Background: an optimization exercise with open tools, aiming at small area and a short achievable clock period. Do not read the settings as production practice. Where RTL was checked, it was by simulation tests only, not by an equivalence proof against the original. Some runs may be left out. An edit can pass the tests and still lose a function that they never use. The RTL of runs 2 to 4 was laid out without a check of its function.

==> flow/design.v <==
module cayde_adder #(parameter WIDTH = 32) 
	( input logic [WIDTH-1:0] a, b,
	  output logic [WIDTH-1:0] y
	);
	assign y = a + b;
endmodule
module cayde_dff #( parameter WIDTH = 32 )
	( input logic clk, rst,
	  input logic [WIDTH-1:0] d,
	  output logic [WIDTH-1:0] q
	);
	always_ff @(posedge clk) begin
		if(rst)
			q <= 0;
		else
			q <= d;
	end
endmodule
module cayde_controller(input logic [6:0]opcode,
			output logic RegWrite,
			output logic [1:0] ALUop
		       );
	localparam logic [6:0] R_TYPE = 7'b0110011;
	localparam logic [6:0] I_TYPE = 7'b0010011;
	localparam logic [6:0] U_LUI  = 7'b0110111;
	assign RegWrite = (opcode==R_TYPE) || (opcode==I_TYPE) || (opcode==U_LUI);
	assign ALUop[0] = (opcode==I_TYPE) || (opcode==U_LUI);
	assign ALUop[1] = (opcode==R_TYPE) || (opcode==I_TYPE);
endmodule
module cayde_decoder ( input logic [31:0] instr_in,
		       input logic [1:0] ALUop,
		       output logic [3:0] alu_op,
		       output logic illegal_instr
		     );
	localparam logic [3:0] ALU_ADD  = 4'd0;
	localparam logic [3:0] ALU_SUB  = 4'd1;
	localparam logic [3:0] ALU_XOR  = 4'd2;
	localparam logic [3:0] ALU_AND  = 4'd3;
	localparam logic [3:0] ALU_OR   = 4'd4;
	localparam logic [3:0] ALU_SLT  = 4'd5;
	localparam logic [3:0] ALU_SLTU = 4'd6;
	localparam logic [3:0] ALU_SLL  = 4'd7;
	localparam logic [3:0] ALU_SRL  = 4'd8;
	localparam logic [3:0] ALU_SRA  = 4'd9;
	logic [31:0] instr;
	logic [6:0] funct7;
	logic [2:0] funct3;
	assign instr = instr_in;
	assign funct7 = instr[31:25];
	assign funct3 = instr[14:12];
	always_comb begin
		illegal_instr = 1'b0;
		alu_op = ALU_ADD;
		case (ALUop)
			2'b10: begin  
				case ({funct7, funct3})
					{7'b000_0000, 3'b000}: alu_op = ALU_ADD;
					{7'b010_0000, 3'b000}: alu_op = ALU_SUB;
					{7'b000_0000, 3'b100}: alu_op = ALU_XOR;
					{7'b000_0000, 3'b111}: alu_op = ALU_AND;
					{7'b000_0000, 3'b110}: alu_op = ALU_OR;
					{7'b000_0000, 3'b010}: alu_op = ALU_SLT;
					{7'b000_0000, 3'b011}: alu_op = ALU_SLTU;
					{7'b000_0000, 3'b001}: alu_op = ALU_SLL;
					{7'b000_0000, 3'b101}: alu_op = ALU_SRL;
					{7'b010_0000, 3'b101}: alu_op = ALU_SRA;
					default: illegal_instr = 1'b1;
				endcase
			end
			2'b11: begin  
				case (funct3)
					3'b000: alu_op = ALU_ADD;
					3'b100: alu_op = ALU_XOR;
					3'b111: alu_op = ALU_AND;
					3'b110: alu_op = ALU_OR;
					3'b010: alu_op = ALU_SLT;
					3'b011: alu_op = ALU_SLTU;
					3'b001: begin
						alu_op = ALU_SLL;
						illegal_instr = (funct7 != 7'b000_0000);
					end
					3'b101: begin
						alu_op = (funct7 == 7'b010_0000) ? ALU_SRA : ALU_SRL;
						illegal_instr = (funct7 != 7'b000_0000) && (funct7 != 7'b010_0000);
					end
					default: illegal_instr = 1'b1;
				endcase
			end
			2'b01: alu_op = ALU_ADD;  
			default: illegal_instr = 1'b1;
		endcase
	end
endmodule
module cayde_alu ( input logic [3:0] op_i,
		   input logic [31:0] op_a,
		   input logic [31:0] op_b,
		   output logic [31:0] res_var
		);
	localparam logic [3:0] ALU_ADD  = 4'd0;
	localparam logic [3:0] ALU_SUB  = 4'd1;
	localparam logic [3:0] ALU_XOR  = 4'd2;
	localparam logic [3:0] ALU_AND  = 4'd3;
	localparam logic [3:0] ALU_OR   = 4'd4;
	localparam logic [3:0] ALU_SLT  = 4'd5;
	localparam logic [3:0] ALU_SLTU = 4'd6;
	localparam logic [3:0] ALU_SLL  = 4'd7;
	localparam logic [3:0] ALU_SRL  = 4'd8;
	localparam logic [3:0] ALU_SRA  = 4'd9;
	always_comb begin
		case (op_i)
			ALU_ADD: res_var = op_a + op_b;
			ALU_SUB: res_var = op_a - op_b;
			ALU_XOR: res_var = op_a ^ op_b;
			ALU_AND: res_var = op_a & op_b;
			ALU_OR: res_var = op_a | op_b;
			ALU_SLT: res_var = {31'b0, $signed(op_a) < $signed(op_b)};
			ALU_SLTU: res_var = {31'b0, op_a < op_b};
			ALU_SLL: res_var = op_a << op_b[4:0];
			ALU_SRL: res_var = op_a >> op_b[4:0];
			ALU_SRA: res_var = $signed(op_a) >>> op_b[4:0];
			default: res_var = 32'b0;
		endcase
	end
endmodule
module cayde_regfile ( input logic clk,
		       input logic rst,
		       input logic [4:0] raddr_in1,
		       input logic [4:0] raddr_in2,
		       input logic [4:0] waddr_in,
		       input logic [31:0] wdata_in,
		       input logic wen_in,
		       output logic [31:0] rdata_out1,
		       output logic [31:0] rdata_out2
		     );
	reg [31:0] x1, x2, x3, x4, x5, x6, x7, x8, x9;
	reg [31:0] x10, x11, x12, x13, x14, x15, x16, x17, x18, x19;
	reg [31:0] x20, x21, x22, x23, x24, x25, x26, x27, x28, x29, x30, x31;
	always @(*) begin
		case (raddr_in1)
			5'b0_0000: rdata_out1 = 32'b0;
			5'b0_0001: rdata_out1 = x1;
			5'b0_0010: rdata_out1 = x2;
			5'b0_0011: rdata_out1 = x3;
			5'b0_0100: rdata_out1 = x4;
			5'b0_0101: rdata_out1 = x5;
			5'b0_0110: rdata_out1 = x6;
			5'b0_0111: rdata_out1 = x7;
			5'b0_1000: rdata_out1 = x8;
			5'b0_1001: rdata_out1 = x9;
			5'b0_1010: rdata_out1 = x10;
			5'b0_1011: rdata_out1 = x11;
			5'b0_1100: rdata_out1 = x12;
			5'b0_1101: rdata_out1 = x13;
			5'b0_1110: rdata_out1 = x14;
			5'b0_1111: rdata_out1 = x15;
			5'b1_0000: rdata_out1 = x16;
			5'b1_0001: rdata_out1 = x17;
			5'b1_0010: rdata_out1 = x18;
			5'b1_0011: rdata_out1 = x19;
			5'b1_0100: rdata_out1 = x20;
			5'b1_0101: rdata_out1 = x21;
			5'b1_0110: rdata_out1 = x22;
			5'b1_0111: rdata_out1 = x23;
			5'b1_1000: rdata_out1 = x24;
			5'b1_1001: rdata_out1 = x25;
			5'b1_1010: rdata_out1 = x26;
			5'b1_1011: rdata_out1 = x27;
			5'b1_1100: rdata_out1 = x28;
			5'b1_1101: rdata_out1 = x29;
			5'b1_1110: rdata_out1 = x30;
			5'b1_1111: rdata_out1 = x31;
			default: rdata_out1 = 32'b0;
		endcase
	end
	always @(*) begin
		case (raddr_in2)
			5'b0_0000: rdata_out2 = 32'b0;
			5'b0_0001: rdata_out2 = x1;
			5'b0_0010: rdata_out2 = x2;
			5'b0_0011: rdata_out2 = x3;
			5'b0_0100: rdata_out2 = x4;
			5'b0_0101: rdata_out2 = x5;
			5'b0_0110: rdata_out2 = x6;
			5'b0_0111: rdata_out2 = x7;
			5'b0_1000: rdata_out2 = x8;
			5'b0_1001: rdata_out2 = x9;
			5'b0_1010: rdata_out2 = x10;
			5'b0_1011: rdata_out2 = x11;
			5'b0_1100: rdata_out2 = x12;
			5'b0_1101: rdata_out2 = x13;
			5'b0_1110: rdata_out2 = x14;
			5'b0_1111: rdata_out2 = x15;
			5'b1_0000: rdata_out2 = x16;
			5'b1_0001: rdata_out2 = x17;
			5'b1_0010: rdata_out2 = x18;
			5'b1_0011: rdata_out2 = x19;
			5'b1_0100: rdata_out2 = x20;
			5'b1_0101: rdata_out2 = x21;
			5'b1_0110: rdata_out2 = x22;
			5'b1_0111: rdata_out2 = x23;
			5'b1_1000: rdata_out2 = x24;
			5'b1_1001: rdata_out2 = x25;
			5'b1_1010: rdata_out2 = x26;
			5'b1_1011: rdata_out2 = x27;
			5'b1_1100: rdata_out2 = x28;
			5'b1_1101: rdata_out2 = x29;
			5'b1_1110: rdata_out2 = x30;
			5'b1_1111: rdata_out2 = x31;
			default: rdata_out2 = 32'b0;
		endcase
	end
	always @(posedge clk) begin
		if (rst == 1) begin
			x1 <= 32'b0;
			x2 <= 32'b0;
			x3 <= 32'b0;
			x4 <= 32'b0;
			x5 <= 32'b0;
			x6 <= 32'b0;
			x7 <= 32'b0;
			x8 <= 32'b0;
			x9 <= 32'b0;
			x10 <= 32'b0;
			x11 <= 32'b0;
			x12 <= 32'b0;
			x13 <= 32'b0;
			x14 <= 32'b0;
			x15 <= 32'b0;
			x16 <= 32'b0;
			x17 <= 32'b0;
			x18 <= 32'b0;
			x19 <= 32'b0;
			x20 <= 32'b0;
			x21 <= 32'b0;
			x22 <= 32'b0;
			x23 <= 32'b0;
			x24 <= 32'b0;
			x25 <= 32'b0;
			x26 <= 32'b0;
			x27 <= 32'b0;
			x28 <= 32'b0;
			x29 <= 32'b0;
			x30 <= 32'b0;
			x31 <= 32'b0;
		end
		else if (wen_in) begin
			case (waddr_in)
				5'b0_0001: x1 <= wdata_in;
				5'b0_0010: x2 <= wdata_in;
				5'b0_0011: x3 <= wdata_in;
				5'b0_0100: x4 <= wdata_in;
				5'b0_0101: x5 <= wdata_in;
				5'b0_0110: x6 <= wdata_in;
				5'b0_0111: x7 <= wdata_in;
				5'b0_1000: x8 <= wdata_in;
				5'b0_1001: x9 <= wdata_in;
				5'b0_1010: x10 <= wdata_in;
				5'b0_1011: x11 <= wdata_in;
				5'b0_1100: x12 <= wdata_in;
				5'b0_1101: x13 <= wdata_in;
				5'b0_1110: x14 <= wdata_in;
				5'b0_1111: x15 <= wdata_in;
				5'b1_0000: x16 <= wdata_in;
				5'b1_0001: x17 <= wdata_in;
				5'b1_0010: x18 <= wdata_in;
				5'b1_0011: x19 <= wdata_in;
				5'b1_0100: x20 <= wdata_in;
				5'b1_0101: x21 <= wdata_in;
				5'b1_0110: x22 <= wdata_in;
				5'b1_0111: x23 <= wdata_in;
				5'b1_1000: x24 <= wdata_in;
				5'b1_1001: x25 <= wdata_in;
				5'b1_1010: x26 <= wdata_in;
				5'b1_1011: x27 <= wdata_in;
				5'b1_1100: x28 <= wdata_in;
				5'b1_1101: x29 <= wdata_in;
				5'b1_1110: x30 <= wdata_in;
				5'b1_1111: x31 <= wdata_in;
				default: ;
			endcase
		end
	end	
endmodule
module cayde (  input logic clk, rst,
		input logic RegWrite,
		input logic [1:0] ALUop,
		input logic [31:0] imem_rdata,
		output logic [8:0] imem_addr,
		output logic [6:0] opcode,
		output logic [6:0] funct7,
		output logic [2:0] funct3,
	        output logic [31:0] alu_output
	     );
	logic [8:0] PC, PCp4, PCval;
	logic [31:0] instr;
	logic [31:0] res;
	logic [31:0] alu_result;
	logic [4:0] rs1, rs2, rd;
	logic [3:0] alu_op;
	logic illegal_instr, wen;
	logic [31:0] reg1, reg2;
	logic [31:0] imm, op_a, op_b;
	assign rs1 = instr[19:15];
	assign rd = instr[11:7];
	assign rs2 = instr[24:20];
	cayde_adder #(9) pcadd (PC, 9'b100, PCp4);
	assign PCval = PCp4;
	cayde_dff #(9) pcreg (clk, rst, PCval, PC);
	assign imem_addr = PC;
	assign instr = imem_rdata;
	assign opcode = instr[6:0];
	assign funct7 = instr[31:25];
	assign funct3 = instr[14:12];
	cayde_decoder decoder (instr, ALUop, alu_op, illegal_instr);
	assign wen = RegWrite & ~illegal_instr;
	cayde_regfile regfile(clk, rst, rs1, rs2, rd, res, wen, reg1, reg2);
	assign imm = ALUop[1] ? {{20{instr[31]}}, instr[31:20]} : {instr[31:12], 12'b0};
	assign op_a = ALUop[1] ? reg1 : 32'b0;
	assign op_b = ALUop[0] ? imm : reg2;
	cayde_alu alu (alu_op, op_a, op_b, alu_result);
	assign res = alu_result;
	assign alu_output = res;
endmodule
module cayde_top ( input logic clk, rst,
		   input logic [31:0] imem_rdata,
		   output logic [8:0] imem_addr,
		   output logic [31:0] out
		 );
	logic [6:0] opcode;
	logic RegWrite;
	logic [1:0] ALUop;
	logic [6:0] funct7;
	logic [2:0] funct3;
	cayde_controller controller (opcode, RegWrite, ALUop);
	cayde top (clk, rst, RegWrite, ALUop, imem_rdata, imem_addr, opcode, funct7, funct3, out);
endmodule
==> flow/run.sh <==
#!/bin/bash
# synth_recipe.tcl (not shown) runs the flow's synth.tcl, then flattens the netlist and writes it again
# the make line also repeats each setting of config.mk as NAME=value (left out here)
make -C /OpenROAD-flow-scripts/flow DESIGN_CONFIG=/design/flow/config.mk WORK_HOME=/design/flow/orfs CLKGATE_MAP_FILE= SYNTH_SCRIPT=/design/flow/synth_recipe.tcl finish
==> flow/config.mk <==
export PLATFORM = sky130hd
export DESIGN_NAME = cayde_top
export DESIGN_NICKNAME = cayde_top
export VERILOG_FILES = /design/flow/design.v
export SDC_FILE = /design/flow/constraint.sdc
export NUM_CORES = 4
export LEC_CHECK = 0
export CAP_MARGIN = 20
export CORE_MARGIN = 2
export CORE_UTILIZATION = 40
export PLACE_DENSITY = 0.6
export SETUP_SLACK_MARGIN = 0.5
export SLEW_MARGIN = 20
==> flow/constraint.sdc <==
create_clock -name core_clock -period 13.0 [get_ports {clk}]
set_input_delay 2.6000 -clock core_clock [delete_from_list [all_inputs] [get_ports {clk}]]
set_output_delay 2.6000 -clock core_clock [all_outputs]
set_load 0.01 [all_outputs]
==> run_1/cell_density.png <==
Drawn at 1 px/µm. 39 x 39 tiles, from dark blue (low) to red (high), 0 to 100% covered.
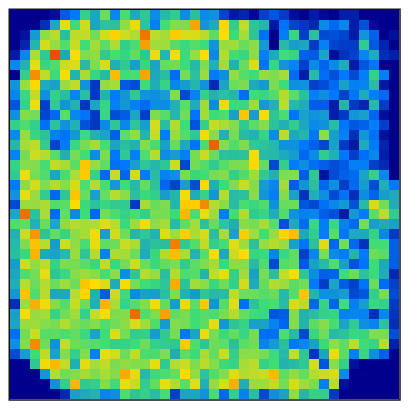
tiles over 75% full: 3.4%
emptiest ninth of the die: upper right
fullest tile: 91%
mean over tiles: 43%
nearly empty tiles: 4.7%
Initial Util: 40.2%
core area: 148000 µm²
Post-Route Utilization: 46.0%

==> run_1/clk_routes.png <==
Drawn at 1 px/µm.
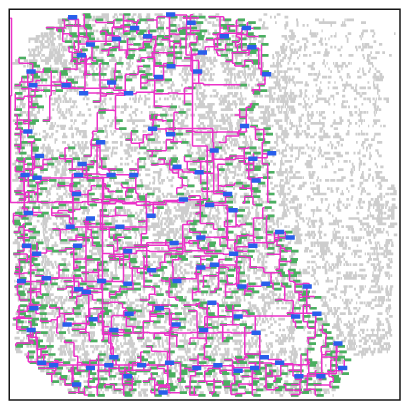
[magenta] clock wires | length: 13900 µm
[green] flip-flops | count: 999
[blue] clock drivers | count: 107
routed clock nets: 108
flops lie: spread over the die
final setup skew: 0.0642 ns
worst skew pair latency: 0.83 ns

==> run_1/metal_density.png <==
Drawn at 1 px/µm. 39 x 39 tiles, from dark blue (low) to red (high), scaled to the fullest tile. Values are wire area over tile area, all layers added.
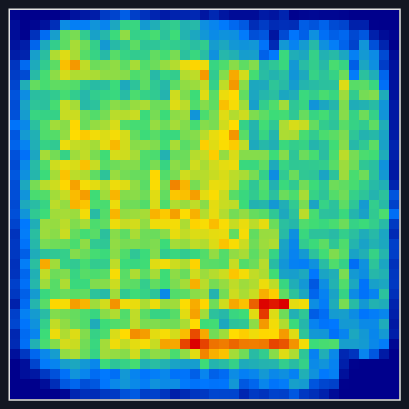
densest ninth of the die: center
fullest tile: 1.1
mean over tiles: 0.51
nearly empty tiles: 3.9%
GRT Total Usage: 51.0%
Vias: 72800
detailed-route wire length: 405 mm
DR WL/cell: 42.1 µm

==> run_1/layer_met2.png <==
Drawn at 1.5 px/µm.
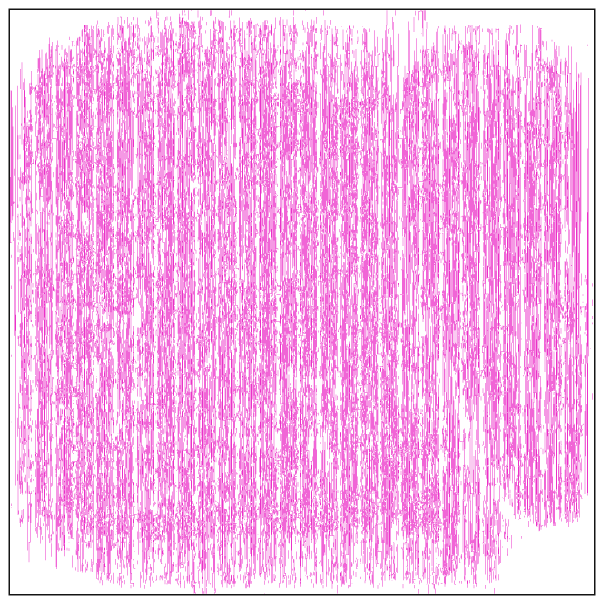
main direction: vertical
share of all routed wire: 39%
nets with wire on the layer: 6016
GR Util met2: 71.3%

==> summary.txt, run 1 <==
Logic synthesis
  – Sequential share of the synthesized area: 33.7%
  – Yosys cell types: 115
  – Most frequent cell after synthesis: nor2_1
  – Ranking of synthesized cells by area: dfxtp_1 34%, a211oi_1 10%, nor2_1 7.7%
  – Post-synth top flop: dfxtp_1
  – Yosys warning total: 4
  – Syn Inst Count: 7741
  – EDFF count, synth: 0
  – Commonest cells post-synth: 1213 x nor2_1, 999 x dfxtp_1, 799 x a211oi_1, 718 x nand3_1, 539 x clkbuf_1
  – Flops & latches, synth: 999
  – Cell Area, Synth: 59400 µm²
  – Async set or reset register ratio after synthesis: 0%
  – Synth top area share: 33.7%
  – Syn_area_per_cell: 7.67 µm²
  – Synth area leader: dfxtp_1

Cells and area
  – Fill count: 14800
  – Proportion of layout cells with a drive suffix above 1: 12.2%
  – Non-Clock Inverter Count: 127
  – Multi-In Gates: 5744
  – Most frequent cells in the layout: 1137 x nor2_1, 999 x dfxtp_1, 796 x a211oi_1
  – Fin nets: 7708
  – Clock network share of area: 5.58%
  – Area grow syn2layout: 14.4%
  – Top cell category: multi-input combinational cells
  – Area of the multi-input gates: 36000 µm²
  – Nonclk buf count: 593
  – Clkbuf count: 153
  – Seq area share: 29.4%
  – NonClk Buf Share: 7.56%
  – Final antenna diode count: 42
  – Seq Cell Count: 999
  – Multi-input combinational area share: 53.0%
  – Most common cell after layout, fill and taps aside: nor2_1
  – Register Area: 20000 µm²

GRT
  – Vias in the first global route: 65800
  – Largest net degree at the start of global routing: 247
  – Global route total overflow: 0
  – First-pass GRT wire length: 546 mm
  – Busiest grt layer: met2
  – Initial antenna violation count: 34
  – Met1 usage: 58.7%
  – Met3 Track Usage GR: 23.0%

Min path
  – Worst Hold Class: flip-flop to flip-flop
  – Hold depth: 1
  – Hold EP: top.pcreg.q[2]
  – Hold_sp: top.pcreg.q[2]

Timing
  – WHS: 0.465 ns
  – Max Fclk: 79.8 MHz
  – Final WS setup: 0.474 ns
  – Final hold vios: 0
  – Setup_tns: 0 ns
  – Fin crit share: 96.4%
  – Post-layout min period: 12.53 ns
  – RSZ-0062 raised after global routing: true
  – Max-slew violations: 0
  – Slew headroom: 11.7%
  – Slew @ Worst Pin: 1.32 ns
  – Finish-stage setup viols: 0

Floorplanning
  – Tapcells: 1930
  – Chip Width: 389 µm
  – Die Y: 389 µm
  – Die ar.: 152000 µm²
  – IO Pins: 75
  – Row count: 141

CTS
  – Hold Buf Count CTS: 0
  – CTS Root Cell: clkbuf_16
  – Buffer count from post-CTS setup fixing: 3
  – CTS Buf Count: 107
  – Post_cts resized: 10
  – CTS tree: done
  – Reg clk slew, reported paths: 0.06 ns
  – H-Tree Depth: 3
  – Clock buffer depth: 3
  – CTS sink cnt: 999

Setup path
  – Crit-path max cell delay: 0.71 ns
  – Worst Path Arrival: 9.93 ns
  – Slowest CP cell: a311oi_4
  – Reg2reg end: top.regfile.x5[30]
  – R2R cell count: 24
  – CP Class: primary input to output port
  – Worst path required time: 10.40 ns
  – Startpoint type of the worst setup path: primary input
  – CP top delay family: compound AO/OA/AOI/OAI gates
  – CP bufs+invs: 7
  – Crit path max fanout: 26
  – Launch point of the worst reg-to-reg path: top.regfile.x10[0]
  – Worst R2R Setup Slack: 6.38 ns
  – Crit-path cells: clkdlybuf4s50_1 > buf_4 > and3b_4 > buf_12 > buf_4 > buf_6 > and3_1 > a2111oi_0 > nand4_1 > o21ai_2 > inv_2 > a21oi_1 > nor3_1 > o21ai_0 > and2_1 > nand2_1 > a311oi_4 > nand3_1 > clkdlybuf4s50_1
  – Crit. End Element: output port

Routing
  – 1st-iter DRT viols: 14800
  – Final ANT Viol Nets: 0
  – Post-route DRC: 0
  – Met2 wire length: 158 mm
  – M1 WL: 139 mm
  – Detail Route met3 WL: 61.4 mm
  – Post-DR vias/cell: 7.56
  – Top routing layer in use: met5
  – DRT Pass-1 Iters: 15

Run
  – Max-Cap Viols: 0

Place
  – Port Buf Inserts: 72
  – Pre-CTS setup slack: 0.194 ns
  – Placer Congestion: 1.12
  – Post-DP HPWL: 278 mm

Outcome
  – Status: finished clean
run 1: cell families after synthesis:
logic type / count (synthesis) / share of synthesized area, %
mux: 41 / 0.708
buf+inv: 1002 / 7.30
compound gates: 2476 / 31.0
other cells: 1 / 0.00631
flops: 999 / 33.7
simple gates: 3096 / 24.7
fa+ha+maj: 102 / 2.17
xor+xnor: 24 / 0.354
run 1: worst max path at each step:
stage | from | end | cells past startpoint
final | imem_rdata[17] | out[16] | 19
after global routing | imem_rdata[22] | out[30] | 25
after CTS | imem_rdata[19] | out[30] | 22
after detailed placement | imem_rdata[19] | out[17] | 24
after global placement | imem_rdata[19] | out[17] | 24
after floorplan | imem_rdata[21] | out[30] | 28
run 1: through the flow:
step                      instance area, µm²  std cells  utilization (%)
after floorplan                        59400       7742                -
final                                  68000       9632             46.0
after CTS                              67700       9580             45.8
after detailed placement               63900       9380             43.2
after global routing                   67900       9602             46.0
after global placement                 63800       9376             43.2
==> run 2, diff against run 1 <==
==> flow/design.v (replaced) <==
module cayde_dec5 ( input logic [4:0] idx,
		    output logic [31:1] oh
		  );
	always_comb
		for (int j = 1; j < 32; j++)
			oh[j] = (idx == j);
endmodule
module cayde_legal ( input logic [31:0] instr,
		     output logic legal
		   );
	logic [6:0] opcode, funct7;
	logic [2:0] funct3;
	logic is_op, is_imm, is_lui;
	assign opcode = instr[6:0];
	assign funct3 = instr[14:12];
	assign funct7 = instr[31:25];
	assign is_op  = (opcode == 7'b0110011) &&
	                ((funct7 == 7'b0) || (funct7 == 7'b0100000 && (funct3 == 3'b000 || funct3 == 3'b101)));
	assign is_imm = (opcode == 7'b0010011) &&
	                ((funct3 == 3'b001) ? (funct7 == 7'b0) :
	                 (funct3 == 3'b101) ? (funct7 == 7'b0 || funct7 == 7'b0100000) : 1'b1);
	assign is_lui = (opcode == 7'b0110111);
	assign legal  = is_op | is_imm | is_lui;
endmodule
module cayde_alu ( input logic [2:0] f3,
		   input logic sub,
		   input logic arith,
		   input logic [31:0] op_a,
		   input logic [31:0] op_b,
		   output logic [31:0] res
		);
	logic inv, left, lt, ltu;
	logic [31:0] b_x, sum, a_rev, sh_in, shr, shl;
	logic [32:0] sum_c;
	assign inv   = (f3 == 3'b000) ? sub : (f3[2:1] == 2'b01);
	assign b_x   = op_b ^ {32{inv}};
	assign sum_c = {1'b0, op_a} + {1'b0, b_x} + {32'b0, inv};
	assign sum   = sum_c[31:0];
	assign ltu   = ~sum_c[32];
	assign lt    = (op_a[31] ^ op_b[31]) ? op_a[31] : sum[31];
	always_comb
		for (int k = 0; k < 32; k++)
			a_rev[k] = op_a[31-k];
	assign left  = ~f3[2];
	assign sh_in = left ? a_rev : op_a;
	assign shr   = $signed({arith & ~left & op_a[31], sh_in}) >>> op_b[4:0];
	always_comb
		for (int k = 0; k < 32; k++)
			shl[k] = shr[31-k];
	always_comb begin
		case (f3)
			3'b000: res = sum;
			3'b001: res = shl;
			3'b010: res = {31'b0, lt};
			3'b011: res = {31'b0, ltu};
			3'b100: res = op_a ^ op_b;
			3'b101: res = shr;
			3'b110: res = op_a | op_b;
			default: res = op_a & op_b;
		endcase
	end
endmodule
module cayde_rdport ( input logic [31:1] sel,
		      input logic [32*32-1:32] regs,
		      output logic [31:0] rdata
		    );
	always_comb begin
		rdata = 32'b0;
		for (int j = 1; j < 32; j++)
			rdata = rdata | ({32{sel[j]}} & regs[32*j +: 32]);
	end
endmodule
module cayde_wrmux ( input logic en, nen,
		     input logic [31:0] d,
		     input logic [31:0] q,
		     output logic [31:0] nxt
		   );
	assign nxt = ({32{en}} & d) | ({32{nen}} & q);
endmodule
module cayde ( input logic [31:0] instr,
	       input logic [31:0] reg1, reg2,
	       output logic [31:0] result
	     );
	logic [31:0] op_b, alu_res;
	assign op_b = instr[5] ? reg2 : {{20{instr[31]}}, instr[31:20]};
	cayde_alu alu (.f3(instr[14:12]), .sub(instr[5] & instr[30]), .arith(instr[30]),
	               .op_a(reg1), .op_b(op_b), .res(alu_res));
	assign result = instr[2] ? {instr[31:12], 12'b0} : alu_res;
endmodule
module cayde_top ( input logic clk, rst,
		   input logic [31:0] imem_rdata,
		   output logic [8:0] imem_addr,
		   output logic [31:0] out
		 );
	logic [8:2] pc;
	logic [32*32-1:32] regs, nxt;
	logic [31:1] sel1, sel2, seld, en, nen;
	logic [31:0] reg1, reg2, wd;
	logic legal;
	always_ff @(posedge clk)
		if (rst) pc <= 7'b0;
		else pc <= pc + 7'b1;
	assign imem_addr = {pc, 2'b00};
	cayde_dec5 dec_rs1 (.idx(imem_rdata[19:15]), .oh(sel1));
	cayde_dec5 dec_rs2 (.idx(imem_rdata[24:20]), .oh(sel2));
	cayde_dec5 dec_rd  (.idx(imem_rdata[11:7]),  .oh(seld));
	cayde_legal legality (.instr(imem_rdata), .legal(legal));
	cayde_rdport rd1 (.sel(sel1), .regs(regs), .rdata(reg1));
	cayde_rdport rd2 (.sel(sel2), .regs(regs), .rdata(reg2));
	cayde core (.instr(imem_rdata), .reg1(reg1), .reg2(reg2), .result(out));
	assign wd  = rst ? 32'b0 : out;
	assign en  = {31{rst}} | ({31{legal}} & seld);
	assign nen = ~en;
	genvar i;
	generate
		for (i = 1; i < 32; i = i + 1) begin : g_x
			cayde_wrmux wr (.en(en[i]), .nen(nen[i]), .d(wd), .q(regs[32*i +: 32]), .nxt(nxt[32*i +: 32]));
		end
	endgenerate
	always_ff @(posedge clk)
		regs <= nxt;
endmodule
--- a/flow/config.mk
+++ b/flow/config.mk
@@ -10,4 +10,5 @@
 export CORE_UTILIZATION = 40
 export PLACE_DENSITY = 0.6
-export SETUP_SLACK_MARGIN = 0.5
+export SETUP_SLACK_MARGIN = 5
 export SLEW_MARGIN = 20
+export SYNTH_HIERARCHICAL = 1
==> run 2 against run 1 <==
Effect of this change: cell count decreased by 27%; highest routed layer unchanged; global-route usage shrank 13 points; critical path type unchanged; largest cell class unchanged; register-to-register slack improved by 0.72 ns; core utilization increased by 3.6 points; critical endpoint is now out[26].
==> summary.txt, run 2 <==
Outcome
  – Status: finished clean

Logic synthesis
  – Syn_area_per_cell: 10.2 µm²
  – Post-synth top flop: dfxtp_1
  – EDFF count, synth: 0
  – Syn Inst Count: 4958
  – Yosys cell types: 75
  – Flops & latches, synth: 999
  – Cell Area, Synth: 50700 µm²
  – Sequential share of the synthesized area: 39.4%
  – Synth top area share: 39.4%
  – Yosys warning total: 10
  – Ranking of synthesized cells by area: dfxtp_1 39%, a22o_1 17%, a22oi_1 12%
  – Most frequent cell after synthesis: dfxtp_1
  – Synth area leader: dfxtp_1
  – Async set or reset register ratio after synthesis: 0%

Floorplanning
  – IO Pins: 75
  – Die ar.: 130000 µm²
  – Row count: 130
  – Chip Width: 360 µm
  – Tapcells: 1650
  – Die Y: 360 µm

CTS
  – H-Tree Depth: 3
  – CTS sink cnt: 999
  – CTS Root Cell: clkbuf_16
  – Reg clk slew, reported paths: 0.06 ns
  – CTS tree: done
  – CTS Buf Count: 104

Cells and area
  – Most common cell after layout, fill and taps aside: dfxtp_1
  – Area grow syn2layout: 23.0%
  – Area of the multi-input gates: 30000 µm²
  – Nonclk buf count: 640
  – NonClk Buf Share: 9.89%
  – Fill count: 11200
  – Clock network share of area: 5.87%
  – Final antenna diode count: 12
  – Fin nets: 5390
  – Multi-input combinational area share: 48.2%
  – Seq Cell Count: 999
  – Seq area share: 32.0%
  – Proportion of layout cells with a drive suffix above 1: 28.1%
  – Clkbuf count: 150
  – Most frequent cells in the layout: 999 x dfxtp_1, 994 x a22o_1, 748 x a22oi_1
  – Top cell category: multi-input combinational cells
  – Non-Clock Inverter Count: 109
  – Cell Count, Final, Fillers Out: 7004

Setup path
  – CP Class: primary input to output port
  – Worst R2R Setup Slack: 7.10 ns
  – Worst path required time: 10.40 ns
  – CP top delay family: simple AND/OR/NAND/NOR gates
  – Critical path depth in cells: 21
  – Launch point of the worst reg-to-reg path: regs[69]
  – Reg2reg end: regs[32]
  – Crit-path max cell delay: 0.76 ns
  – Crit path max fanout: 9
  – Slowest CP cell: nand4_1
  – Crit-path cells: buf_12 > or2_4 > buf_6 > nor2_4 > buf_12 > a22oi_1 > nand4_1 > or4_4 > mux2_4 > xnor2_4 > ha_4 > a21o_1 > a21o_1 > a21o_1 > a31oi_2 > o31ai_4 > a31oi_1 > mux2_4 > a221o_1 > mux2_4 > buf_6
  – CP startpoint: imem_rdata[23]
  – Worst Path Arrival: 7.89 ns
  – CP bufs+invs: 4
  – Worst setup path end: out[26]

Place
  – Placer Congestion: 1.05
  – Port Buf Inserts: 72
  – Post-DP HPWL: 157 mm
  – Post-DP Area: 52400 µm²
  – Placed Instances: 6410

Routing
  – Detail Route met3 WL: 37.1 mm
  – Post-route DRC: 0
  – DR WL/cell: 37.0 µm
  – M1 WL: 94.8 mm
  – DRT Pass-1 Iters: 8
  – Met2 wire length: 104 mm
  – Post-DR vias/cell: 7.28
  – Top routing layer in use: met5
  – Final ANT Viol Nets: 0

Timing
  – Final setup skew: 0.0510 ns
  – WHS: 0.484 ns
  – Final hold vios: 0
  – Finish-stage setup viols: 0
  – Max Fclk: 95.3 MHz
  – Slew headroom: 14.6%
  – Post-layout min period: 10.49 ns
  – Final WS setup: 2.51 ns

GRT
  – First-pass GRT wire length: 358 mm
  – Busiest grt layer: met2
  – Global route total overflow: 0
  – Vias in the first global route: 46400
  – GRT Total Usage: 37.7%
  – Largest net degree at the start of global routing: 56
  – Met3 Track Usage GR: 14.1%
  – Initial antenna violation count: 45

Run
  – Max-Cap Viols: 0

Min path
  – Worst Hold Class: flip-flop to flip-flop
  – Hold EP: pc[2]
  – Hold_sp: pc[2]
  – Hold depth: 1
[run 2: Yosys stat by module, one instance, submodules excluded, excerpt]
module / cells / times used
cayde: 74 / 1
cayde_top: 1126 / 1
cayde_legal: 13 / 1
cayde_dec5: 46 / 3
cayde_wrmux: 38 / 31
cayde_rdport: 733 / 2
[run 2: logic make-up (layout without fill, tap and decap cells)]
family,count (synthesis),after routing,share of synthesized area [%]
adder cells (fa/ha/maj),98,98,2.43
other,1,14,0.00739
XOR/XNOR,62,62,1.07
multiplexers,138,139,4.14
flip-flops,999,999,39.4
AND/OR/NAND/NOR,762,785,7.87
AO/OA/AOI/OAI,2318,2318,37.4
buffers and inverters,580,939,7.61
[run 2: repair_timing]
item,4_1_cts,5_1_grt
pin swaps,213,147
setup buffers,307,54
endpoints found under the setup margin,1024,212
endpoints found under the hold margin,0,0
gates resized for setup,662,159
gates cloned,27,3
==> run_2/cell_density.png <==
Drawn at 1 px/µm. 36 x 36 tiles, from dark blue (low) to red (high), 0 to 100% covered.
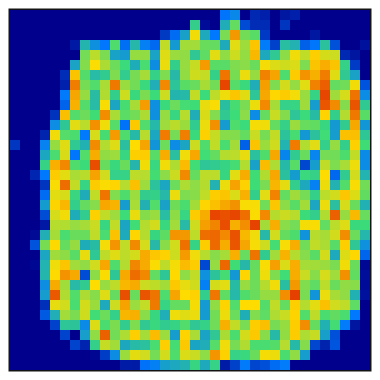
Initial Util: 40.3%
core area: 126000 µm²
Post-Route Utilization: 49.6%

==> run_2/layer_met2.png <==
Drawn at 1.5 px/µm.
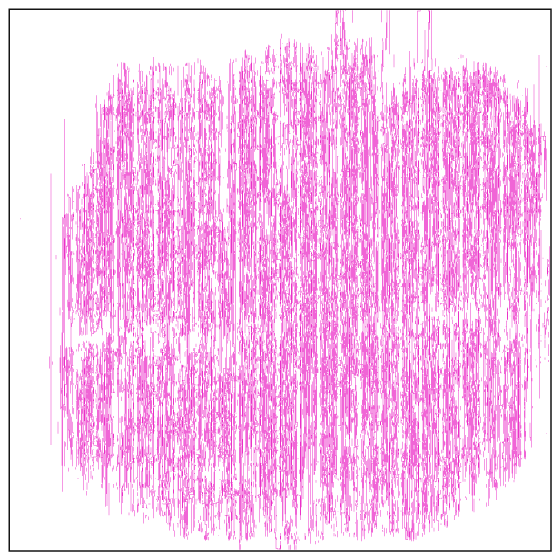
Vias: 51000
GR Util met2: 53.1%
detailed-route wire length: 259 mm

==> run 3: a larger rewrite; changed files in full <==
==> flow/design.v <==
module cayde_dec5 ( input logic [4:0] idx,
		    output logic [31:1] oh
		  );
	always_comb
		for (int j = 1; j < 32; j++)
			oh[j] = (idx == j);
endmodule
module cayde_legal ( input logic [31:0] instr,
		     output logic legal
		   );
	logic [6:0] opcode, funct7;
	logic [2:0] funct3;
	logic is_op, is_imm, is_lui;
	assign opcode = instr[6:0];
	assign funct3 = instr[14:12];
	assign funct7 = instr[31:25];
	assign is_op  = (opcode == 7'b0110011) &&
	                ((funct7 == 7'b0) || (funct7 == 7'b0100000 && (funct3 == 3'b000 || funct3 == 3'b101)));
	assign is_imm = (opcode == 7'b0010011) &&
	                ((funct3 == 3'b001) ? (funct7 == 7'b0) :
	                 (funct3 == 3'b101) ? (funct7 == 7'b0 || funct7 == 7'b0100000) : 1'b1);
	assign is_lui = (opcode == 7'b0110111);
	assign legal  = is_op | is_imm | is_lui;
endmodule
module cayde_alu ( input logic [2:0] f3,
		   input logic sub,
		   input logic arith,
		   input logic lui,
		   input logic [31:0] imm_u,
		   input logic [31:0] op_a,
		   input logic [31:0] op_b,
		   input logic [4:0] shamt,
		   output logic [31:0] res
		);
	logic inv, left, lt, ltu;
	logic [31:0] bx, p0, g0, sum, a_rev, sh_in, shr, shl;
	logic [31:0] G [0:5];
	logic [31:0] P [0:5];
	logic s_sum, s_shl, s_shr, s_lt, s_ltu, s_xor, s_or, s_and;
	assign inv = (f3 == 3'b000) ? sub : (f3[2:1] == 2'b01);
	assign bx  = op_b ^ {32{inv}};
	assign p0  = op_a ^ bx;
	assign g0  = op_a & bx;
	assign G[0] = {g0[31:1], g0[0] | (p0[0] & inv)};
	assign P[0] = p0;
	genvar l, i;
	generate
		for (l = 0; l < 5; l = l + 1) begin : g_lvl
			for (i = 0; i < 32; i = i + 1) begin : g_bit
				if ((i >> l) & 1) begin : g_node
					localparam integer J = ((i >> l) << l) - 1;
					assign G[l+1][i] = G[l][i] | (P[l][i] & G[l][J]);
					assign P[l+1][i] = P[l][i] & P[l][J];
				end else begin : g_pass
					assign G[l+1][i] = G[l][i];
					assign P[l+1][i] = P[l][i];
				end
			end
		end
	endgenerate
	assign sum = p0 ^ {G[5][30:0], inv};
	assign ltu = ~G[5][31];
	assign lt  = (op_a[31] ^ op_b[31]) ? op_a[31] : sum[31];
	always_comb
		for (int k = 0; k < 32; k++)
			a_rev[k] = op_a[31-k];
	assign left  = ~f3[2];
	assign sh_in = left ? a_rev : op_a;
	assign shr   = $signed({arith & ~left & op_a[31], sh_in}) >>> shamt;
	always_comb
		for (int k = 0; k < 32; k++)
			shl[k] = shr[31-k];
	assign s_sum = ~lui & (f3 == 3'b000);
	assign s_shl = ~lui & (f3 == 3'b001);
	assign s_lt  = ~lui & (f3 == 3'b010);
	assign s_ltu = ~lui & (f3 == 3'b011);
	assign s_xor = ~lui & (f3 == 3'b100);
	assign s_shr = ~lui & (f3 == 3'b101);
	assign s_or  = ~lui & (f3 == 3'b110);
	assign s_and = ~lui & (f3 == 3'b111);
	assign res = ({32{s_sum}} & sum) | ({32{s_shl}} & shl) | ({32{s_shr}} & shr) |
	             ({32{s_xor}} & p0) | ({32{s_or}} & (op_a | op_b)) | ({32{s_and}} & g0) |
	             {31'b0, (s_lt & lt) | (s_ltu & ltu)} | ({32{lui}} & imm_u);
endmodule
module cayde_ao3 ( input logic [2:0] s,
		   input logic [2:0] d,
		   output logic y_n
		 );
	assign y_n = ~|(s & d);
endmodule
module cayde_rdport #( parameter W = 32 )
		    ( input logic [32:1] sel,
		      input logic [32*32-1:32] regs,
		      input logic [31:0] extra,
		      output logic [W-1:0] rdata
		    );
	genvar b, g;
	generate
		for (b = 0; b < W; b = b + 1) begin : g_bit
			logic [33:1] d;
			logic [33:1] s;
			logic [10:0] t_n;
			for (g = 1; g < 32; g = g + 1) begin : g_d
				assign d[g] = regs[32*g + b];
			end
			assign d[32] = extra[b];
			assign d[33] = 1'b0;
			assign s = {1'b0, sel};
			for (g = 0; g < 11; g = g + 1) begin : g_t
				cayde_ao3 t (.s(s[3*g+1 +: 3]), .d(d[3*g+1 +: 3]), .y_n(t_n[g]));
			end
			assign rdata[b] = ~&t_n;
		end
	endgenerate
endmodule
module cayde_wrmux ( input logic en, nen,
		     input logic [31:0] d,
		     input logic [31:0] q,
		     output logic [31:0] nxt
		   );
	assign nxt = ({32{en}} & d) | ({32{nen}} & q);
endmodule
module cayde ( input logic [31:0] instr,
	       input logic [31:0] op_a, op_b,
	       input logic [4:0] shamt,
	       output logic [31:0] result
	     );
	cayde_alu alu (.f3(instr[14:12]), .sub(instr[5] & instr[30]), .arith(instr[30]),
	               .lui(instr[2]), .imm_u({instr[31:12], 12'b0}),
	               .op_a(op_a), .op_b(op_b), .shamt(shamt), .res(result));
endmodule
module cayde_top ( input logic clk, rst,
		   input logic [31:0] imem_rdata,
		   output logic [8:0] imem_addr,
		   output logic [31:0] out
		 );
	logic [8:2] pc;
	logic [32*32-1:32] regs, nxt;
	logic [31:1] sel1, sel2, seld, en, nen;
	logic [31:0] op_a, op_b, imm, wd;
	logic [4:0] shamt;
	logic legal;
	always_ff @(posedge clk)
		if (rst) pc <= 7'b0;
		else pc <= pc + 7'b1;
	assign imem_addr = {pc, 2'b00};
	cayde_dec5 dec_rs1 (.idx(imem_rdata[19:15]), .oh(sel1));
	cayde_dec5 dec_rs2 (.idx(imem_rdata[24:20]), .oh(sel2));
	cayde_dec5 dec_rd  (.idx(imem_rdata[11:7]),  .oh(seld));
	cayde_legal legality (.instr(imem_rdata), .legal(legal));
	assign imm = {{20{imem_rdata[31]}}, imem_rdata[31:20]};
	cayde_rdport rd1 (.sel({1'b0, sel1}), .regs(regs), .extra(32'b0), .rdata(op_a));
	cayde_rdport rd2 (.sel({~imem_rdata[5], sel2 & {31{imem_rdata[5]}}}), .regs(regs), .extra(imm), .rdata(op_b));
	cayde_rdport #(5) rd2s (.sel({~imem_rdata[5], sel2 & {31{imem_rdata[5]}}}), .regs(regs), .extra(imm), .rdata(shamt));
	cayde core (.instr(imem_rdata), .op_a(op_a), .op_b(op_b), .shamt(shamt), .result(out));
	assign wd  = rst ? 32'b0 : out;
	assign en  = {31{rst}} | ({31{legal}} & seld);
	assign nen = ~en;
	genvar i;
	generate
		for (i = 1; i < 32; i = i + 1) begin : g_x
			cayde_wrmux wr (.en(en[i]), .nen(nen[i]), .d(wd), .q(regs[32*i +: 32]), .nxt(nxt[32*i +: 32]));
		end
	endgenerate
	always_ff @(posedge clk)
		regs <= nxt;
endmodule
==> run 3 against run 2 <==
Effect of this change: sequential share of layout area is 2.1 points higher; synthesized cell count fell by 14%; clock skew shrank 0.020 ns; still clean on timing, DRC and antenna; sequential cell count unchanged; via count fell by 0.88%; highest routed layer unchanged; core utilization hardly changed; register-to-register slack lost 0.91 ns; design area is 6.1% lower; first-iteration DRC count up 58%.
==> summary.txt, run 3 <==
Setup path
  – Crit-path max cell delay: 0.79 ns
  – Critical path depth in cells: 18
  – CP startpoint: imem_rdata[17]
  – Crit. End Element: output port
  – Worst Path Arrival: 8.51 ns
  – Worst path required time: 10.40 ns
  – Worst setup path end: out[26]
  – Worst R2R Setup Slack: 6.19 ns
  – CP bufs+invs: 4
  – R2R cell count: 17
  – Startpoint type of the worst setup path: primary input
  – Slowest CP cell: o211ai_1
  – CP top delay family: simple AND/OR/NAND/NOR gates
  – Crit path max fanout: 15
  – CP Class: primary input to output port
  – Crit-path cells: buf_2 > nand3b_1 > buf_6 > nor2_4 > a222oi_1 > nand4_1 > or3_4 > ha_1 > and4_4 > nand3_2 > or4_4 > a21oi_4 > o21a_1 > o21a_1 > mux2_4 > o211ai_1 > buf_4 > buf_6
  – Reg2reg end: regs[474]

Cells and area
  – Clkbuf count: 147
  – Area grow syn2layout: 22.9%
  – Proportion of layout cells with a drive suffix above 1: 23.6%
  – Non-Clock Inverter Count: 50
  – Register Area: 20000 µm²
  – Most frequent cells in the layout: 999 x dfxtp_1, 930 x a22o_1, 771 x a222oi_1
  – Fin nets: 4933
  – Nonclk buf count: 490
  – Fill count: 10500
  – Seq area share: 34.1%
  – Most common cell after layout, fill and taps aside: dfxtp_1
  – NonClk Buf Share: 7.86%
  – Multi-input combinational area share: 48.2%
  – Clock network share of area: 6.13%
  – Final antenna diode count: 8
  – Seq Cell Count: 999
  – Top cell category: multi-input combinational cells
  – Area of the multi-input gates: 28300 µm²

CTS
  – CTS Root Cell: clkbuf_16
  – Hold Buf Count CTS: 0
  – H-Tree Depth: 3
  – Buffer count from post-CTS setup fixing: 214
  – CTS sink cnt: 999
  – Post_cts resized: 486
  – Reg clk slew, reported paths: 0.07 ns
  – CTS Buf Count: 104
  – CTS tree: done
  – Clock buffer depth: 3
  – Worst skew pair latency: 0.74 ns

Routing
  – 1st-iter DRT viols: 14800
  – DRT Pass-1 Iters: 14
  – Post-DR vias/cell: 7.79
  – Final ANT Viol Nets: 0
  – Post-route DRC: 0
  – DR WL/cell: 39.7 µm

Timing
  – Finish-stage setup viols: 0
  – Post-layout min period: 11.11 ns
  – WHS: 0.468 ns
  – Max Fclk: 90.0 MHz
  – Fin crit share: 85.4%
  – Final setup skew: 0.0312 ns
  – Slew headroom: 15.8%
  – RSZ-0062 raised after global routing: true
  – Setup_tns: 0 ns
  – Slew @ Worst Pin: 1.26 ns
  – Final hold vios: 0

Floorplanning
  – IO Pins: 75
  – Die Y: 349 µm
  – Tapcells: 1536
  – Chip Width: 349 µm
  – Row count: 126

Logic synthesis
  – EDFF count, synth: 0
  – Post-synth top flop: dfxtp_1
  – Sequential share of the synthesized area: 41.9%
  – Commonest cells post-synth: 999 x dfxtp_1, 930 x a22o_1, 771 x a222oi_1, 189 x buf_6, 157 x nor2_1
  – Syn_area_per_cell: 11.1 µm²
  – Flops & latches, synth: 999
  – Yosys warning total: 11
  – Cell Area, Synth: 47700 µm²
  – Most frequent cell after synthesis: dfxtp_1
  – Synth area leader: dfxtp_1
  – Ranking of synthesized cells by area: dfxtp_1 42%, a22o_1 17%, a222oi_1 16%
  – Async set or reset register ratio after synthesis: 0%
  – Syn Inst Count: 4279
  – Yosys cell types: 72
  – Synth top area share: 41.9%

Min path
  – Hold_sp: pc[2]
  – Hold depth: 1
  – Hold EP: pc[2]
  – Worst Hold Class: flip-flop to flip-flop

GRT
  – Initial antenna violation count: 16
  – Vias in the first global route: 45000
  – Global route total overflow: 0
  – First-pass GRT wire length: 353 mm
  – Largest net degree at the start of global routing: 49

Place
  – Post-DP HPWL: 147 mm
  – Placer Congestion: 1.05

Outcome
  – Status: finished clean

Run
  – Max-Cap Viols: 0
[run 3: changes by cell type after synthesis, moves of 27 or more]
cell	delta
a22oi_1	-772
a222oi_1	+707
clkbuf_1	-155
or3_1	+70
a22o_1	-64
or4_1	-63
ha_1	-62
a221oi_2	-61
a21oi_1	-60
inv_1	-58
nand3_1	-57
and2_1	+35
nor2_1	-33
mux2_4	-27
[run 3: per-stage QoR]
stage	utilization [%]	setup WS, ns	cell area [µm²]	std cells
floorplan	-	4.13	49100	4490
global placement	42.7	0.721	50500	5961
detailed placement	42.7	0.706	50500	5962
CTS	48.8	2.70	57700	6418
global route	49.6	2.15	58600	6483
finish	49.6	1.89	58600	6488
[run 3: metal layers]
metal  up-vias  GRT usage, %  wire, µm
met3      1016          17.0     45600
met1     24500          50.8     90600
met5         -          1.72       338
li1      20000             -         -
met2      5046          53.8     98800
met4        20          27.3     22100
[run 3: cell families after synthesis]
group	after synthesis	synth area share, %
AO/OA/AOI/OAI	2041	38.4
XOR/XNOR	55	1.01
adder cells (fa/ha/maj)	40	1.13
buffers and inverters	325	5.62
flip-flops	999	41.9
multiplexers	129	4.16
other	5	0.0394
AND/OR/NAND/NOR	685	7.67
==> run_3/layer_met2.png <==
Drawn at 1.5 px/µm.
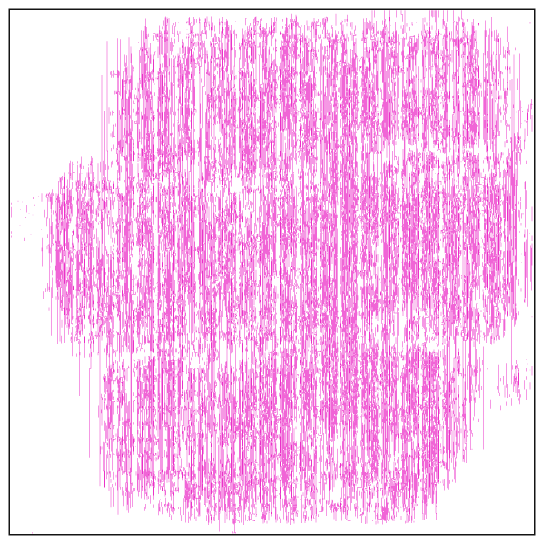
Vias: 50600
GR Util met2: 53.8%
detailed-route wire length: 257 mm

==> run_3/cell_density.png <==
Drawn at 1 px/µm. 35 x 35 tiles, from dark blue (low) to red (high), 0 to 100% covered.
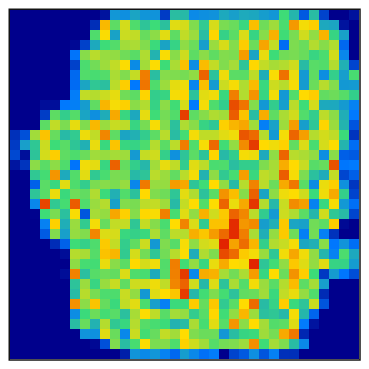
nearly empty tiles: 17%
mean over tiles: 46%
fullest tile: 96%
Initial Util: 40.4%
Post-Route Utilization: 49.6%
core area: 118000 µm²

==> run 4, diff against run 3 <==
--- a/flow/config.mk
+++ b/flow/config.mk
@@ -9,4 +9,6 @@
 export CORE_MARGIN = 2
 export CORE_UTILIZATION = 40
+export CTS_BUF_LIST = sky130_fd_sc_hd__clkbuf_8
+export CTS_CLUSTER_SIZE = 20
 export PLACE_DENSITY = 0.6
 export SETUP_SLACK_MARGIN = 5
==> run 4 against run 3 <==
Effect of this change: still clean on timing, DRC and antenna; routed wire length increased by 0.19%; register-to-register slack better by 0.11 ns; first-iteration DRC count up 7.7%; synthesized cell count unchanged; non-clock buffer count is 17 higher; design area about the same; hold slack hardly changed; largest cell class unchanged; highest routed layer unchanged.
==> summary.txt, run 4 <==
Outcome
  – Status: finished clean

Setup path
  – Crit path max fanout: 8
  – Startpoint type of the worst setup path: primary input
  – Slowest CP cell: o211ai_1
  – Worst Path Arrival: 8.39 ns
  – R2R cell count: 17
  – Crit. End Element: output port
  – Crit-path cells: buf_12 > or2_4 > buf_6 > nor2_4 > and2_4 > buf_6 > a222oi_1 > nand4_1 > or3_4 > xnor2_2 > ha_1 > and4_4 > nand3_2 > or4_4 > a21oi_4 > o21a_1 > o21a_1 > mux2_4 > o211ai_1 > buf_4 > buf_6
  – CP bufs+invs: 5
  – CP top delay family: simple AND/OR/NAND/NOR gates
  – Critical path depth in cells: 21
  – CP Class: primary input to output port

Timing
  – Final WS setup: 2.01 ns
  – Slew headroom: 15.5%
  – Max Fclk: 91.0 MHz
  – Slew @ Worst Pin: 1.27 ns
  – Post-layout min period: 10.99 ns
  – Final hold vios: 0
  – Fin crit share: 84.6%
  – Setup_tns: 0 ns
  – Max-slew violations: 0
  – RSZ-0062 raised after global routing: true
  – Finish-stage setup viols: 0

Logic synthesis
  – Synth Area in Compound Gates: 38.4%
  – Simple-Gate Fraction of Synth Area: 7.67%
  – Post-synth top flop: dfxtp_1
  – Syn_area_per_cell: 11.1 µm²
  – Synth top area share: 41.9%
  – Ranking of synthesized cells by area: dfxtp_1 42%, a22o_1 17%, a222oi_1 16%
  – Syn Inst Count: 4279
  – Synth Area in XOR/XNOR: 1.01%
  – EDFF count, synth: 0
  – Post-synthesis mux area share: 4.16%
  – Largest family of logic cells by synthesized area: compound AO/OA/AOI/OAI gates
  – Synth area leader: dfxtp_1
  – Commonest cells post-synth: 999 x dfxtp_1, 930 x a22o_1, 771 x a222oi_1, 189 x buf_6, 157 x nor2_1
  – Flops & latches, synth: 999
  – Async set or reset register ratio after synthesis: 0%
  – Yosys cell types: 72
  – Cell Area, Synth: 47700 µm²
  – Sequential share of the synthesized area: 41.9%

Cells and area
  – Area grow syn2layout: 22.8%
  – Post-Route Utilization: 49.6%
  – Proportion of layout cells with a drive suffix above 1: 24.7%
  – Post-route cell area: 58500 µm²
  – Cell Count, Final, Fillers Out: 6616
  – Most frequent cells in the layout: 999 x dfxtp_1, 930 x a22o_1, 771 x a222oi_1
  – Most common cell after layout, fill and taps aside: dfxtp_1
  – Largest Register: regs
  – Fin nets: 5010

Place
  – Placed Instances: 5962
  – Post-DP Area: 50500 µm²
  – Port Buf Inserts: 72
  – Placer Congestion: 1.05
  – Post-DP HPWL: 147 mm

Floorplanning
  – Die Y: 349 µm
  – Chip Width: 349 µm
  – IO Pins: 75
  – Core area: 118000 µm²
  – Row count: 126
  – Initial Util: 40.4%

GRT
  – Busiest grt layer: met2
  – Largest net degree at the start of global routing: 49
  – GRT Total Usage: 40.1%
  – Met1 usage: 51.2%
  – Initial antenna violation count: 16
  – Met3 Track Usage GR: 16.9%
  – Global route total overflow: 0

CTS
  – CTS Root Cell: clkbuf_8
  – H-Tree Depth: 4
  – Reg clk slew, reported paths: 0.06 ns
  – CTS Buf Count: 167
  – CTS sink cnt: 999
  – CTS tree: done

Routing
  – Detail Route met3 WL: 44.3 mm
  – 1st-iter DRT viols: 16000
  – M1 WL: 91.8 mm
  – DR WL/cell: 39.0 µm
  – Final ANT Viol Nets: 0
  – Post-DR vias/cell: 7.76
  – Met2 wire length: 98.4 mm

Min path
  – Worst Hold Class: flip-flop to flip-flop
  – Hold depth: 1

Run
  – Max-Cap Viols: 0
run 4: cell counts after synthesis:
No cell type changed its count.
run 4: kinds of logic after synthesis:
group | count (synthesis)
adders and majority gates | 40
buffers and inverters | 325
muxes | 129
DFF | 999
and+or+nand+nor | 685
other | 5
AOI/OAI and AO/OA | 2041
xor gates and xnor gates | 55
run 4: worst paths after layout:
kind | start | endpoint | slack, ns
worst max-delay path | imem_rdata[23] | out[26] | 2.01
worst max register to register | regs[47] | regs[922] | 6.30
worst min-delay path | pc[2] | pc[2] | 0.47
worst min register to register | pc[2] | pc[2] | 0.47
run 4: cell type report:
type,count,area [µm²]
repair inverters,1,7.51
fillers,10600,59500
diodes,12,30.0
repair buffers,507,4660
multi-input cells,3211,28300
inverters,49,195
clock buffers,211,2900
well taps,1536,1920
clock inverters,90,576
flip-flops and latches,999,20000
run 4: what timing repair did:
action | CTS | global route
setup endpoints to repair | 973 | 183
endpoints found under the hold margin | 0 | 0
pin swaps | 225 | 122
buffers inserted | 212 | 77
gates resized for setup | 441 | 120
gates cloned | 46 | 3
==> run_4/layer_met2.png <==
Drawn at 1.5 px/µm.
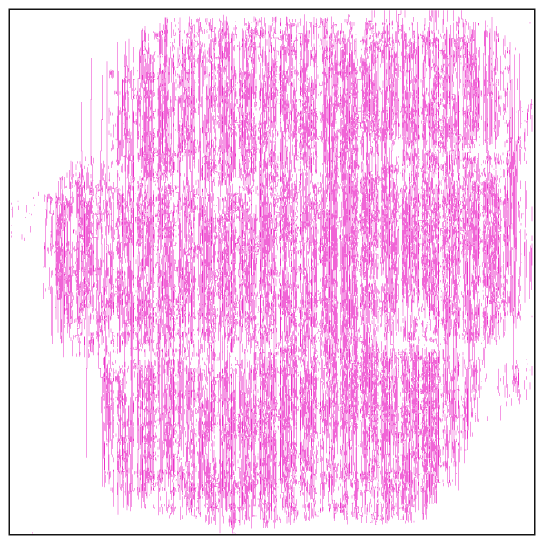
detailed-route wire length: 258 mm
GR Util met2: 53.8%
Vias: 51300

==> run_4/clk_routes.png <==
Drawn at 1.5 px/µm.
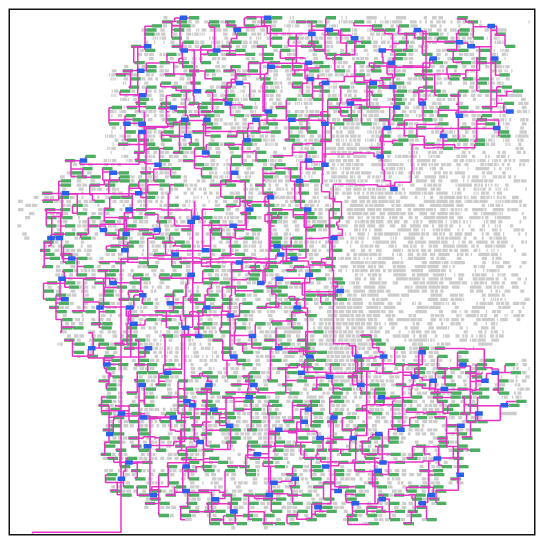
[magenta] clock wires | length: 13700 µm
[blue] clock drivers | count: 167
[green] flip-flops | count: 999
flops lie: spread over the die
routed clock nets: 168
final setup skew: 0.0599 ns
worst skew pair latency: 0.92 ns

--- run 5 (changed files replaced; the others as in run 4) ---
==> flow/design.v <==
module cayde_g_nor2 (input logic a, b, output logic y);
	assign y = ~(a | b);
endmodule
module cayde_g_nand2 (input logic a, b, output logic y);
	assign y = ~(a & b);
endmodule
module cayde_g_inv (input logic a, output logic y);
	assign y = ~a;
endmodule
module cayde_g_xor2 (input logic a, b, output logic y);
	assign y = a ^ b;
endmodule
module cayde_g_aoi21 (input logic a1, a2, b1, output logic y);
	assign y = ~((a1 & a2) | b1);
endmodule
module cayde_g_oai21 (input logic a1, a2, b1, output logic y);
	assign y = ~((a1 | a2) & b1);
endmodule
module cayde_g_ao21 (input logic a1, a2, b1, output logic y);
	assign y = (a1 & a2) | b1;
endmodule
module cayde_g_a221o (input logic a1, a2, b1, b2, c1, output logic y);
	assign y = (a1 & a2) | (b1 & b2) | c1;
endmodule
module cayde_g_mux2i (input logic s, a0, a1, output logic y);
	assign y = ~(s ? a1 : a0);
endmodule
module cayde_adder ( input logic [31:0] an,
		     input logic [31:0] bxn,
		     input logic inv,
		     output logic [32:1] c,
		     output logic [31:0] g0,
		     output logic [31:0] t0
		   );
	logic g1, t2, g5, t6, g9, t10, g13, t14, g17, t18, g21, t22, g25, t26, g29, t30, g33, t34, g37, t38, g41, t42, g45, t46, g49, t50, g53, t54, g57, t58, g61, t62, g65, t66, g69, t70, g73, t74, g77, t78, g81, t82, g85, t86, g89, t90, g93, t94, g97, t98, g101, t102, g105, t106, g109, t110, g113, t114, g117, t118, g121, t122, g125, t126, g129, g131, g133, t135, g137, t139, g141, t143, g145, t147, g149, t151, g153, t155, g157, t159, g161, t163, g165, t167, g169, t171, g173, t175, g177, t179, g181, t183, g185, t187, g189, t191, n193, n195, g197, g199, n201, n203, g205, t207, g209, t211, n213, n215, g217, t219, g221, t223, n225, n227, g229, t231, g233, t235, n237, n239, g241, t243, g245, t247, n249, n251, g253, t255, g257, t259, n261, n263, g265, t267, g269, t271, n273, n275, g277, t279, g281, t283, g285, n287, n289, g291, g293, g295, g297, t299, n301, n303, g305, t307, g309, t311, g313, t315, g317, t319, n321, n323, g325, t327, g329, t331, g333, t335, g337, t339, n341, n343, g345, t347, g349, t351, g353, t355, n357, n359, g361, g363, n365, n367, g369, n371, n373, g375, g377, g379, g381, g383, n385, n387, g389, t391, g393, t395, n397, n399, g401, t403, n405, n407, g409, t411, g413, t415, g417, t419, g421, t423, g425, t427, g429, n431, n433, g435, g437, g439, n441, n443, g445, n447, n449, g451, n453, n455, g457, n459, n461, g463, g465, g467, g469, g471, g473, g475, g477, g479;
	cayde_g_nor2 u3 (.a(an[0]), .b(bxn[0]), .y(g1));
	cayde_g_nand2 u4 (.a(an[0]), .b(bxn[0]), .y(t2));
	cayde_g_nor2 u7 (.a(an[1]), .b(bxn[1]), .y(g5));
	cayde_g_nand2 u8 (.a(an[1]), .b(bxn[1]), .y(t6));
	cayde_g_nor2 u11 (.a(an[2]), .b(bxn[2]), .y(g9));
	cayde_g_nand2 u12 (.a(an[2]), .b(bxn[2]), .y(t10));
	cayde_g_nor2 u15 (.a(an[3]), .b(bxn[3]), .y(g13));
	cayde_g_nand2 u16 (.a(an[3]), .b(bxn[3]), .y(t14));
	cayde_g_nor2 u19 (.a(an[4]), .b(bxn[4]), .y(g17));
	cayde_g_nand2 u20 (.a(an[4]), .b(bxn[4]), .y(t18));
	cayde_g_nor2 u23 (.a(an[5]), .b(bxn[5]), .y(g21));
	cayde_g_nand2 u24 (.a(an[5]), .b(bxn[5]), .y(t22));
	cayde_g_nor2 u27 (.a(an[6]), .b(bxn[6]), .y(g25));
	cayde_g_nand2 u28 (.a(an[6]), .b(bxn[6]), .y(t26));
	cayde_g_nor2 u31 (.a(an[7]), .b(bxn[7]), .y(g29));
	cayde_g_nand2 u32 (.a(an[7]), .b(bxn[7]), .y(t30));
	cayde_g_nor2 u35 (.a(an[8]), .b(bxn[8]), .y(g33));
	cayde_g_nand2 u36 (.a(an[8]), .b(bxn[8]), .y(t34));
	cayde_g_nor2 u39 (.a(an[9]), .b(bxn[9]), .y(g37));
	cayde_g_nand2 u40 (.a(an[9]), .b(bxn[9]), .y(t38));
	cayde_g_nor2 u43 (.a(an[10]), .b(bxn[10]), .y(g41));
	cayde_g_nand2 u44 (.a(an[10]), .b(bxn[10]), .y(t42));
	cayde_g_nor2 u47 (.a(an[11]), .b(bxn[11]), .y(g45));
	cayde_g_nand2 u48 (.a(an[11]), .b(bxn[11]), .y(t46));
	cayde_g_nor2 u51 (.a(an[12]), .b(bxn[12]), .y(g49));
	cayde_g_nand2 u52 (.a(an[12]), .b(bxn[12]), .y(t50));
	cayde_g_nor2 u55 (.a(an[13]), .b(bxn[13]), .y(g53));
	cayde_g_nand2 u56 (.a(an[13]), .b(bxn[13]), .y(t54));
	cayde_g_nor2 u59 (.a(an[14]), .b(bxn[14]), .y(g57));
	cayde_g_nand2 u60 (.a(an[14]), .b(bxn[14]), .y(t58));
	cayde_g_nor2 u63 (.a(an[15]), .b(bxn[15]), .y(g61));
	cayde_g_nand2 u64 (.a(an[15]), .b(bxn[15]), .y(t62));
	cayde_g_nor2 u67 (.a(an[16]), .b(bxn[16]), .y(g65));
	cayde_g_nand2 u68 (.a(an[16]), .b(bxn[16]), .y(t66));
	cayde_g_nor2 u71 (.a(an[17]), .b(bxn[17]), .y(g69));
	cayde_g_nand2 u72 (.a(an[17]), .b(bxn[17]), .y(t70));
	cayde_g_nor2 u75 (.a(an[18]), .b(bxn[18]), .y(g73));
	cayde_g_nand2 u76 (.a(an[18]), .b(bxn[18]), .y(t74));
	cayde_g_nor2 u79 (.a(an[19]), .b(bxn[19]), .y(g77));
	cayde_g_nand2 u80 (.a(an[19]), .b(bxn[19]), .y(t78));
	cayde_g_nor2 u83 (.a(an[20]), .b(bxn[20]), .y(g81));
	cayde_g_nand2 u84 (.a(an[20]), .b(bxn[20]), .y(t82));
	cayde_g_nor2 u87 (.a(an[21]), .b(bxn[21]), .y(g85));
	cayde_g_nand2 u88 (.a(an[21]), .b(bxn[21]), .y(t86));
	cayde_g_nor2 u91 (.a(an[22]), .b(bxn[22]), .y(g89));
	cayde_g_nand2 u92 (.a(an[22]), .b(bxn[22]), .y(t90));
	cayde_g_nor2 u95 (.a(an[23]), .b(bxn[23]), .y(g93));
	cayde_g_nand2 u96 (.a(an[23]), .b(bxn[23]), .y(t94));
	cayde_g_nor2 u99 (.a(an[24]), .b(bxn[24]), .y(g97));
	cayde_g_nand2 u100 (.a(an[24]), .b(bxn[24]), .y(t98));
	cayde_g_nor2 u103 (.a(an[25]), .b(bxn[25]), .y(g101));
	cayde_g_nand2 u104 (.a(an[25]), .b(bxn[25]), .y(t102));
	cayde_g_nor2 u107 (.a(an[26]), .b(bxn[26]), .y(g105));
	cayde_g_nand2 u108 (.a(an[26]), .b(bxn[26]), .y(t106));
	cayde_g_nor2 u111 (.a(an[27]), .b(bxn[27]), .y(g109));
	cayde_g_nand2 u112 (.a(an[27]), .b(bxn[27]), .y(t110));
	cayde_g_nor2 u115 (.a(an[28]), .b(bxn[28]), .y(g113));
	cayde_g_nand2 u116 (.a(an[28]), .b(bxn[28]), .y(t114));
	cayde_g_nor2 u119 (.a(an[29]), .b(bxn[29]), .y(g117));
	cayde_g_nand2 u120 (.a(an[29]), .b(bxn[29]), .y(t118));
	cayde_g_nor2 u123 (.a(an[30]), .b(bxn[30]), .y(g121));
	cayde_g_nand2 u124 (.a(an[30]), .b(bxn[30]), .y(t122));
	cayde_g_nor2 u127 (.a(an[31]), .b(bxn[31]), .y(g125));
	cayde_g_nand2 u128 (.a(an[31]), .b(bxn[31]), .y(t126));
	cayde_g_ao21 u130 (.a1(t2), .a2(inv), .b1(g1), .y(g129));
	cayde_g_aoi21 u132 (.a1(t6), .a2(g129), .b1(g5), .y(g131));
	cayde_g_aoi21 u134 (.a1(t14), .a2(g9), .b1(g13), .y(g133));
	cayde_g_nand2 u136 (.a(t14), .b(t10), .y(t135));
	cayde_g_aoi21 u138 (.a1(t22), .a2(g17), .b1(g21), .y(g137));
	cayde_g_nand2 u140 (.a(t22), .b(t18), .y(t139));
	cayde_g_aoi21 u142 (.a1(t30), .a2(g25), .b1(g29), .y(g141));
	cayde_g_nand2 u144 (.a(t30), .b(t26), .y(t143));
	cayde_g_aoi21 u146 (.a1(t38), .a2(g33), .b1(g37), .y(g145));
	cayde_g_nand2 u148 (.a(t38), .b(t34), .y(t147));
	cayde_g_aoi21 u150 (.a1(t46), .a2(g41), .b1(g45), .y(g149));
	cayde_g_nand2 u152 (.a(t46), .b(t42), .y(t151));
	cayde_g_aoi21 u154 (.a1(t54), .a2(g49), .b1(g53), .y(g153));
	cayde_g_nand2 u156 (.a(t54), .b(t50), .y(t155));
	cayde_g_aoi21 u158 (.a1(t62), .a2(g57), .b1(g61), .y(g157));
	cayde_g_nand2 u160 (.a(t62), .b(t58), .y(t159));
	cayde_g_aoi21 u162 (.a1(t70), .a2(g65), .b1(g69), .y(g161));
	cayde_g_nand2 u164 (.a(t70), .b(t66), .y(t163));
	cayde_g_aoi21 u166 (.a1(t78), .a2(g73), .b1(g77), .y(g165));
	cayde_g_nand2 u168 (.a(t78), .b(t74), .y(t167));
	cayde_g_aoi21 u170 (.a1(t86), .a2(g81), .b1(g85), .y(g169));
	cayde_g_nand2 u172 (.a(t86), .b(t82), .y(t171));
	cayde_g_aoi21 u174 (.a1(t94), .a2(g89), .b1(g93), .y(g173));
	cayde_g_nand2 u176 (.a(t94), .b(t90), .y(t175));
	cayde_g_aoi21 u178 (.a1(t102), .a2(g97), .b1(g101), .y(g177));
	cayde_g_nand2 u180 (.a(t102), .b(t98), .y(t179));
	cayde_g_aoi21 u182 (.a1(t110), .a2(g105), .b1(g109), .y(g181));
	cayde_g_nand2 u184 (.a(t110), .b(t106), .y(t183));
	cayde_g_aoi21 u186 (.a1(t118), .a2(g113), .b1(g117), .y(g185));
	cayde_g_nand2 u188 (.a(t118), .b(t114), .y(t187));
	cayde_g_aoi21 u190 (.a1(t126), .a2(g121), .b1(g125), .y(g189));
	cayde_g_nand2 u192 (.a(t126), .b(t122), .y(t191));
	cayde_g_inv u194 (.a(g9), .y(n193));
	cayde_g_inv u196 (.a(t10), .y(n195));
	cayde_g_oai21 u198 (.a1(n195), .a2(g131), .b1(n193), .y(g197));
	cayde_g_oai21 u200 (.a1(t135), .a2(g131), .b1(g133), .y(g199));
	cayde_g_inv u202 (.a(g25), .y(n201));
	cayde_g_inv u204 (.a(t26), .y(n203));
	cayde_g_oai21 u206 (.a1(n203), .a2(g137), .b1(n201), .y(g205));
	cayde_g_nor2 u208 (.a(n203), .b(t139), .y(t207));
	cayde_g_oai21 u210 (.a1(t143), .a2(g137), .b1(g141), .y(g209));
	cayde_g_nor2 u212 (.a(t143), .b(t139), .y(t211));
	cayde_g_inv u214 (.a(g41), .y(n213));
	cayde_g_inv u216 (.a(t42), .y(n215));
	cayde_g_oai21 u218 (.a1(n215), .a2(g145), .b1(n213), .y(g217));
	cayde_g_nor2 u220 (.a(n215), .b(t147), .y(t219));
	cayde_g_oai21 u222 (.a1(t151), .a2(g145), .b1(g149), .y(g221));
	cayde_g_nor2 u224 (.a(t151), .b(t147), .y(t223));
	cayde_g_inv u226 (.a(g57), .y(n225));
	cayde_g_inv u228 (.a(t58), .y(n227));
	cayde_g_oai21 u230 (.a1(n227), .a2(g153), .b1(n225), .y(g229));
	cayde_g_nor2 u232 (.a(n227), .b(t155), .y(t231));
	cayde_g_oai21 u234 (.a1(t159), .a2(g153), .b1(g157), .y(g233));
	cayde_g_nor2 u236 (.a(t159), .b(t155), .y(t235));
	cayde_g_inv u238 (.a(g73), .y(n237));
	cayde_g_inv u240 (.a(t74), .y(n239));
	cayde_g_oai21 u242 (.a1(n239), .a2(g161), .b1(n237), .y(g241));
	cayde_g_nor2 u244 (.a(n239), .b(t163), .y(t243));
	cayde_g_oai21 u246 (.a1(t167), .a2(g161), .b1(g165), .y(g245));
	cayde_g_nor2 u248 (.a(t167), .b(t163), .y(t247));
	cayde_g_inv u250 (.a(g89), .y(n249));
	cayde_g_inv u252 (.a(t90), .y(n251));
	cayde_g_oai21 u254 (.a1(n251), .a2(g169), .b1(n249), .y(g253));
	cayde_g_nor2 u256 (.a(n251), .b(t171), .y(t255));
	cayde_g_oai21 u258 (.a1(t175), .a2(g169), .b1(g173), .y(g257));
	cayde_g_nor2 u260 (.a(t175), .b(t171), .y(t259));
	cayde_g_inv u262 (.a(g105), .y(n261));
	cayde_g_inv u264 (.a(t106), .y(n263));
	cayde_g_oai21 u266 (.a1(n263), .a2(g177), .b1(n261), .y(g265));
	cayde_g_nor2 u268 (.a(n263), .b(t179), .y(t267));
	cayde_g_oai21 u270 (.a1(t183), .a2(g177), .b1(g181), .y(g269));
	cayde_g_nor2 u272 (.a(t183), .b(t179), .y(t271));
	cayde_g_inv u274 (.a(g121), .y(n273));
	cayde_g_inv u276 (.a(t122), .y(n275));
	cayde_g_oai21 u278 (.a1(n275), .a2(g185), .b1(n273), .y(g277));
	cayde_g_nor2 u280 (.a(n275), .b(t187), .y(t279));
	cayde_g_oai21 u282 (.a1(t191), .a2(g185), .b1(g189), .y(g281));
	cayde_g_nor2 u284 (.a(t191), .b(t187), .y(t283));
	cayde_g_aoi21 u286 (.a1(t18), .a2(g199), .b1(g17), .y(g285));
	cayde_g_inv u288 (.a(g137), .y(n287));
	cayde_g_inv u290 (.a(t139), .y(n289));
	cayde_g_aoi21 u292 (.a1(n289), .a2(g199), .b1(n287), .y(g291));
	cayde_g_aoi21 u294 (.a1(t207), .a2(g199), .b1(g205), .y(g293));
	cayde_g_aoi21 u296 (.a1(t211), .a2(g199), .b1(g209), .y(g295));
	cayde_g_aoi21 u298 (.a1(t50), .a2(g221), .b1(g49), .y(g297));
	cayde_g_nand2 u300 (.a(t50), .b(t223), .y(t299));
	cayde_g_inv u302 (.a(g153), .y(n301));
	cayde_g_inv u304 (.a(t155), .y(n303));
	cayde_g_aoi21 u306 (.a1(n303), .a2(g221), .b1(n301), .y(g305));
	cayde_g_nand2 u308 (.a(n303), .b(t223), .y(t307));
	cayde_g_aoi21 u310 (.a1(t231), .a2(g221), .b1(g229), .y(g309));
	cayde_g_nand2 u312 (.a(t231), .b(t223), .y(t311));
	cayde_g_aoi21 u314 (.a1(t235), .a2(g221), .b1(g233), .y(g313));
	cayde_g_nand2 u316 (.a(t235), .b(t223), .y(t315));
	cayde_g_aoi21 u318 (.a1(t82), .a2(g245), .b1(g81), .y(g317));
	cayde_g_nand2 u320 (.a(t82), .b(t247), .y(t319));
	cayde_g_inv u322 (.a(g169), .y(n321));
	cayde_g_inv u324 (.a(t171), .y(n323));
	cayde_g_aoi21 u326 (.a1(n323), .a2(g245), .b1(n321), .y(g325));
	cayde_g_nand2 u328 (.a(n323), .b(t247), .y(t327));
	cayde_g_aoi21 u330 (.a1(t255), .a2(g245), .b1(g253), .y(g329));
	cayde_g_nand2 u332 (.a(t255), .b(t247), .y(t331));
	cayde_g_aoi21 u334 (.a1(t259), .a2(g245), .b1(g257), .y(g333));
	cayde_g_nand2 u336 (.a(t259), .b(t247), .y(t335));
	cayde_g_aoi21 u338 (.a1(t114), .a2(g269), .b1(g113), .y(g337));
	cayde_g_nand2 u340 (.a(t114), .b(t271), .y(t339));
	cayde_g_inv u342 (.a(g185), .y(n341));
	cayde_g_inv u344 (.a(t187), .y(n343));
	cayde_g_aoi21 u346 (.a1(n343), .a2(g269), .b1(n341), .y(g345));
	cayde_g_nand2 u348 (.a(n343), .b(t271), .y(t347));
	cayde_g_aoi21 u350 (.a1(t279), .a2(g269), .b1(g277), .y(g349));
	cayde_g_nand2 u352 (.a(t279), .b(t271), .y(t351));
	cayde_g_aoi21 u354 (.a1(t283), .a2(g269), .b1(g281), .y(g353));
	cayde_g_nand2 u356 (.a(t283), .b(t271), .y(t355));
	cayde_g_inv u358 (.a(g33), .y(n357));
	cayde_g_inv u360 (.a(t34), .y(n359));
	cayde_g_oai21 u362 (.a1(n359), .a2(g295), .b1(n357), .y(g361));
	cayde_g_oai21 u364 (.a1(t147), .a2(g295), .b1(g145), .y(g363));
	cayde_g_inv u366 (.a(g217), .y(n365));
	cayde_g_inv u368 (.a(t219), .y(n367));
	cayde_g_oai21 u370 (.a1(n367), .a2(g295), .b1(n365), .y(g369));
	cayde_g_inv u372 (.a(g221), .y(n371));
	cayde_g_inv u374 (.a(t223), .y(n373));
	cayde_g_oai21 u376 (.a1(n373), .a2(g295), .b1(n371), .y(g375));
	cayde_g_oai21 u378 (.a1(t299), .a2(g295), .b1(g297), .y(g377));
	cayde_g_oai21 u380 (.a1(t307), .a2(g295), .b1(g305), .y(g379));
	cayde_g_oai21 u382 (.a1(t311), .a2(g295), .b1(g309), .y(g381));
	cayde_g_oai21 u384 (.a1(t315), .a2(g295), .b1(g313), .y(g383));
	cayde_g_inv u386 (.a(g97), .y(n385));
	cayde_g_inv u388 (.a(t98), .y(n387));
	cayde_g_oai21 u390 (.a1(n387), .a2(g333), .b1(n385), .y(g389));
	cayde_g_nor2 u392 (.a(n387), .b(t335), .y(t391));
	cayde_g_oai21 u394 (.a1(t179), .a2(g333), .b1(g177), .y(g393));
	cayde_g_nor2 u396 (.a(t179), .b(t335), .y(t395));
	cayde_g_inv u398 (.a(g265), .y(n397));
	cayde_g_inv u400 (.a(t267), .y(n399));
	cayde_g_oai21 u402 (.a1(n399), .a2(g333), .b1(n397), .y(g401));
	cayde_g_nor2 u404 (.a(n399), .b(t335), .y(t403));
	cayde_g_inv u406 (.a(g269), .y(n405));
	cayde_g_inv u408 (.a(t271), .y(n407));
	cayde_g_oai21 u410 (.a1(n407), .a2(g333), .b1(n405), .y(g409));
	cayde_g_nor2 u412 (.a(n407), .b(t335), .y(t411));
	cayde_g_oai21 u414 (.a1(t339), .a2(g333), .b1(g337), .y(g413));
	cayde_g_nor2 u416 (.a(t339), .b(t335), .y(t415));
	cayde_g_oai21 u418 (.a1(t347), .a2(g333), .b1(g345), .y(g417));
	cayde_g_nor2 u420 (.a(t347), .b(t335), .y(t419));
	cayde_g_oai21 u422 (.a1(t351), .a2(g333), .b1(g349), .y(g421));
	cayde_g_nor2 u424 (.a(t351), .b(t335), .y(t423));
	cayde_g_oai21 u426 (.a1(t355), .a2(g333), .b1(g353), .y(g425));
	cayde_g_nor2 u428 (.a(t355), .b(t335), .y(t427));
	cayde_g_aoi21 u430 (.a1(t66), .a2(g383), .b1(g65), .y(g429));
	cayde_g_inv u432 (.a(g161), .y(n431));
	cayde_g_inv u434 (.a(t163), .y(n433));
	cayde_g_aoi21 u436 (.a1(n433), .a2(g383), .b1(n431), .y(g435));
	cayde_g_aoi21 u438 (.a1(t243), .a2(g383), .b1(g241), .y(g437));
	cayde_g_aoi21 u440 (.a1(t247), .a2(g383), .b1(g245), .y(g439));
	cayde_g_inv u442 (.a(g317), .y(n441));
	cayde_g_inv u444 (.a(t319), .y(n443));
	cayde_g_aoi21 u446 (.a1(n443), .a2(g383), .b1(n441), .y(g445));
	cayde_g_inv u448 (.a(g325), .y(n447));
	cayde_g_inv u450 (.a(t327), .y(n449));
	cayde_g_aoi21 u452 (.a1(n449), .a2(g383), .b1(n447), .y(g451));
	cayde_g_inv u454 (.a(g329), .y(n453));
	cayde_g_inv u456 (.a(t331), .y(n455));
	cayde_g_aoi21 u458 (.a1(n455), .a2(g383), .b1(n453), .y(g457));
	cayde_g_inv u460 (.a(g333), .y(n459));
	cayde_g_inv u462 (.a(t335), .y(n461));
	cayde_g_aoi21 u464 (.a1(n461), .a2(g383), .b1(n459), .y(g463));
	cayde_g_aoi21 u466 (.a1(t391), .a2(g383), .b1(g389), .y(g465));
	cayde_g_aoi21 u468 (.a1(t395), .a2(g383), .b1(g393), .y(g467));
	cayde_g_aoi21 u470 (.a1(t403), .a2(g383), .b1(g401), .y(g469));
	cayde_g_aoi21 u472 (.a1(t411), .a2(g383), .b1(g409), .y(g471));
	cayde_g_aoi21 u474 (.a1(t415), .a2(g383), .b1(g413), .y(g473));
	cayde_g_aoi21 u476 (.a1(t419), .a2(g383), .b1(g417), .y(g475));
	cayde_g_aoi21 u478 (.a1(t423), .a2(g383), .b1(g421), .y(g477));
	cayde_g_aoi21 u480 (.a1(t427), .a2(g383), .b1(g425), .y(g479));
	assign c[1] = g129;
	assign c[2] = g131;
	assign c[3] = g197;
	assign c[4] = g199;
	assign c[5] = g285;
	assign c[6] = g291;
	assign c[7] = g293;
	assign c[8] = g295;
	assign c[9] = g361;
	assign c[10] = g363;
	assign c[11] = g369;
	assign c[12] = g375;
	assign c[13] = g377;
	assign c[14] = g379;
	assign c[15] = g381;
	assign c[16] = g383;
	assign c[17] = g429;
	assign c[18] = g435;
	assign c[19] = g437;
	assign c[20] = g439;
	assign c[21] = g445;
	assign c[22] = g451;
	assign c[23] = g457;
	assign c[24] = g463;
	assign c[25] = g465;
	assign c[26] = g467;
	assign c[27] = g469;
	assign c[28] = g471;
	assign c[29] = g473;
	assign c[30] = g475;
	assign c[31] = g477;
	assign c[32] = g479;
	assign g0[0] = g1;
	assign t0[0] = t2;
	assign g0[1] = g5;
	assign t0[1] = t6;
	assign g0[2] = g9;
	assign t0[2] = t10;
	assign g0[3] = g13;
	assign t0[3] = t14;
	assign g0[4] = g17;
	assign t0[4] = t18;
	assign g0[5] = g21;
	assign t0[5] = t22;
	assign g0[6] = g25;
	assign t0[6] = t26;
	assign g0[7] = g29;
	assign t0[7] = t30;
	assign g0[8] = g33;
	assign t0[8] = t34;
	assign g0[9] = g37;
	assign t0[9] = t38;
	assign g0[10] = g41;
	assign t0[10] = t42;
	assign g0[11] = g45;
	assign t0[11] = t46;
	assign g0[12] = g49;
	assign t0[12] = t50;
	assign g0[13] = g53;
	assign t0[13] = t54;
	assign g0[14] = g57;
	assign t0[14] = t58;
	assign g0[15] = g61;
	assign t0[15] = t62;
	assign g0[16] = g65;
	assign t0[16] = t66;
	assign g0[17] = g69;
	assign t0[17] = t70;
	assign g0[18] = g73;
	assign t0[18] = t74;
	assign g0[19] = g77;
	assign t0[19] = t78;
	assign g0[20] = g81;
	assign t0[20] = t82;
	assign g0[21] = g85;
	assign t0[21] = t86;
	assign g0[22] = g89;
	assign t0[22] = t90;
	assign g0[23] = g93;
	assign t0[23] = t94;
	assign g0[24] = g97;
	assign t0[24] = t98;
	assign g0[25] = g101;
	assign t0[25] = t102;
	assign g0[26] = g105;
	assign t0[26] = t106;
	assign g0[27] = g109;
	assign t0[27] = t110;
	assign g0[28] = g113;
	assign t0[28] = t114;
	assign g0[29] = g117;
	assign t0[29] = t118;
	assign g0[30] = g121;
	assign t0[30] = t122;
	assign g0[31] = g125;
	assign t0[31] = t126;
endmodule
module cayde_dec5 ( input logic [4:0] idx,
		    input logic en,
		    output logic [31:1] oh
		  );
	always_comb
		for (int j = 1; j < 32; j++)
			oh[j] = en & (idx == j);
endmodule
module cayde_legal ( input logic [31:0] instr,
		     output logic legal
		   );
	logic [6:0] opcode, funct7;
	logic [2:0] funct3;
	logic is_op, is_imm, is_lui;
	assign opcode = instr[6:0];
	assign funct3 = instr[14:12];
	assign funct7 = instr[31:25];
	assign is_op  = (opcode == 7'b0110011) &&
	                ((funct7 == 7'b0) || (funct7 == 7'b0100000 && (funct3 == 3'b000 || funct3 == 3'b101)));
	assign is_imm = (opcode == 7'b0010011) &&
	                ((funct3 == 3'b001) ? (funct7 == 7'b0) :
	                 (funct3 == 3'b101) ? (funct7 == 7'b0 || funct7 == 7'b0100000) : 1'b1);
	assign is_lui = (opcode == 7'b0110111);
	assign legal  = is_op | is_imm | is_lui;
endmodule
module cayde_alu ( input logic [2:0] f3,
		   input logic sub,
		   input logic arith,
		   input logic lui,
		   input logic [31:0] imm_u,
		   input logic [31:0] an,
		   input logic [31:0] bn,
		   input logic [4:0] shamtn,
		   output logic [31:0] res
		);
	localparam logic [32:1] CPOL = 32'b00000000000000001111111100001101;
	logic inv, left, diff, s_sum, s_shl, s_shr, s_lt, s_ltu, s_xor, s_or, s_and;
	logic [31:0] bxn, p, g0, t0, an_rev, shin_n, shr, shl, o, x0, x1;
	logic [32:1] c;
	logic [32:0] sh_n;
	assign inv = (f3 == 3'b000) ? sub : (f3[2:1] == 2'b01);
	genvar i;
	generate
		for (i = 0; i < 32; i = i + 1) begin : g_in
			cayde_g_xor2 ux (.a(bn[i]), .b(inv), .y(bxn[i]));
			cayde_g_xor2 up (.a(an[i]), .b(bxn[i]), .y(p[i]));
		end
	endgenerate
	cayde_adder add (.an(an), .bxn(bxn), .inv(inv), .c(c), .g0(g0), .t0(t0));
	always_comb
		for (int k = 0; k < 32; k++)
			an_rev[k] = an[31-k];
	assign left   = ~f3[2];
	assign shin_n = left ? an_rev : an;
	assign sh_n   = $signed({~(arith & ~left & ~an[31]), shin_n}) >>> ~shamtn;
	always_comb
		for (int k = 0; k < 32; k++) begin
			shr[k] = ~sh_n[k];
			shl[k] = ~sh_n[31-k];
		end
	assign s_sum = ~lui & (f3 == 3'b000);
	assign s_shl = ~lui & (f3 == 3'b001);
	assign s_lt  = ~lui & (f3 == 3'b010);
	assign s_ltu = ~lui & (f3 == 3'b011);
	assign s_xor = ~lui & (f3 == 3'b100);
	assign s_shr = ~lui & (f3 == 3'b101);
	assign s_or  = ~lui & (f3 == 3'b110);
	assign s_and = ~lui & (f3 == 3'b111);
	assign o = ({32{s_shl}} & shl) | ({32{s_shr}} & shr) | ({32{s_xor}} & p) |
	           ({32{s_or}} & t0) | ({32{s_and}} & g0) | ({32{lui}} & imm_u);
	assign x0 = ~(o | ({32{s_sum}} & p));
	assign x1 = ~(o | ({32{s_sum}} & ~p));
	generate
		for (i = 1; i < 32; i = i + 1) begin : g_out
			if (CPOL[i]) begin : g_t
				cayde_g_mux2i um (.s(c[i]), .a0(x0[i]), .a1(x1[i]), .y(res[i]));
			end else begin : g_f
				cayde_g_mux2i um (.s(c[i]), .a0(x1[i]), .a1(x0[i]), .y(res[i]));
			end
		end
	endgenerate
	logic e, k, nc31, nc32;
	assign diff = an[31] ^ bn[31];
	assign e = o[0] | (s_sum & (p[0] ^ inv)) | (s_lt & diff & ~an[31]);
	assign k = s_lt & ~diff;
	generate
		if (CPOL[31]) begin : g_c31
			cayde_g_inv ui (.a(c[31]), .y(nc31));
		end else begin : g_c31n
			assign nc31 = c[31];
		end
		if (CPOL[32]) begin : g_c32
			cayde_g_inv ui (.a(c[32]), .y(nc32));
		end else begin : g_c32n
			assign nc32 = c[32];
		end
	endgenerate
	cayde_g_a221o u0 (.a1(k), .a2(nc31), .b1(s_ltu), .b2(nc32), .c1(e), .y(res[0]));
endmodule
module cayde_g_ao3n ( input logic [2:0] s,
		      input logic [2:0] d,
		      output logic y_n
		    );
	assign y_n = ~|(s & d);
endmodule
module cayde_g_nand4 (input logic a, b, c, d, output logic y);
	assign y = ~(a & b & c & d);
endmodule
module cayde_g_nand3 (input logic a, b, c, output logic y);
	assign y = ~(a & b & c);
endmodule
module cayde_g_nor3 (input logic a, b, c, output logic y);
	assign y = ~(a | b | c);
endmodule
module cayde_rdport #( parameter W = 32 )
		    ( input logic [32:1] sel,
		      input logic [32*32-1:32] regs,
		      input logic [31:0] extra,
		      output logic [W-1:0] rdata_n
		    );
	genvar b, g;
	generate
		for (b = 0; b < W; b = b + 1) begin : g_bit
			logic [33:1] d;
			logic [33:1] s;
			logic [10:0] t_n;
			logic [2:0] u;
			for (g = 1; g < 32; g = g + 1) begin : g_d
				assign d[g] = regs[32*g + b];
			end
			assign d[32] = extra[b];
			assign d[33] = 1'b0;
			assign s = {1'b0, sel};
			for (g = 0; g < 11; g = g + 1) begin : g_t
				cayde_g_ao3n t (.s(s[3*g+1 +: 3]), .d(d[3*g+1 +: 3]), .y_n(t_n[g]));
			end
			cayde_g_nand4 u0 (.a(t_n[0]), .b(t_n[1]), .c(t_n[2]), .d(t_n[3]), .y(u[0]));
			cayde_g_nand4 u1 (.a(t_n[4]), .b(t_n[5]), .c(t_n[6]), .d(t_n[7]), .y(u[1]));
			cayde_g_nand3 u2 (.a(t_n[8]), .b(t_n[9]), .c(t_n[10]), .y(u[2]));
			cayde_g_nor3 u3 (.a(u[0]), .b(u[1]), .c(u[2]), .y(rdata_n[b]));
		end
	endgenerate
endmodule
module cayde_wrmux ( input logic en, nen,
		     input logic [31:0] d,
		     input logic [31:0] q,
		     output logic [31:0] nxt
		   );
	assign nxt = ({32{en}} & d) | ({32{nen}} & q);
endmodule
module cayde ( input logic [31:0] instr,
	       input logic [31:0] an, bn,
	       input logic [4:0] shamtn,
	       output logic [31:0] result
	     );
	cayde_alu alu (.f3(instr[14:12]), .sub(instr[5] & instr[30]), .arith(instr[30]),
	               .lui(instr[2]), .imm_u({instr[31:12], 12'b0}),
	               .an(an), .bn(bn), .shamtn(shamtn), .res(result));
endmodule
module cayde_top ( input logic clk, rst,
		   input logic [31:0] imem_rdata,
		   output logic [8:0] imem_addr,
		   output logic [31:0] out
		 );
	logic [8:2] pc;
	logic [32*32-1:32] regs, nxt;
	logic [31:1] sel1, sel2, seld, en, nen;
	logic [31:0] an, bn, imm, wd;
	logic [4:0] shamtn;
	logic legal;
	always_ff @(posedge clk)
		if (rst) pc <= 7'b0;
		else pc <= pc + 7'b1;
	assign imem_addr = {pc, 2'b00};
	cayde_dec5 dec_rs1 (.idx(imem_rdata[19:15]), .en(1'b1), .oh(sel1));
	cayde_dec5 dec_rs2 (.idx(imem_rdata[24:20]), .en(imem_rdata[5]), .oh(sel2));
	cayde_dec5 dec_rd  (.idx(imem_rdata[11:7]), .en(1'b1), .oh(seld));
	cayde_legal legality (.instr(imem_rdata), .legal(legal));
	assign imm = {{20{imem_rdata[31]}}, imem_rdata[31:20]};
	cayde_rdport rd1 (.sel({1'b0, sel1}), .regs(regs), .extra(32'b0), .rdata_n(an));
	cayde_rdport rd2 (.sel({~imem_rdata[5], sel2}), .regs(regs), .extra(imm), .rdata_n(bn));
	cayde_rdport #(5) rd2s (.sel({~imem_rdata[5], sel2}), .regs(regs), .extra(imm), .rdata_n(shamtn));
	cayde core (.instr(imem_rdata), .an(an), .bn(bn), .shamtn(shamtn), .result(out));
	assign wd  = rst ? 32'b0 : out;
	assign en  = {31{rst}} | ({31{legal}} & seld);
	assign nen = ~en;
	genvar i;
	generate
		for (i = 1; i < 32; i = i + 1) begin : g_x
			cayde_wrmux wr (.en(en[i]), .nen(nen[i]), .d(wd), .q(regs[32*i +: 32]), .nxt(nxt[32*i +: 32]));
		end
	endgenerate
	always_ff @(posedge clk)
		regs <= nxt;
endmodule
==> flow/config.mk <==
export PLATFORM = sky130hd
export DESIGN_NAME = cayde_top
export DESIGN_NICKNAME = cayde_top
export VERILOG_FILES = /design/flow/design.v
export SDC_FILE = /design/flow/constraint.sdc
export NUM_CORES = 4
export LEC_CHECK = 0
export CAP_MARGIN = 20
export CORE_MARGIN = 2
export CORE_UTILIZATION = 40
export PLACE_DENSITY = 0.6
export SETUP_SLACK_MARGIN = 5
export SLEW_MARGIN = 20
export SYNTH_HIERARCHICAL = 1
==> run 5 against run 4 <==
Effect of this change: sequential share of layout area fell by 3.1 points; register-to-register slack improved by 0.74 ns; clock skew is 0.017 ns lower; die area increased by 4.0%; design area up 10%; critical endpoint unchanged; first-iteration DRC count is 6.2% lower; maximum frequency rose by 10%; largest cell class unchanged; routed wire length rose by 3.5%.
==> summary.txt, run 5 <==
Outcome
  – Status: finished clean

CTS
  – Hold Buf Count CTS: 0
  – CTS sink cnt: 999
  – Clock buffer depth: 3
  – Worst skew pair latency: 0.75 ns
  – CTS Buf Count: 105
  – CTS Root Cell: clkbuf_16
  – H-Tree Depth: 3
  – Reg clk slew, reported paths: 0.06 ns
  – CTS tree: done

Setup path
  – Crit. End Element: output port
  – Crit path max fanout: 8
  – CP top delay family: compound AO/OA/AOI/OAI gates
  – Most frequent cell on the critical path: buf_12
  – CP bufs+invs: 8
  – Crit-path max cell delay: 0.77 ns
  – Startpoint type of the worst setup path: primary input
  – Slowest CP cell: a222oi_1
  – Worst path required time: 10.40 ns
  – Crit-path cells: buf_12 > or4b_4 > buf_12 > nor2_4 > buf_12 > buf_8 > a222oi_1 > nand4_1 > nor3_2 > buf_6 > mux4_2 > inv_2 > mux4_2 > buf_6 > a21o_1 > a221o_1 > a211oi_2 > mux2i_2 > buf_2
  – Worst Path Arrival: 7.35 ns
  – Worst R2R Setup Slack: 7.04 ns
  – CP Class: primary input to output port

Cells and area
  – Top cell category: multi-input combinational cells
  – Final antenna diode count: 5
  – Multi-In Gates: 3380
  – Multi-input combinational area share: 46.8%
  – Area of the multi-input gates: 30100 µm²
  – Clock network share of area: 5.51%
  – Seq Cell Count: 999
  – Non-Clock Inverter Count: 86
  – Most frequent cells in the layout: 999 x dfxtp_1, 931 x a22o_1, 769 x a222oi_1
  – Post-Route Utilization: 52.2%
  – Largest Register: regs
  – Top Registers: regs (992), pc (7)
  – Fill count: 10800
  – Post-route cell area: 64500 µm²
  – Fin nets: 5415
  – Area grow syn2layout: 30.0%
  – Proportion of layout cells with a drive suffix above 1: 29.6%
  – Most common cell after layout, fill and taps aside: dfxtp_1
  – NonClk Buf Share: 13.0%
  – Register Area: 20000 µm²
  – Nonclk buf count: 808
  – Cell Count, Final, Fillers Out: 7108
  – Clkbuf count: 148
  – Max reg flops: 992
  – Seq area share: 31.0%

Routing
  – DRT Pass-1 Iters: 22
  – Final ANT Viol Nets: 0
  – Post-DR vias/cell: 7.57
  – Post-route DRC: 0
  – 1st-iter DRT viols: 15000

Timing
  – Final WS setup: 3.05 ns
  – Fin crit share: 76.5%
  – Final hold vios: 0
  – RSZ-0062 raised after global routing: true
  – Slew headroom: 17.5%
  – Setup_tns: 0 ns
  – Max Fclk: 101 MHz
  – Finish-stage setup viols: 0
  – Post-layout min period: 9.95 ns
  – Final setup skew: 0.0429 ns
  – Slew @ Worst Pin: 1.24 ns
  – Max-slew violations: 0
  – WHS: 0.477 ns

Logic synthesis
  – Synth top area share: 40.3%
  – Yosys warning total: 9
  – Syn_area_per_cell: 10.9 µm²
  – Sequential share of the synthesized area: 40.3%
  – EDFF count, synth: 0
  – Synth area leader: dfxtp_1
  – Post-synth top flop: dfxtp_1
  – Async set or reset register ratio after synthesis: 0%
  – Ranking of synthesized cells by area: dfxtp_1 40%, a22o_1 16%, a222oi_1 16%
  – Yosys cell types: 81
  – Syn Inst Count: 4570
  – Cell Area, Synth: 49600 µm²
  – Most frequent cell after synthesis: dfxtp_1
  – Commonest cells post-synth: 999 x dfxtp_1, 933 x a22o_1, 769 x a222oi_1, 231 x nor2_1, 188 x buf_6
  – Flops & latches, synth: 999

Place
  – Placer Congestion: 1.03
  – Placed Instances: 6374
  – Port Buf Inserts: 72
  – Post-DP Area: 52600 µm²
  – Post-DP HPWL: 154 mm
  – Pre-CTS setup slack: 1.35 ns

GRT
  – Initial antenna violation count: 10
  – Global route total overflow: 0
  – Largest net degree at the start of global routing: 53
  – Vias in the first global route: 48600
  – First-pass GRT wire length: 365 mm

Floorplanning
  – Initial Util: 40.2%
  – Row count: 129
  – Core area: 123000 µm²
  – Die ar.: 127000 µm²
  – Die Y: 356 µm
  – Tapcells: 1637
  – Chip Width: 356 µm
  – IO Pins: 75

Min path
  – Worst Hold Class: flip-flop to flip-flop

Run
  – Max-Cap Viols: 0
[run 5: per-layer routing]
layer	GRT usage [%]	routed length (µm)	share of wire (%)
met2	54.2	104000	39
met4	27.5	23900	9.0
met1	49.3	93800	35
met5	0.370	278	0.10
met3	16.5	45000	17
[run 5: timing repair]
item / in CTS / in global routing
cloned: 46 / 6
gates resized for setup: 687 / 191
setup buffers: 384 / 97
endpoints found under the setup margin: 1024 / 63
pin swaps: 346 / 182
[run 5: final timing paths]
check | startpoint | endpoint | cells past startpoint
setup / recovery | imem_rdata[18] | out[26] | 19
hold reg to reg | pc[2] | pc[2] | 1
hold / removal | pc[2] | pc[2] | 1
setup reg to reg | regs[36] | regs[742] | 30
[run 5: cell families after synthesis]
group                    Yosys count  synth area share (%)
AO/OA/AOI/OAI                   2074                  37.7
multiplexers                     169                  4.67
AND/OR/NAND/NOR                  798                  8.76
flip-flops                       999                  40.3
buffers and inverters            453                  7.22
other                              6                0.0454
adder cells (fa/ha/maj)            1                0.0252
XOR/XNOR                          70                  1.24
==> run_5/clk_routes.png <==
Drawn at 1.5 px/µm.
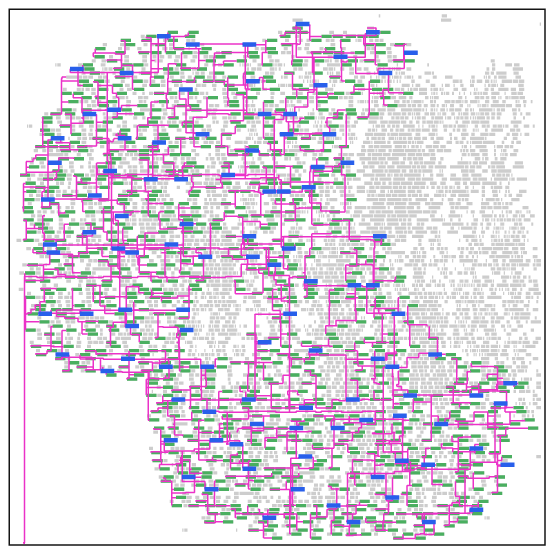
[magenta] clock wires | length: 12900 µm
[blue] clock drivers | count: 105
[green] flip-flops | count: 999
flops lie: spread over the die
routed clock nets: 106

==> run_5/metal_density.png <==
Drawn at 1 px/µm. 36 x 36 tiles, from dark blue (low) to red (high), scaled to the fullest tile. Values are wire area over tile area, all layers added.
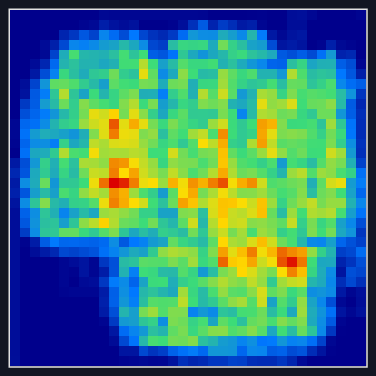
emptiest ninth of the die: lower left
nearly empty tiles: 17%
tiles over half the peak: 36%
mean over tiles: 0.40
Vias: 53800
GRT Total Usage: 39.4%
detailed-route wire length: 267 mm
DR WL/cell: 37.6 µm

==> run 6, diff against run 5 <==
--- a/flow/config.mk
+++ b/flow/config.mk
@@ -13,2 +13,3 @@
 export SLEW_MARGIN = 20
 export SYNTH_HIERARCHICAL = 1
+export TNS_END_PERCENT = 0
==> run 6 against run 5 <==
Effect of this change: global-route usage is 1.1 points lower; non-clock buffer count is 198 lower; worst setup slack worse by 0.014 ns.
==> summary.txt, run 6 <==
Floorplanning
  – Die Y: 356 µm
  – IO Pins: 75
  – Tapcells: 1637
  – Chip Width: 356 µm
  – Core area: 123000 µm²
  – Initial Util: 40.2%
  – Die ar.: 127000 µm²
  – Row count: 129

GRT
  – Met1 usage: 48.2%
  – First-pass GRT wire length: 356 mm
  – Met3 Track Usage GR: 15.2%
  – Global route total overflow: 0
  – Vias in the first global route: 47400
  – Largest net degree at the start of global routing: 47

CTS
  – Reg clk slew, reported paths: 0.06 ns
  – CTS Root Cell: clkbuf_16
  – Clock buffer depth: 3
  – Worst skew pair latency: 0.73 ns
  – H-Tree Depth: 3
  – Hold Buf Count CTS: 0
  – CTS sink cnt: 999
  – CTS Buf Count: 108
  – CTS tree: done

Timing
  – Post-layout min period: 9.96 ns
  – Final hold vios: 0
  – Fin crit share: 76.6%
  – Setup_tns: 0 ns
  – Max Fclk: 100 MHz
  – Max-slew violations: 0
  – Finish-stage setup viols: 0
  – Slew @ Worst Pin: 1.04 ns
  – Final WS setup: 3.04 ns
  – RSZ-0062 raised after global routing: true
  – WHS: 0.473 ns
  – Final setup skew: 0.0440 ns
  – Slew headroom: 30.6%

Logic synthesis
  – Most frequent cell after synthesis: dfxtp_1
  – Yosys warning total: 9
  – Flops & latches, synth: 999
  – EDFF count, synth: 0
  – Simple-Gate Fraction of Synth Area: 8.76%
  – Yosys cell types: 81
  – Synth top area share: 40.3%
  – Synth area leader: dfxtp_1
  – Synth Area in Compound Gates: 37.7%
  – Largest family of logic cells by synthesized area: compound AO/OA/AOI/OAI gates
  – Post-synthesis mux area share: 4.67%
  – Post-synth top flop: dfxtp_1
  – Sequential share of the synthesized area: 40.3%
  – Synth Area in XOR/XNOR: 1.24%
  – Ranking of synthesized cells by area: dfxtp_1 40%, a22o_1 16%, a222oi_1 16%
  – Cell Area, Synth: 49600 µm²
  – Syn Inst Count: 4570
  – Syn_area_per_cell: 10.9 µm²
  – Commonest cells post-synth: 999 x dfxtp_1, 933 x a22o_1, 769 x a222oi_1, 231 x nor2_1, 188 x buf_6
  – Adder-cell share of the synthesized area: 0.0252%
  – Async set or reset register ratio after synthesis: 0%

Setup path
  – CP top delay family: compound AO/OA/AOI/OAI gates
  – Crit-path max cell delay: 0.54 ns
  – CP Class: primary input to output port
  – Worst path required time: 10.40 ns
  – Crit path max fanout: 11
  – Worst R2R Setup Slack: 7.13 ns
  – CP bufs+invs: 5
  – Startpoint type of the worst setup path: primary input
  – Worst Path Arrival: 7.36 ns
  – Slowest CP cell: nand4_1
  – Crit. End Element: output port

Cells and area
  – Register Area: 20000 µm²
  – Post-Route Utilization: 49.6%
  – Non-Clock Inverter Count: 86
  – Cell Count, Final, Fillers Out: 6901
  – Max reg flops: 992
  – Most common cell after layout, fill and taps aside: dfxtp_1
  – Proportion of layout cells with a drive suffix above 1: 24.1%
  – Multi-In Gates: 3373
  – Final antenna diode count: 1
  – Largest Register: regs
  – Most frequent cells in the layout: 999 x dfxtp_1, 933 x a22o_1, 769 x a222oi_1
  – Seq Cell Count: 999
  – Fin nets: 5213
  – Fill count: 11200
  – Seq area share: 32.7%
  – Top cell category: multi-input combinational cells
  – Clkbuf count: 156
  – Multi-input combinational area share: 47.5%
  – Post-route cell area: 61200 µm²
  – Top Registers: regs (992), pc (7)
  – Area of the multi-input gates: 29100 µm²
  – Nonclk buf count: 610
  – Clock network share of area: 5.99%
  – Area grow syn2layout: 23.4%

Routing
  – DR WL/cell: 37.1 µm
  – Final ANT Viol Nets: 0
  – Post-route DRC: 0
  – DRT Pass-1 Iters: 17
  – Top routing layer in use: met5
  – 1st-iter DRT viols: 14800
  – M1 WL: 91.1 mm
  – Detail Route met3 WL: 41.6 mm
  – Met2 wire length: 102 mm
  – Post-DR vias/cell: 7.56

Outcome
  – Status: finished clean

Place
  – Post-DP Area: 52200 µm²
  – Placed Instances: 6347
  – Placer Congestion: 1.06
  – Port Buf Inserts: 72
  – Pre-CTS setup slack: 1.04 ns
  – Post-DP HPWL: 153 mm

Run
  – Max-Cap Viols: 0

Min path
  – Worst Hold Class: flip-flop to flip-flop
[run 6: cell types whose count changed in the layout (fill, tap and decap cells not counted), moves of 13 or more]
cell | previous run | this run
buf_6 | 142 | 44
nand2_1 | 103 | 118
buf_4 | 473 | 412
nor2_1 | 142 | 156
a21oi_1 | 18 | 32
nand2_2 | 17 | 4
buf_2 | 28 | 8
nor3_2 | 44 | 27
dlygate4sd2_1 | 0 | 22
a21oi_4 | 23 | 6
buf_12 | 104 | 72
[run 6: worst paths after layout]
check	depth (start not counted)	end	startpoint
hold / removal	1	pc[2]	pc[2]
setup reg to reg	24	regs[326]	regs[61]
hold reg to reg	1	pc[2]	pc[2]
setup / recovery	18	out[0]	imem_rdata[23]
[run 6: what timing repair did]
item                       4_1_cts  5_1_grt
pin swaps                      243       32
gates resized for setup        479       25
setup endpoints to repair     1024       63
gates cloned                    40        0
hold endpoints to repair         0        0
setup buffers                  303       14
[run 6: kinds of logic (layout without fill, tap and decap cells)]
logic type,Yosys count,in the layout
flip-flops,999,999
XOR/XNOR,70,70
multiplexers,169,169
buffers and inverters,453,891
AND/OR/NAND/NOR,798,827
adder cells (fa/ha/maj),1,1
other,6,233
AO/OA/AOI/OAI,2074,2074
==> run_6/metal_density.png <==
Drawn at 1 px/µm. 36 x 36 tiles, from dark blue (low) to red (high), scaled to the fullest tile. Values are wire area over tile area, all layers added.
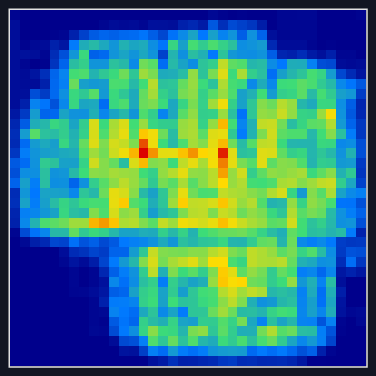
emptiest ninth of the die: lower left
fullest tile: 1.1
tiles over half the peak: 29%
nearly empty tiles: 18%
Vias: 52100
detailed-route wire length: 256 mm
GRT Total Usage: 38.3%

==> run_6/layer_met2.png <==
Drawn at 1.5 px/µm.
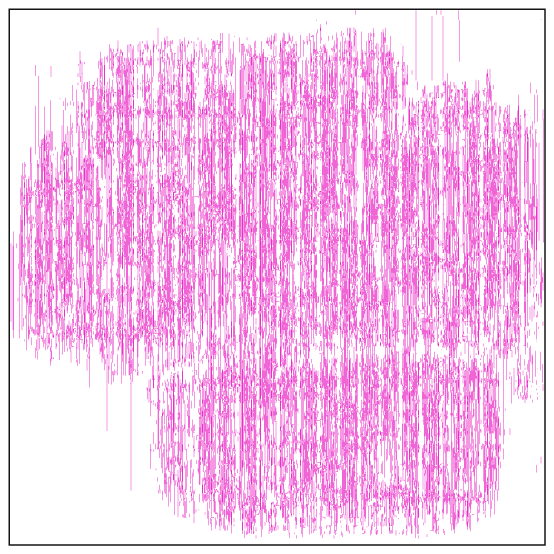
nets with wire on the layer: 4560
main direction: vertical
GR Util met2: 53.4%

==> run 7, diff against run 6 <==
--- a/flow/config.mk
+++ b/flow/config.mk
@@ -9,4 +9,7 @@
 export CORE_MARGIN = 2
 export CORE_UTILIZATION = 40
+export CTS_BUF_LIST = sky130_fd_sc_hd__clkbuf_16
+export CTS_CLUSTER_DIAMETER = 80
+export CTS_CLUSTER_SIZE = 24
 export PLACE_DENSITY = 0.6
 export SETUP_SLACK_MARGIN = 5
==> run 7 against run 6 <==
Effect of this change: routed wire length down 1.6%; critical path depth down 2; clock skew down 0.00051 ns; non-clock buffer count down 13; design area down 3.9%; global-route usage down 0.65 points; hold slack better by 0.0072 ns; synthesized cell count unchanged; critical path type unchanged; highest routed layer unchanged.
==> summary.txt, run 7 <==
Outcome
  – Status: finished clean

Routing
  – M1 WL: 90.5 mm
  – DRT Pass-1 Iters: 17
  – Final ANT Viol Nets: 0
  – Met2 wire length: 101 mm
  – DR WL/cell: 37.2 µm
  – Top routing layer in use: met5
  – 1st-iter DRT viols: 14300
  – Post-route DRC: 0
  – Detail Route met3 WL: 39.7 mm
  – Post-DR vias/cell: 7.57

Logic synthesis
  – Synth Area in Compound Gates: 37.7%
  – Simple-Gate Fraction of Synth Area: 8.76%
  – Synth top area share: 40.3%
  – Synth Area in XOR/XNOR: 1.24%
  – Commonest cells post-synth: 999 x dfxtp_1, 933 x a22o_1, 769 x a222oi_1, 231 x nor2_1, 188 x buf_6
  – Post-synthesis mux area share: 4.67%
  – Yosys cell types: 81
  – Synth area leader: dfxtp_1
  – Cell Area, Synth: 49600 µm²
  – Ranking of synthesized cells by area: dfxtp_1 40%, a22o_1 16%, a222oi_1 16%
  – Most frequent cell after synthesis: dfxtp_1
  – Yosys warning total: 9
  – EDFF count, synth: 0
  – Largest family of logic cells by synthesized area: compound AO/OA/AOI/OAI gates
  – Syn Inst Count: 4570
  – Sequential share of the synthesized area: 40.3%
  – Adder-cell share of the synthesized area: 0.0252%
  – Post-synth top flop: dfxtp_1
  – Flops & latches, synth: 999
  – Async set or reset register ratio after synthesis: 0%
  – Syn_area_per_cell: 10.9 µm²

GRT
  – Vias in the first global route: 46300
  – Largest net degree at the start of global routing: 47
  – Global route total overflow: 0
  – Busiest grt layer: met2
  – GRT Total Usage: 37.6%
  – Initial antenna violation count: 4
  – First-pass GRT wire length: 351 mm
  – Met1 usage: 48.0%
  – Met3 Track Usage GR: 13.6%

Min path
  – Hold depth: 1
  – Worst Hold Class: flip-flop to flip-flop
  – Hold_sp: pc[2]

Timing
  – Max Fclk: 99.9 MHz
  – Slew @ Worst Pin: 1.28 ns
  – Fin crit share: 77.0%
  – Max-slew violations: 0
  – Finish-stage setup viols: 0
  – Post-layout min period: 10.01 ns
  – Final hold vios: 0
  – RSZ-0062 raised after global routing: true
  – WHS: 0.480 ns
  – Setup_tns: 0 ns
  – Slew headroom: 14.5%
  – Final WS setup: 2.99 ns

Cells and area
  – Proportion of layout cells with a drive suffix above 1: 22.4%
  – Fin nets: 5144
  – Most common cell after layout, fill and taps aside: dfxtp_1
  – Fill count: 11400
  – Area grow syn2layout: 18.6%
  – Register Area: 20000 µm²
  – Top Registers: regs (992), pc (7)
  – Largest Register: regs
  – Post-route cell area: 58900 µm²
  – Post-Route Utilization: 47.7%
  – Max reg flops: 992
  – Most frequent cells in the layout: 999 x dfxtp_1, 933 x a22o_1, 769 x a222oi_1
  – Cell Count, Final, Fillers Out: 6774
  – Area of the multi-input gates: 29000 µm²

Setup path
  – Crit. End Element: output port
  – Critical path depth in cells: 16
  – Worst path required time: 10.40 ns
  – R2R cell count: 20
  – Launch point of the worst reg-to-reg path: regs[61]
  – Startpoint type of the worst setup path: primary input
  – CP startpoint: imem_rdata[15]
  – Crit path max fanout: 8
  – Crit-path cells: buf_12 > nand2b_4 > buf_6 > nor2_4 > buf_8 > a222oi_1 > nand4_1 > nor3_4 > mux2i_4 > a22o_1 > mux4_2 > a21o_1 > a221o_1 > a211oi_2 > mux2i_2 > buf_2
  – Crit-path max cell delay: 0.71 ns
  – Slowest CP cell: nand4_1
  – CP top delay family: compound AO/OA/AOI/OAI gates
  – Worst Path Arrival: 7.41 ns
  – CP Class: primary input to output port
  – CP bufs+invs: 4

Floorplanning
  – Chip Width: 356 µm
  – Core area: 123000 µm²
  – IO Pins: 75
  – Die Y: 356 µm
  – Die ar.: 127000 µm²
  – Initial Util: 40.2%
  – Row count: 129

CTS
  – CTS Buf Count: 53
  – CTS Root Cell: clkbuf_16
  – CTS tree: done
  – Reg clk slew, reported paths: 0.09 ns
  – Clock buffer depth: 3
  – Hold Buf Count CTS: 0
  – H-Tree Depth: 2
  – CTS sink cnt: 999

Run
  – Max-Cap Viols: 0

Place
  – Placed Instances: 6347
  – Port Buf Inserts: 72
  – Placer Congestion: 1.06
  – Post-DP Area: 52200 µm²
  – Pre-CTS setup slack: 1.04 ns
  – Post-DP HPWL: 153 mm
-- run 7: cell types whose count changed in the layout (fill, tap and decap cells not counted), moves of 4 or more --
cell / delta
clkbuf_1: -21
clkinv_2: -15
clkbuf_8: -25
bufbuf_16: -4
diode_2: +4
buf_4: -6
clkbuf_16: -55
clkinv_8: +4
bufinv_16: -8
-- run 7: cell type report --
cell class,instances,share of cell area [%]
diodes,5,0.0213
clock buffers,55,2.34
clock inverters,23,0.381
inverters,86,0.548
multi-input cells,3372,49.3
flip-flops and latches,999,34.0
well taps,1637,3.48
repair buffers,597,9.93
-- run 7: repair_timing --
action	4_1_cts	5_1_grt
gates cloned	35	0
pin swaps	229	41
setup buffers	290	19
setup endpoints to repair	1024	32
resized for setup	454	32
-- run 7: worst paths after layout --
path                     to  slack [ns]
hold reg to reg       pc[2]        0.48
setup reg to reg  regs[326]        7.14
setup / recovery    out[26]        2.99
hold / removal        pc[2]        0.48
==> run_7/clk_routes.png <==
Drawn at 1.5 px/µm.
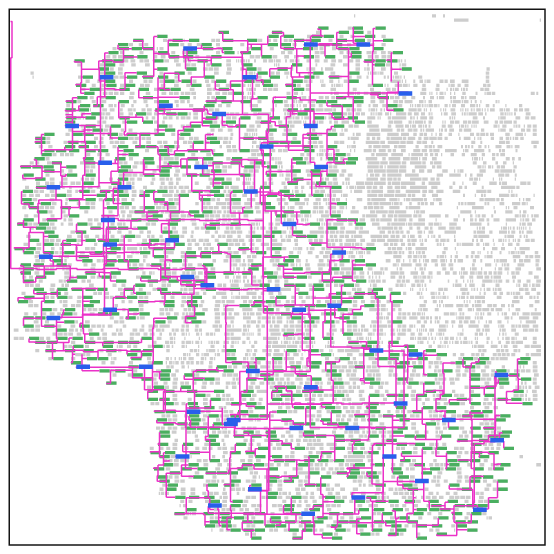
[blue] clock drivers | count: 53
[green] flip-flops | count: 999
[magenta] clock wires | length: 11500 µm
flops lie: spread over the die
worst skew pair latency: 0.71 ns
final setup skew: 0.0435 ns

==> run_7/layer_met2.png <==
Drawn at 1.5 px/µm.
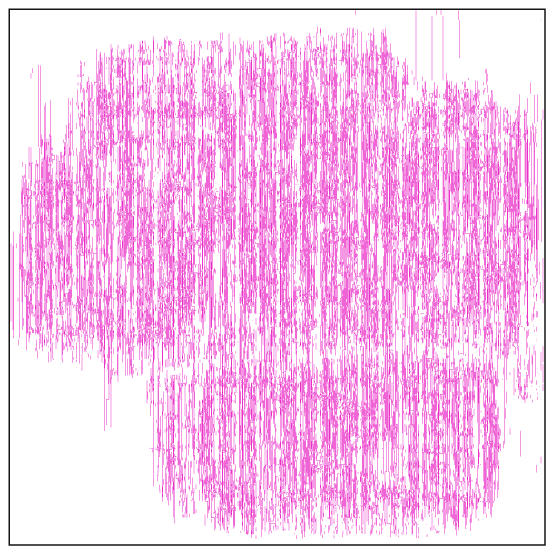
Vias: 51300
detailed-route wire length: 252 mm
GR Util met2: 52.8%

--- run 8: outline of the changes from run 7 ---
flow/design.v: 567 -> 959 lines; modules unchanged: 17
  cayde_rdec: new, 28 lines
  cayde_g_ao2n: new, 6 lines
  cayde_shift: new, 351 lines
  cayde_alu: edited, 74 -> 77 lines
  cayde_rdport: edited, 29 -> 35 lines
  cayde: edited, 9 -> 9 lines
  cayde_top: edited, 36 -> 34 lines
==> module cayde_g_ao2n as of run 8 <==
module cayde_g_ao2n ( input logic [1:0] s,
		      input logic [1:0] d,
		      output logic y_n
		    );
	assign y_n = ~|(s & d);
endmodule
==> module cayde_rdport as of run 8 <==
module cayde_rdport #( parameter W = 32, parameter DUAL = 0 )
		    ( input logic [32:1] sel,
		      input logic [32*32-1:32] regs,
		      input logic [31:0] extra,
		      output logic [W-1:0] rdata_n,
		      output logic [W-1:0] rdata2_n
		    );
	genvar b, g;
	generate
		for (b = 0; b < W; b = b + 1) begin : g_bit
			logic [33:1] d;
			logic [33:1] s;
			logic [10:0] t_n;
			logic [2:0] u;
			for (g = 1; g < 32; g = g + 1) begin : g_d
				assign d[g] = regs[32*g + b];
			end
			assign d[32] = extra[b];
			assign d[33] = 1'b0;
			assign s = {1'b0, sel};
			for (g = 0; g < 11; g = g + 1) begin : g_t
				cayde_g_ao3n t (.s(s[3*g+1 +: 3]), .d(d[3*g+1 +: 3]), .y_n(t_n[g]));
			end
			cayde_g_nand4 u0 (.a(t_n[0]), .b(t_n[1]), .c(t_n[2]), .d(t_n[3]), .y(u[0]));
			cayde_g_nand4 u1 (.a(t_n[4]), .b(t_n[5]), .c(t_n[6]), .d(t_n[7]), .y(u[1]));
			cayde_g_nand3 u2 (.a(t_n[8]), .b(t_n[9]), .c(t_n[10]), .y(u[2]));
			cayde_g_nor3 u3 (.a(u[0]), .b(u[1]), .c(u[2]), .y(rdata_n[b]));
			if (DUAL) begin : g_dual
				cayde_g_nor3 u4 (.a(u[0]), .b(u[1]), .c(u[2]), .y(rdata2_n[b]));
			end else begin : g_single
				assign rdata2_n[b] = 1'b0;
			end
		end
	endgenerate
endmodule
==> module cayde_rdec as of run 8 <==
module cayde_rdec #( parameter HAS_EN = 1 )
		  ( input logic [4:0] idx,
		    input logic en,
		    output logic [31:1] oh
		  );
	logic [4:0] ni;
	logic [3:0] an;
	logic [7:0] bn;
	genvar k, j;
	generate
		for (k = 0; k < 5; k = k + 1) begin : g_ni
			cayde_g_inv u (.a(idx[k]), .y(ni[k]));
		end
		for (k = 0; k < 4; k = k + 1) begin : g_a
			if (HAS_EN) begin : g_e
				cayde_g_nand3 u (.a(k[1] ? idx[1] : ni[1]), .b(k[0] ? idx[0] : ni[0]), .c(en), .y(an[k]));
			end else begin : g_n
				cayde_g_nand2 u (.a(k[1] ? idx[1] : ni[1]), .b(k[0] ? idx[0] : ni[0]), .y(an[k]));
			end
		end
		for (k = 0; k < 8; k = k + 1) begin : g_b
			cayde_g_nand3 u (.a(k[2] ? idx[4] : ni[4]), .b(k[1] ? idx[3] : ni[3]), .c(k[0] ? idx[2] : ni[2]), .y(bn[k]));
		end
		for (j = 1; j < 32; j = j + 1) begin : g_o
			cayde_g_nor2 u (.a(an[j % 4]), .b(bn[j / 4]), .y(oh[j]));
		end
	endgenerate
endmodule
==> module cayde as of run 8 <==
module cayde ( input logic [31:0] instr,
	       input logic [31:0] an, an_s, bn,
	       input logic [4:0] shamtn,
	       output logic [31:0] result
	     );
	cayde_alu alu (.f3(instr[14:12]), .sub(instr[5] & instr[30]), .arith(instr[30]),
	               .lui(instr[2]), .imm_u({instr[31:12], 12'b0}),
	               .an(an), .an_s(an_s), .bn(bn), .shamtn(shamtn), .res(result));
endmodule
==> run 8 against run 7 <==
Effect of this change: highest routed layer unchanged; cell count shrank 0.62%; via count shrank 1.6%; synthesized cell count shrank 0.42%.
==> summary.txt, run 8 <==
Timing
  – Final WS setup: 2.93 ns
  – Finish-stage setup viols: 0
  – RSZ-0062 raised after global routing: true
  – Post-layout min period: 10.07 ns
  – Final setup skew: 0.0731 ns
  – Slew @ Worst Pin: 1.36 ns
  – WHS: 0.481 ns
  – Max Fclk: 99.3 MHz
  – Fin crit share: 77.4%
  – Slew headroom: 9.16%
  – Setup_tns: 0 ns
  – Final hold vios: 0
  – Max-slew violations: 0

Floorplanning
  – Die Y: 354 µm
  – Core area: 122000 µm²
  – Die ar.: 125000 µm²
  – Initial Util: 40.3%
  – Row count: 128
  – IO Pins: 75
  – Chip Width: 354 µm
  – Tapcells: 1625

GRT
  – First-pass GRT wire length: 347 mm
  – Vias in the first global route: 45800
  – Global route total overflow: 0
  – Busiest grt layer: met2
  – Met3 Track Usage GR: 14.0%
  – Met1 usage: 48.5%
  – Largest net degree at the start of global routing: 40
  – Initial antenna violation count: 6

Setup path
  – Slowest CP cell: a222oi_1
  – Most frequent cell on the critical path: buf_4
  – Worst path required time: 10.40 ns
  – CP Class: primary input to output port
  – Startpoint type of the worst setup path: primary input
  – R2R cell count: 18
  – CP top delay family: compound AO/OA/AOI/OAI gates
  – Crit-path max cell delay: 0.67 ns
  – Worst R2R Setup Slack: 7.32 ns
  – Crit path max fanout: 8
  – CP bufs+invs: 6
  – Crit-path cells: buf_2 > buf_12 > buf_4 > nand3_2 > buf_4 > nor2_4 > a222oi_1 > nand4_1 > nor3_2 > xor2_1 > nand2_1 > a21oi_2 > o21ai_4 > a21oi_4 > buf_4 > o21ai_1 > a21oi_2 > mux2i_4 > dlygate4sd2_1
  – CP startpoint: imem_rdata[21]
  – Crit. End Element: output port
  – Worst Path Arrival: 7.47 ns
  – Reg2reg end: regs[976]

Cells and area
  – Seq Cell Count: 999
  – Multi-In Gates: 3337
  – Multi-input combinational area share: 49.3%
  – Most frequent cells in the layout: 999 x dfxtp_1, 941 x a22o_1, 744 x a222oi_1
  – Top cell category: multi-input combinational cells
  – Top Registers: regs (992), pc (7)
  – Largest Register: regs
  – Fill count: 11200
  – Nonclk buf count: 573
  – Fin nets: 5121
  – Clkbuf count: 56
  – Max reg flops: 992
  – Area of the multi-input gates: 28700 µm²
  – Seq area share: 34.4%
  – Non-Clock Inverter Count: 115
  – Most common cell after layout, fill and taps aside: dfxtp_1
  – Area grow syn2layout: 18.6%
  – NonClk Buf Share: 8.97%
  – Clock network share of area: 3.05%
  – Register Area: 20000 µm²
  – Proportion of layout cells with a drive suffix above 1: 23.8%
  – Cell Count, Final, Fillers Out: 6732

Place
  – Port Buf Inserts: 72
  – Placed Instances: 6317
  – Pre-CTS setup slack: 1.07 ns
  – Post-DP HPWL: 152 mm
  – Placer Congestion: 1.04

Outcome
  – Status: finished clean

Routing
  – Post-DR vias/cell: 7.49
  – M1 WL: 92.1 mm
  – Final ANT Viol Nets: 0
  – 1st-iter DRT viols: 14500
  – Post-route DRC: 0
  – DRT Pass-1 Iters: 14
  – Detail Route met3 WL: 39.0 mm
  – Met2 wire length: 99.9 mm
  – Top routing layer in use: met5

CTS
  – CTS Buf Count: 55
  – Worst skew pair latency: 0.75 ns
  – Hold Buf Count CTS: 0
  – Reg clk slew, reported paths: 0.09 ns
  – CTS sink cnt: 999
  – CTS tree: done
  – H-Tree Depth: 2
  – Clock buffer depth: 3
  – CTS Root Cell: clkbuf_16

Run
  – Max-Cap Viols: 0

Logic synthesis
  – Syn Inst Count: 4551
  – Yosys warning total: 9
  – Cell Area, Synth: 49100 µm²
  – Syn_area_per_cell: 10.8 µm²

Min path
  – Hold depth: 1
  – Worst Hold Class: flip-flop to flip-flop
run 8: per-stage QoR:
step	instance area [µm²]	util (%)
floorplan	50300	-
global route	58200	47.8
global placement	51800	42.6
finish	58200	47.8
CTS	57500	47.2
detailed placement	51900	42.6
run 8: what timing repair did:
item                       4_1_cts  5_1_grt
pin swaps                      241       74
cloned                          33        0
setup buffers                  250       45
setup endpoints to repair     1024       32
resized for setup              406       38
run 8: worst max path at each step:
stage	cells after the start	endpoint	slack [ns]
after floorplan	18	out[13]	4.19
after global placement	20	out[21]	1.16
after detailed placement	20	out[21]	1.07
after CTS	20	out[18]	3.28
after global routing	22	out[30]	2.93
final	19	out[31]	2.93
==> run_8/layer_met2.png <==
Drawn at 1.5 px/µm.
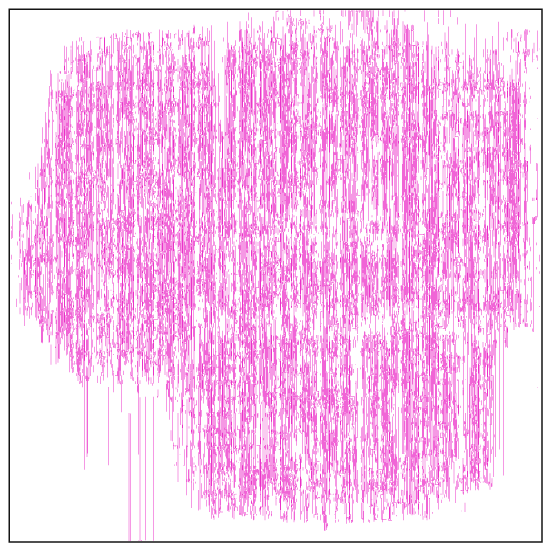
GR Util met2: 52.9%
detailed-route wire length: 250 mm
Vias: 50400

==> run_8/metal_density.png <==
Drawn at 1 px/µm. 35 x 35 tiles, from dark blue (low) to red (high), scaled to the fullest tile. Values are wire area over tile area, all layers added.
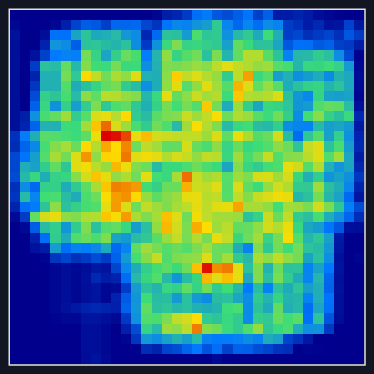
emptiest ninth of the die: lower left
tiles over half the peak: 37%
mean over tiles: 0.37
fullest tile: 0.98
densest ninth of the die: center
nearly empty tiles: 15%
DR WL/cell: 37.1 µm
GRT Total Usage: 37.6%

==> afterwards: timing with drivers on the ports <==
In the flow no input, the clock included, has a driving cell. The finished layouts below were timed again as built, in two steps. Step 1, drivers: a clkbuf_16 drives clk and a buf_2 each remaining input, both assumed. Step 2, shift: input delay + t, output delay - t, t = (earliest + latest rising clock arrival at the registers) / 2. This alone moves slack from input paths to output paths. a / b / c = ideal ports / drivers / drivers and shift; a / b = the first two.
run | shift t [ns] | setup WS [ns] | clock arrival spread, ns | worst register clock-pin slew, ns | worst data-port slew with drivers (ns)
run 1 | 0.881 | 0.474 / 0.310 / 0.310 | 0.064 / 0.064 | 0.07 / 0.07 | 0.16
run 2 | 0.798 | 2.511 / 2.338 / 2.338 | 0.051 / 0.051 | 0.07 / 0.07 | 0.22
run 3 | 0.808 | 1.893 / 1.805 / 1.805 | 0.031 / 0.031 | 0.07 / 0.07 | 0.22
run 4 | 0.973 | 2.008 / 1.892 / 1.892 | 0.060 / 0.060 | 0.10 / 0.10 | 0.18
run 5 | 0.803 | 3.052 / 2.928 / 2.928 | 0.043 / 0.043 | 0.07 / 0.07 | 0.16
run 6 | 0.781 | 3.038 / 2.911 / 2.911 | 0.044 / 0.044 | 0.07 / 0.07 | 0.20
run 7 | 0.766 | 2.990 / 2.917 / 2.917 | 0.043 / 0.043 | 0.11 / 0.11 | 0.14
run 8 | 0.786 | 2.934 / 2.839 / 2.839 | 0.073 / 0.073 | 0.11 / 0.11 | 0.17
After both steps setup and hold are still met in every run listed. The setup slack of run 2, which loses most, moves by -0.173 ns with the drivers and by -0.173 ns with both steps.
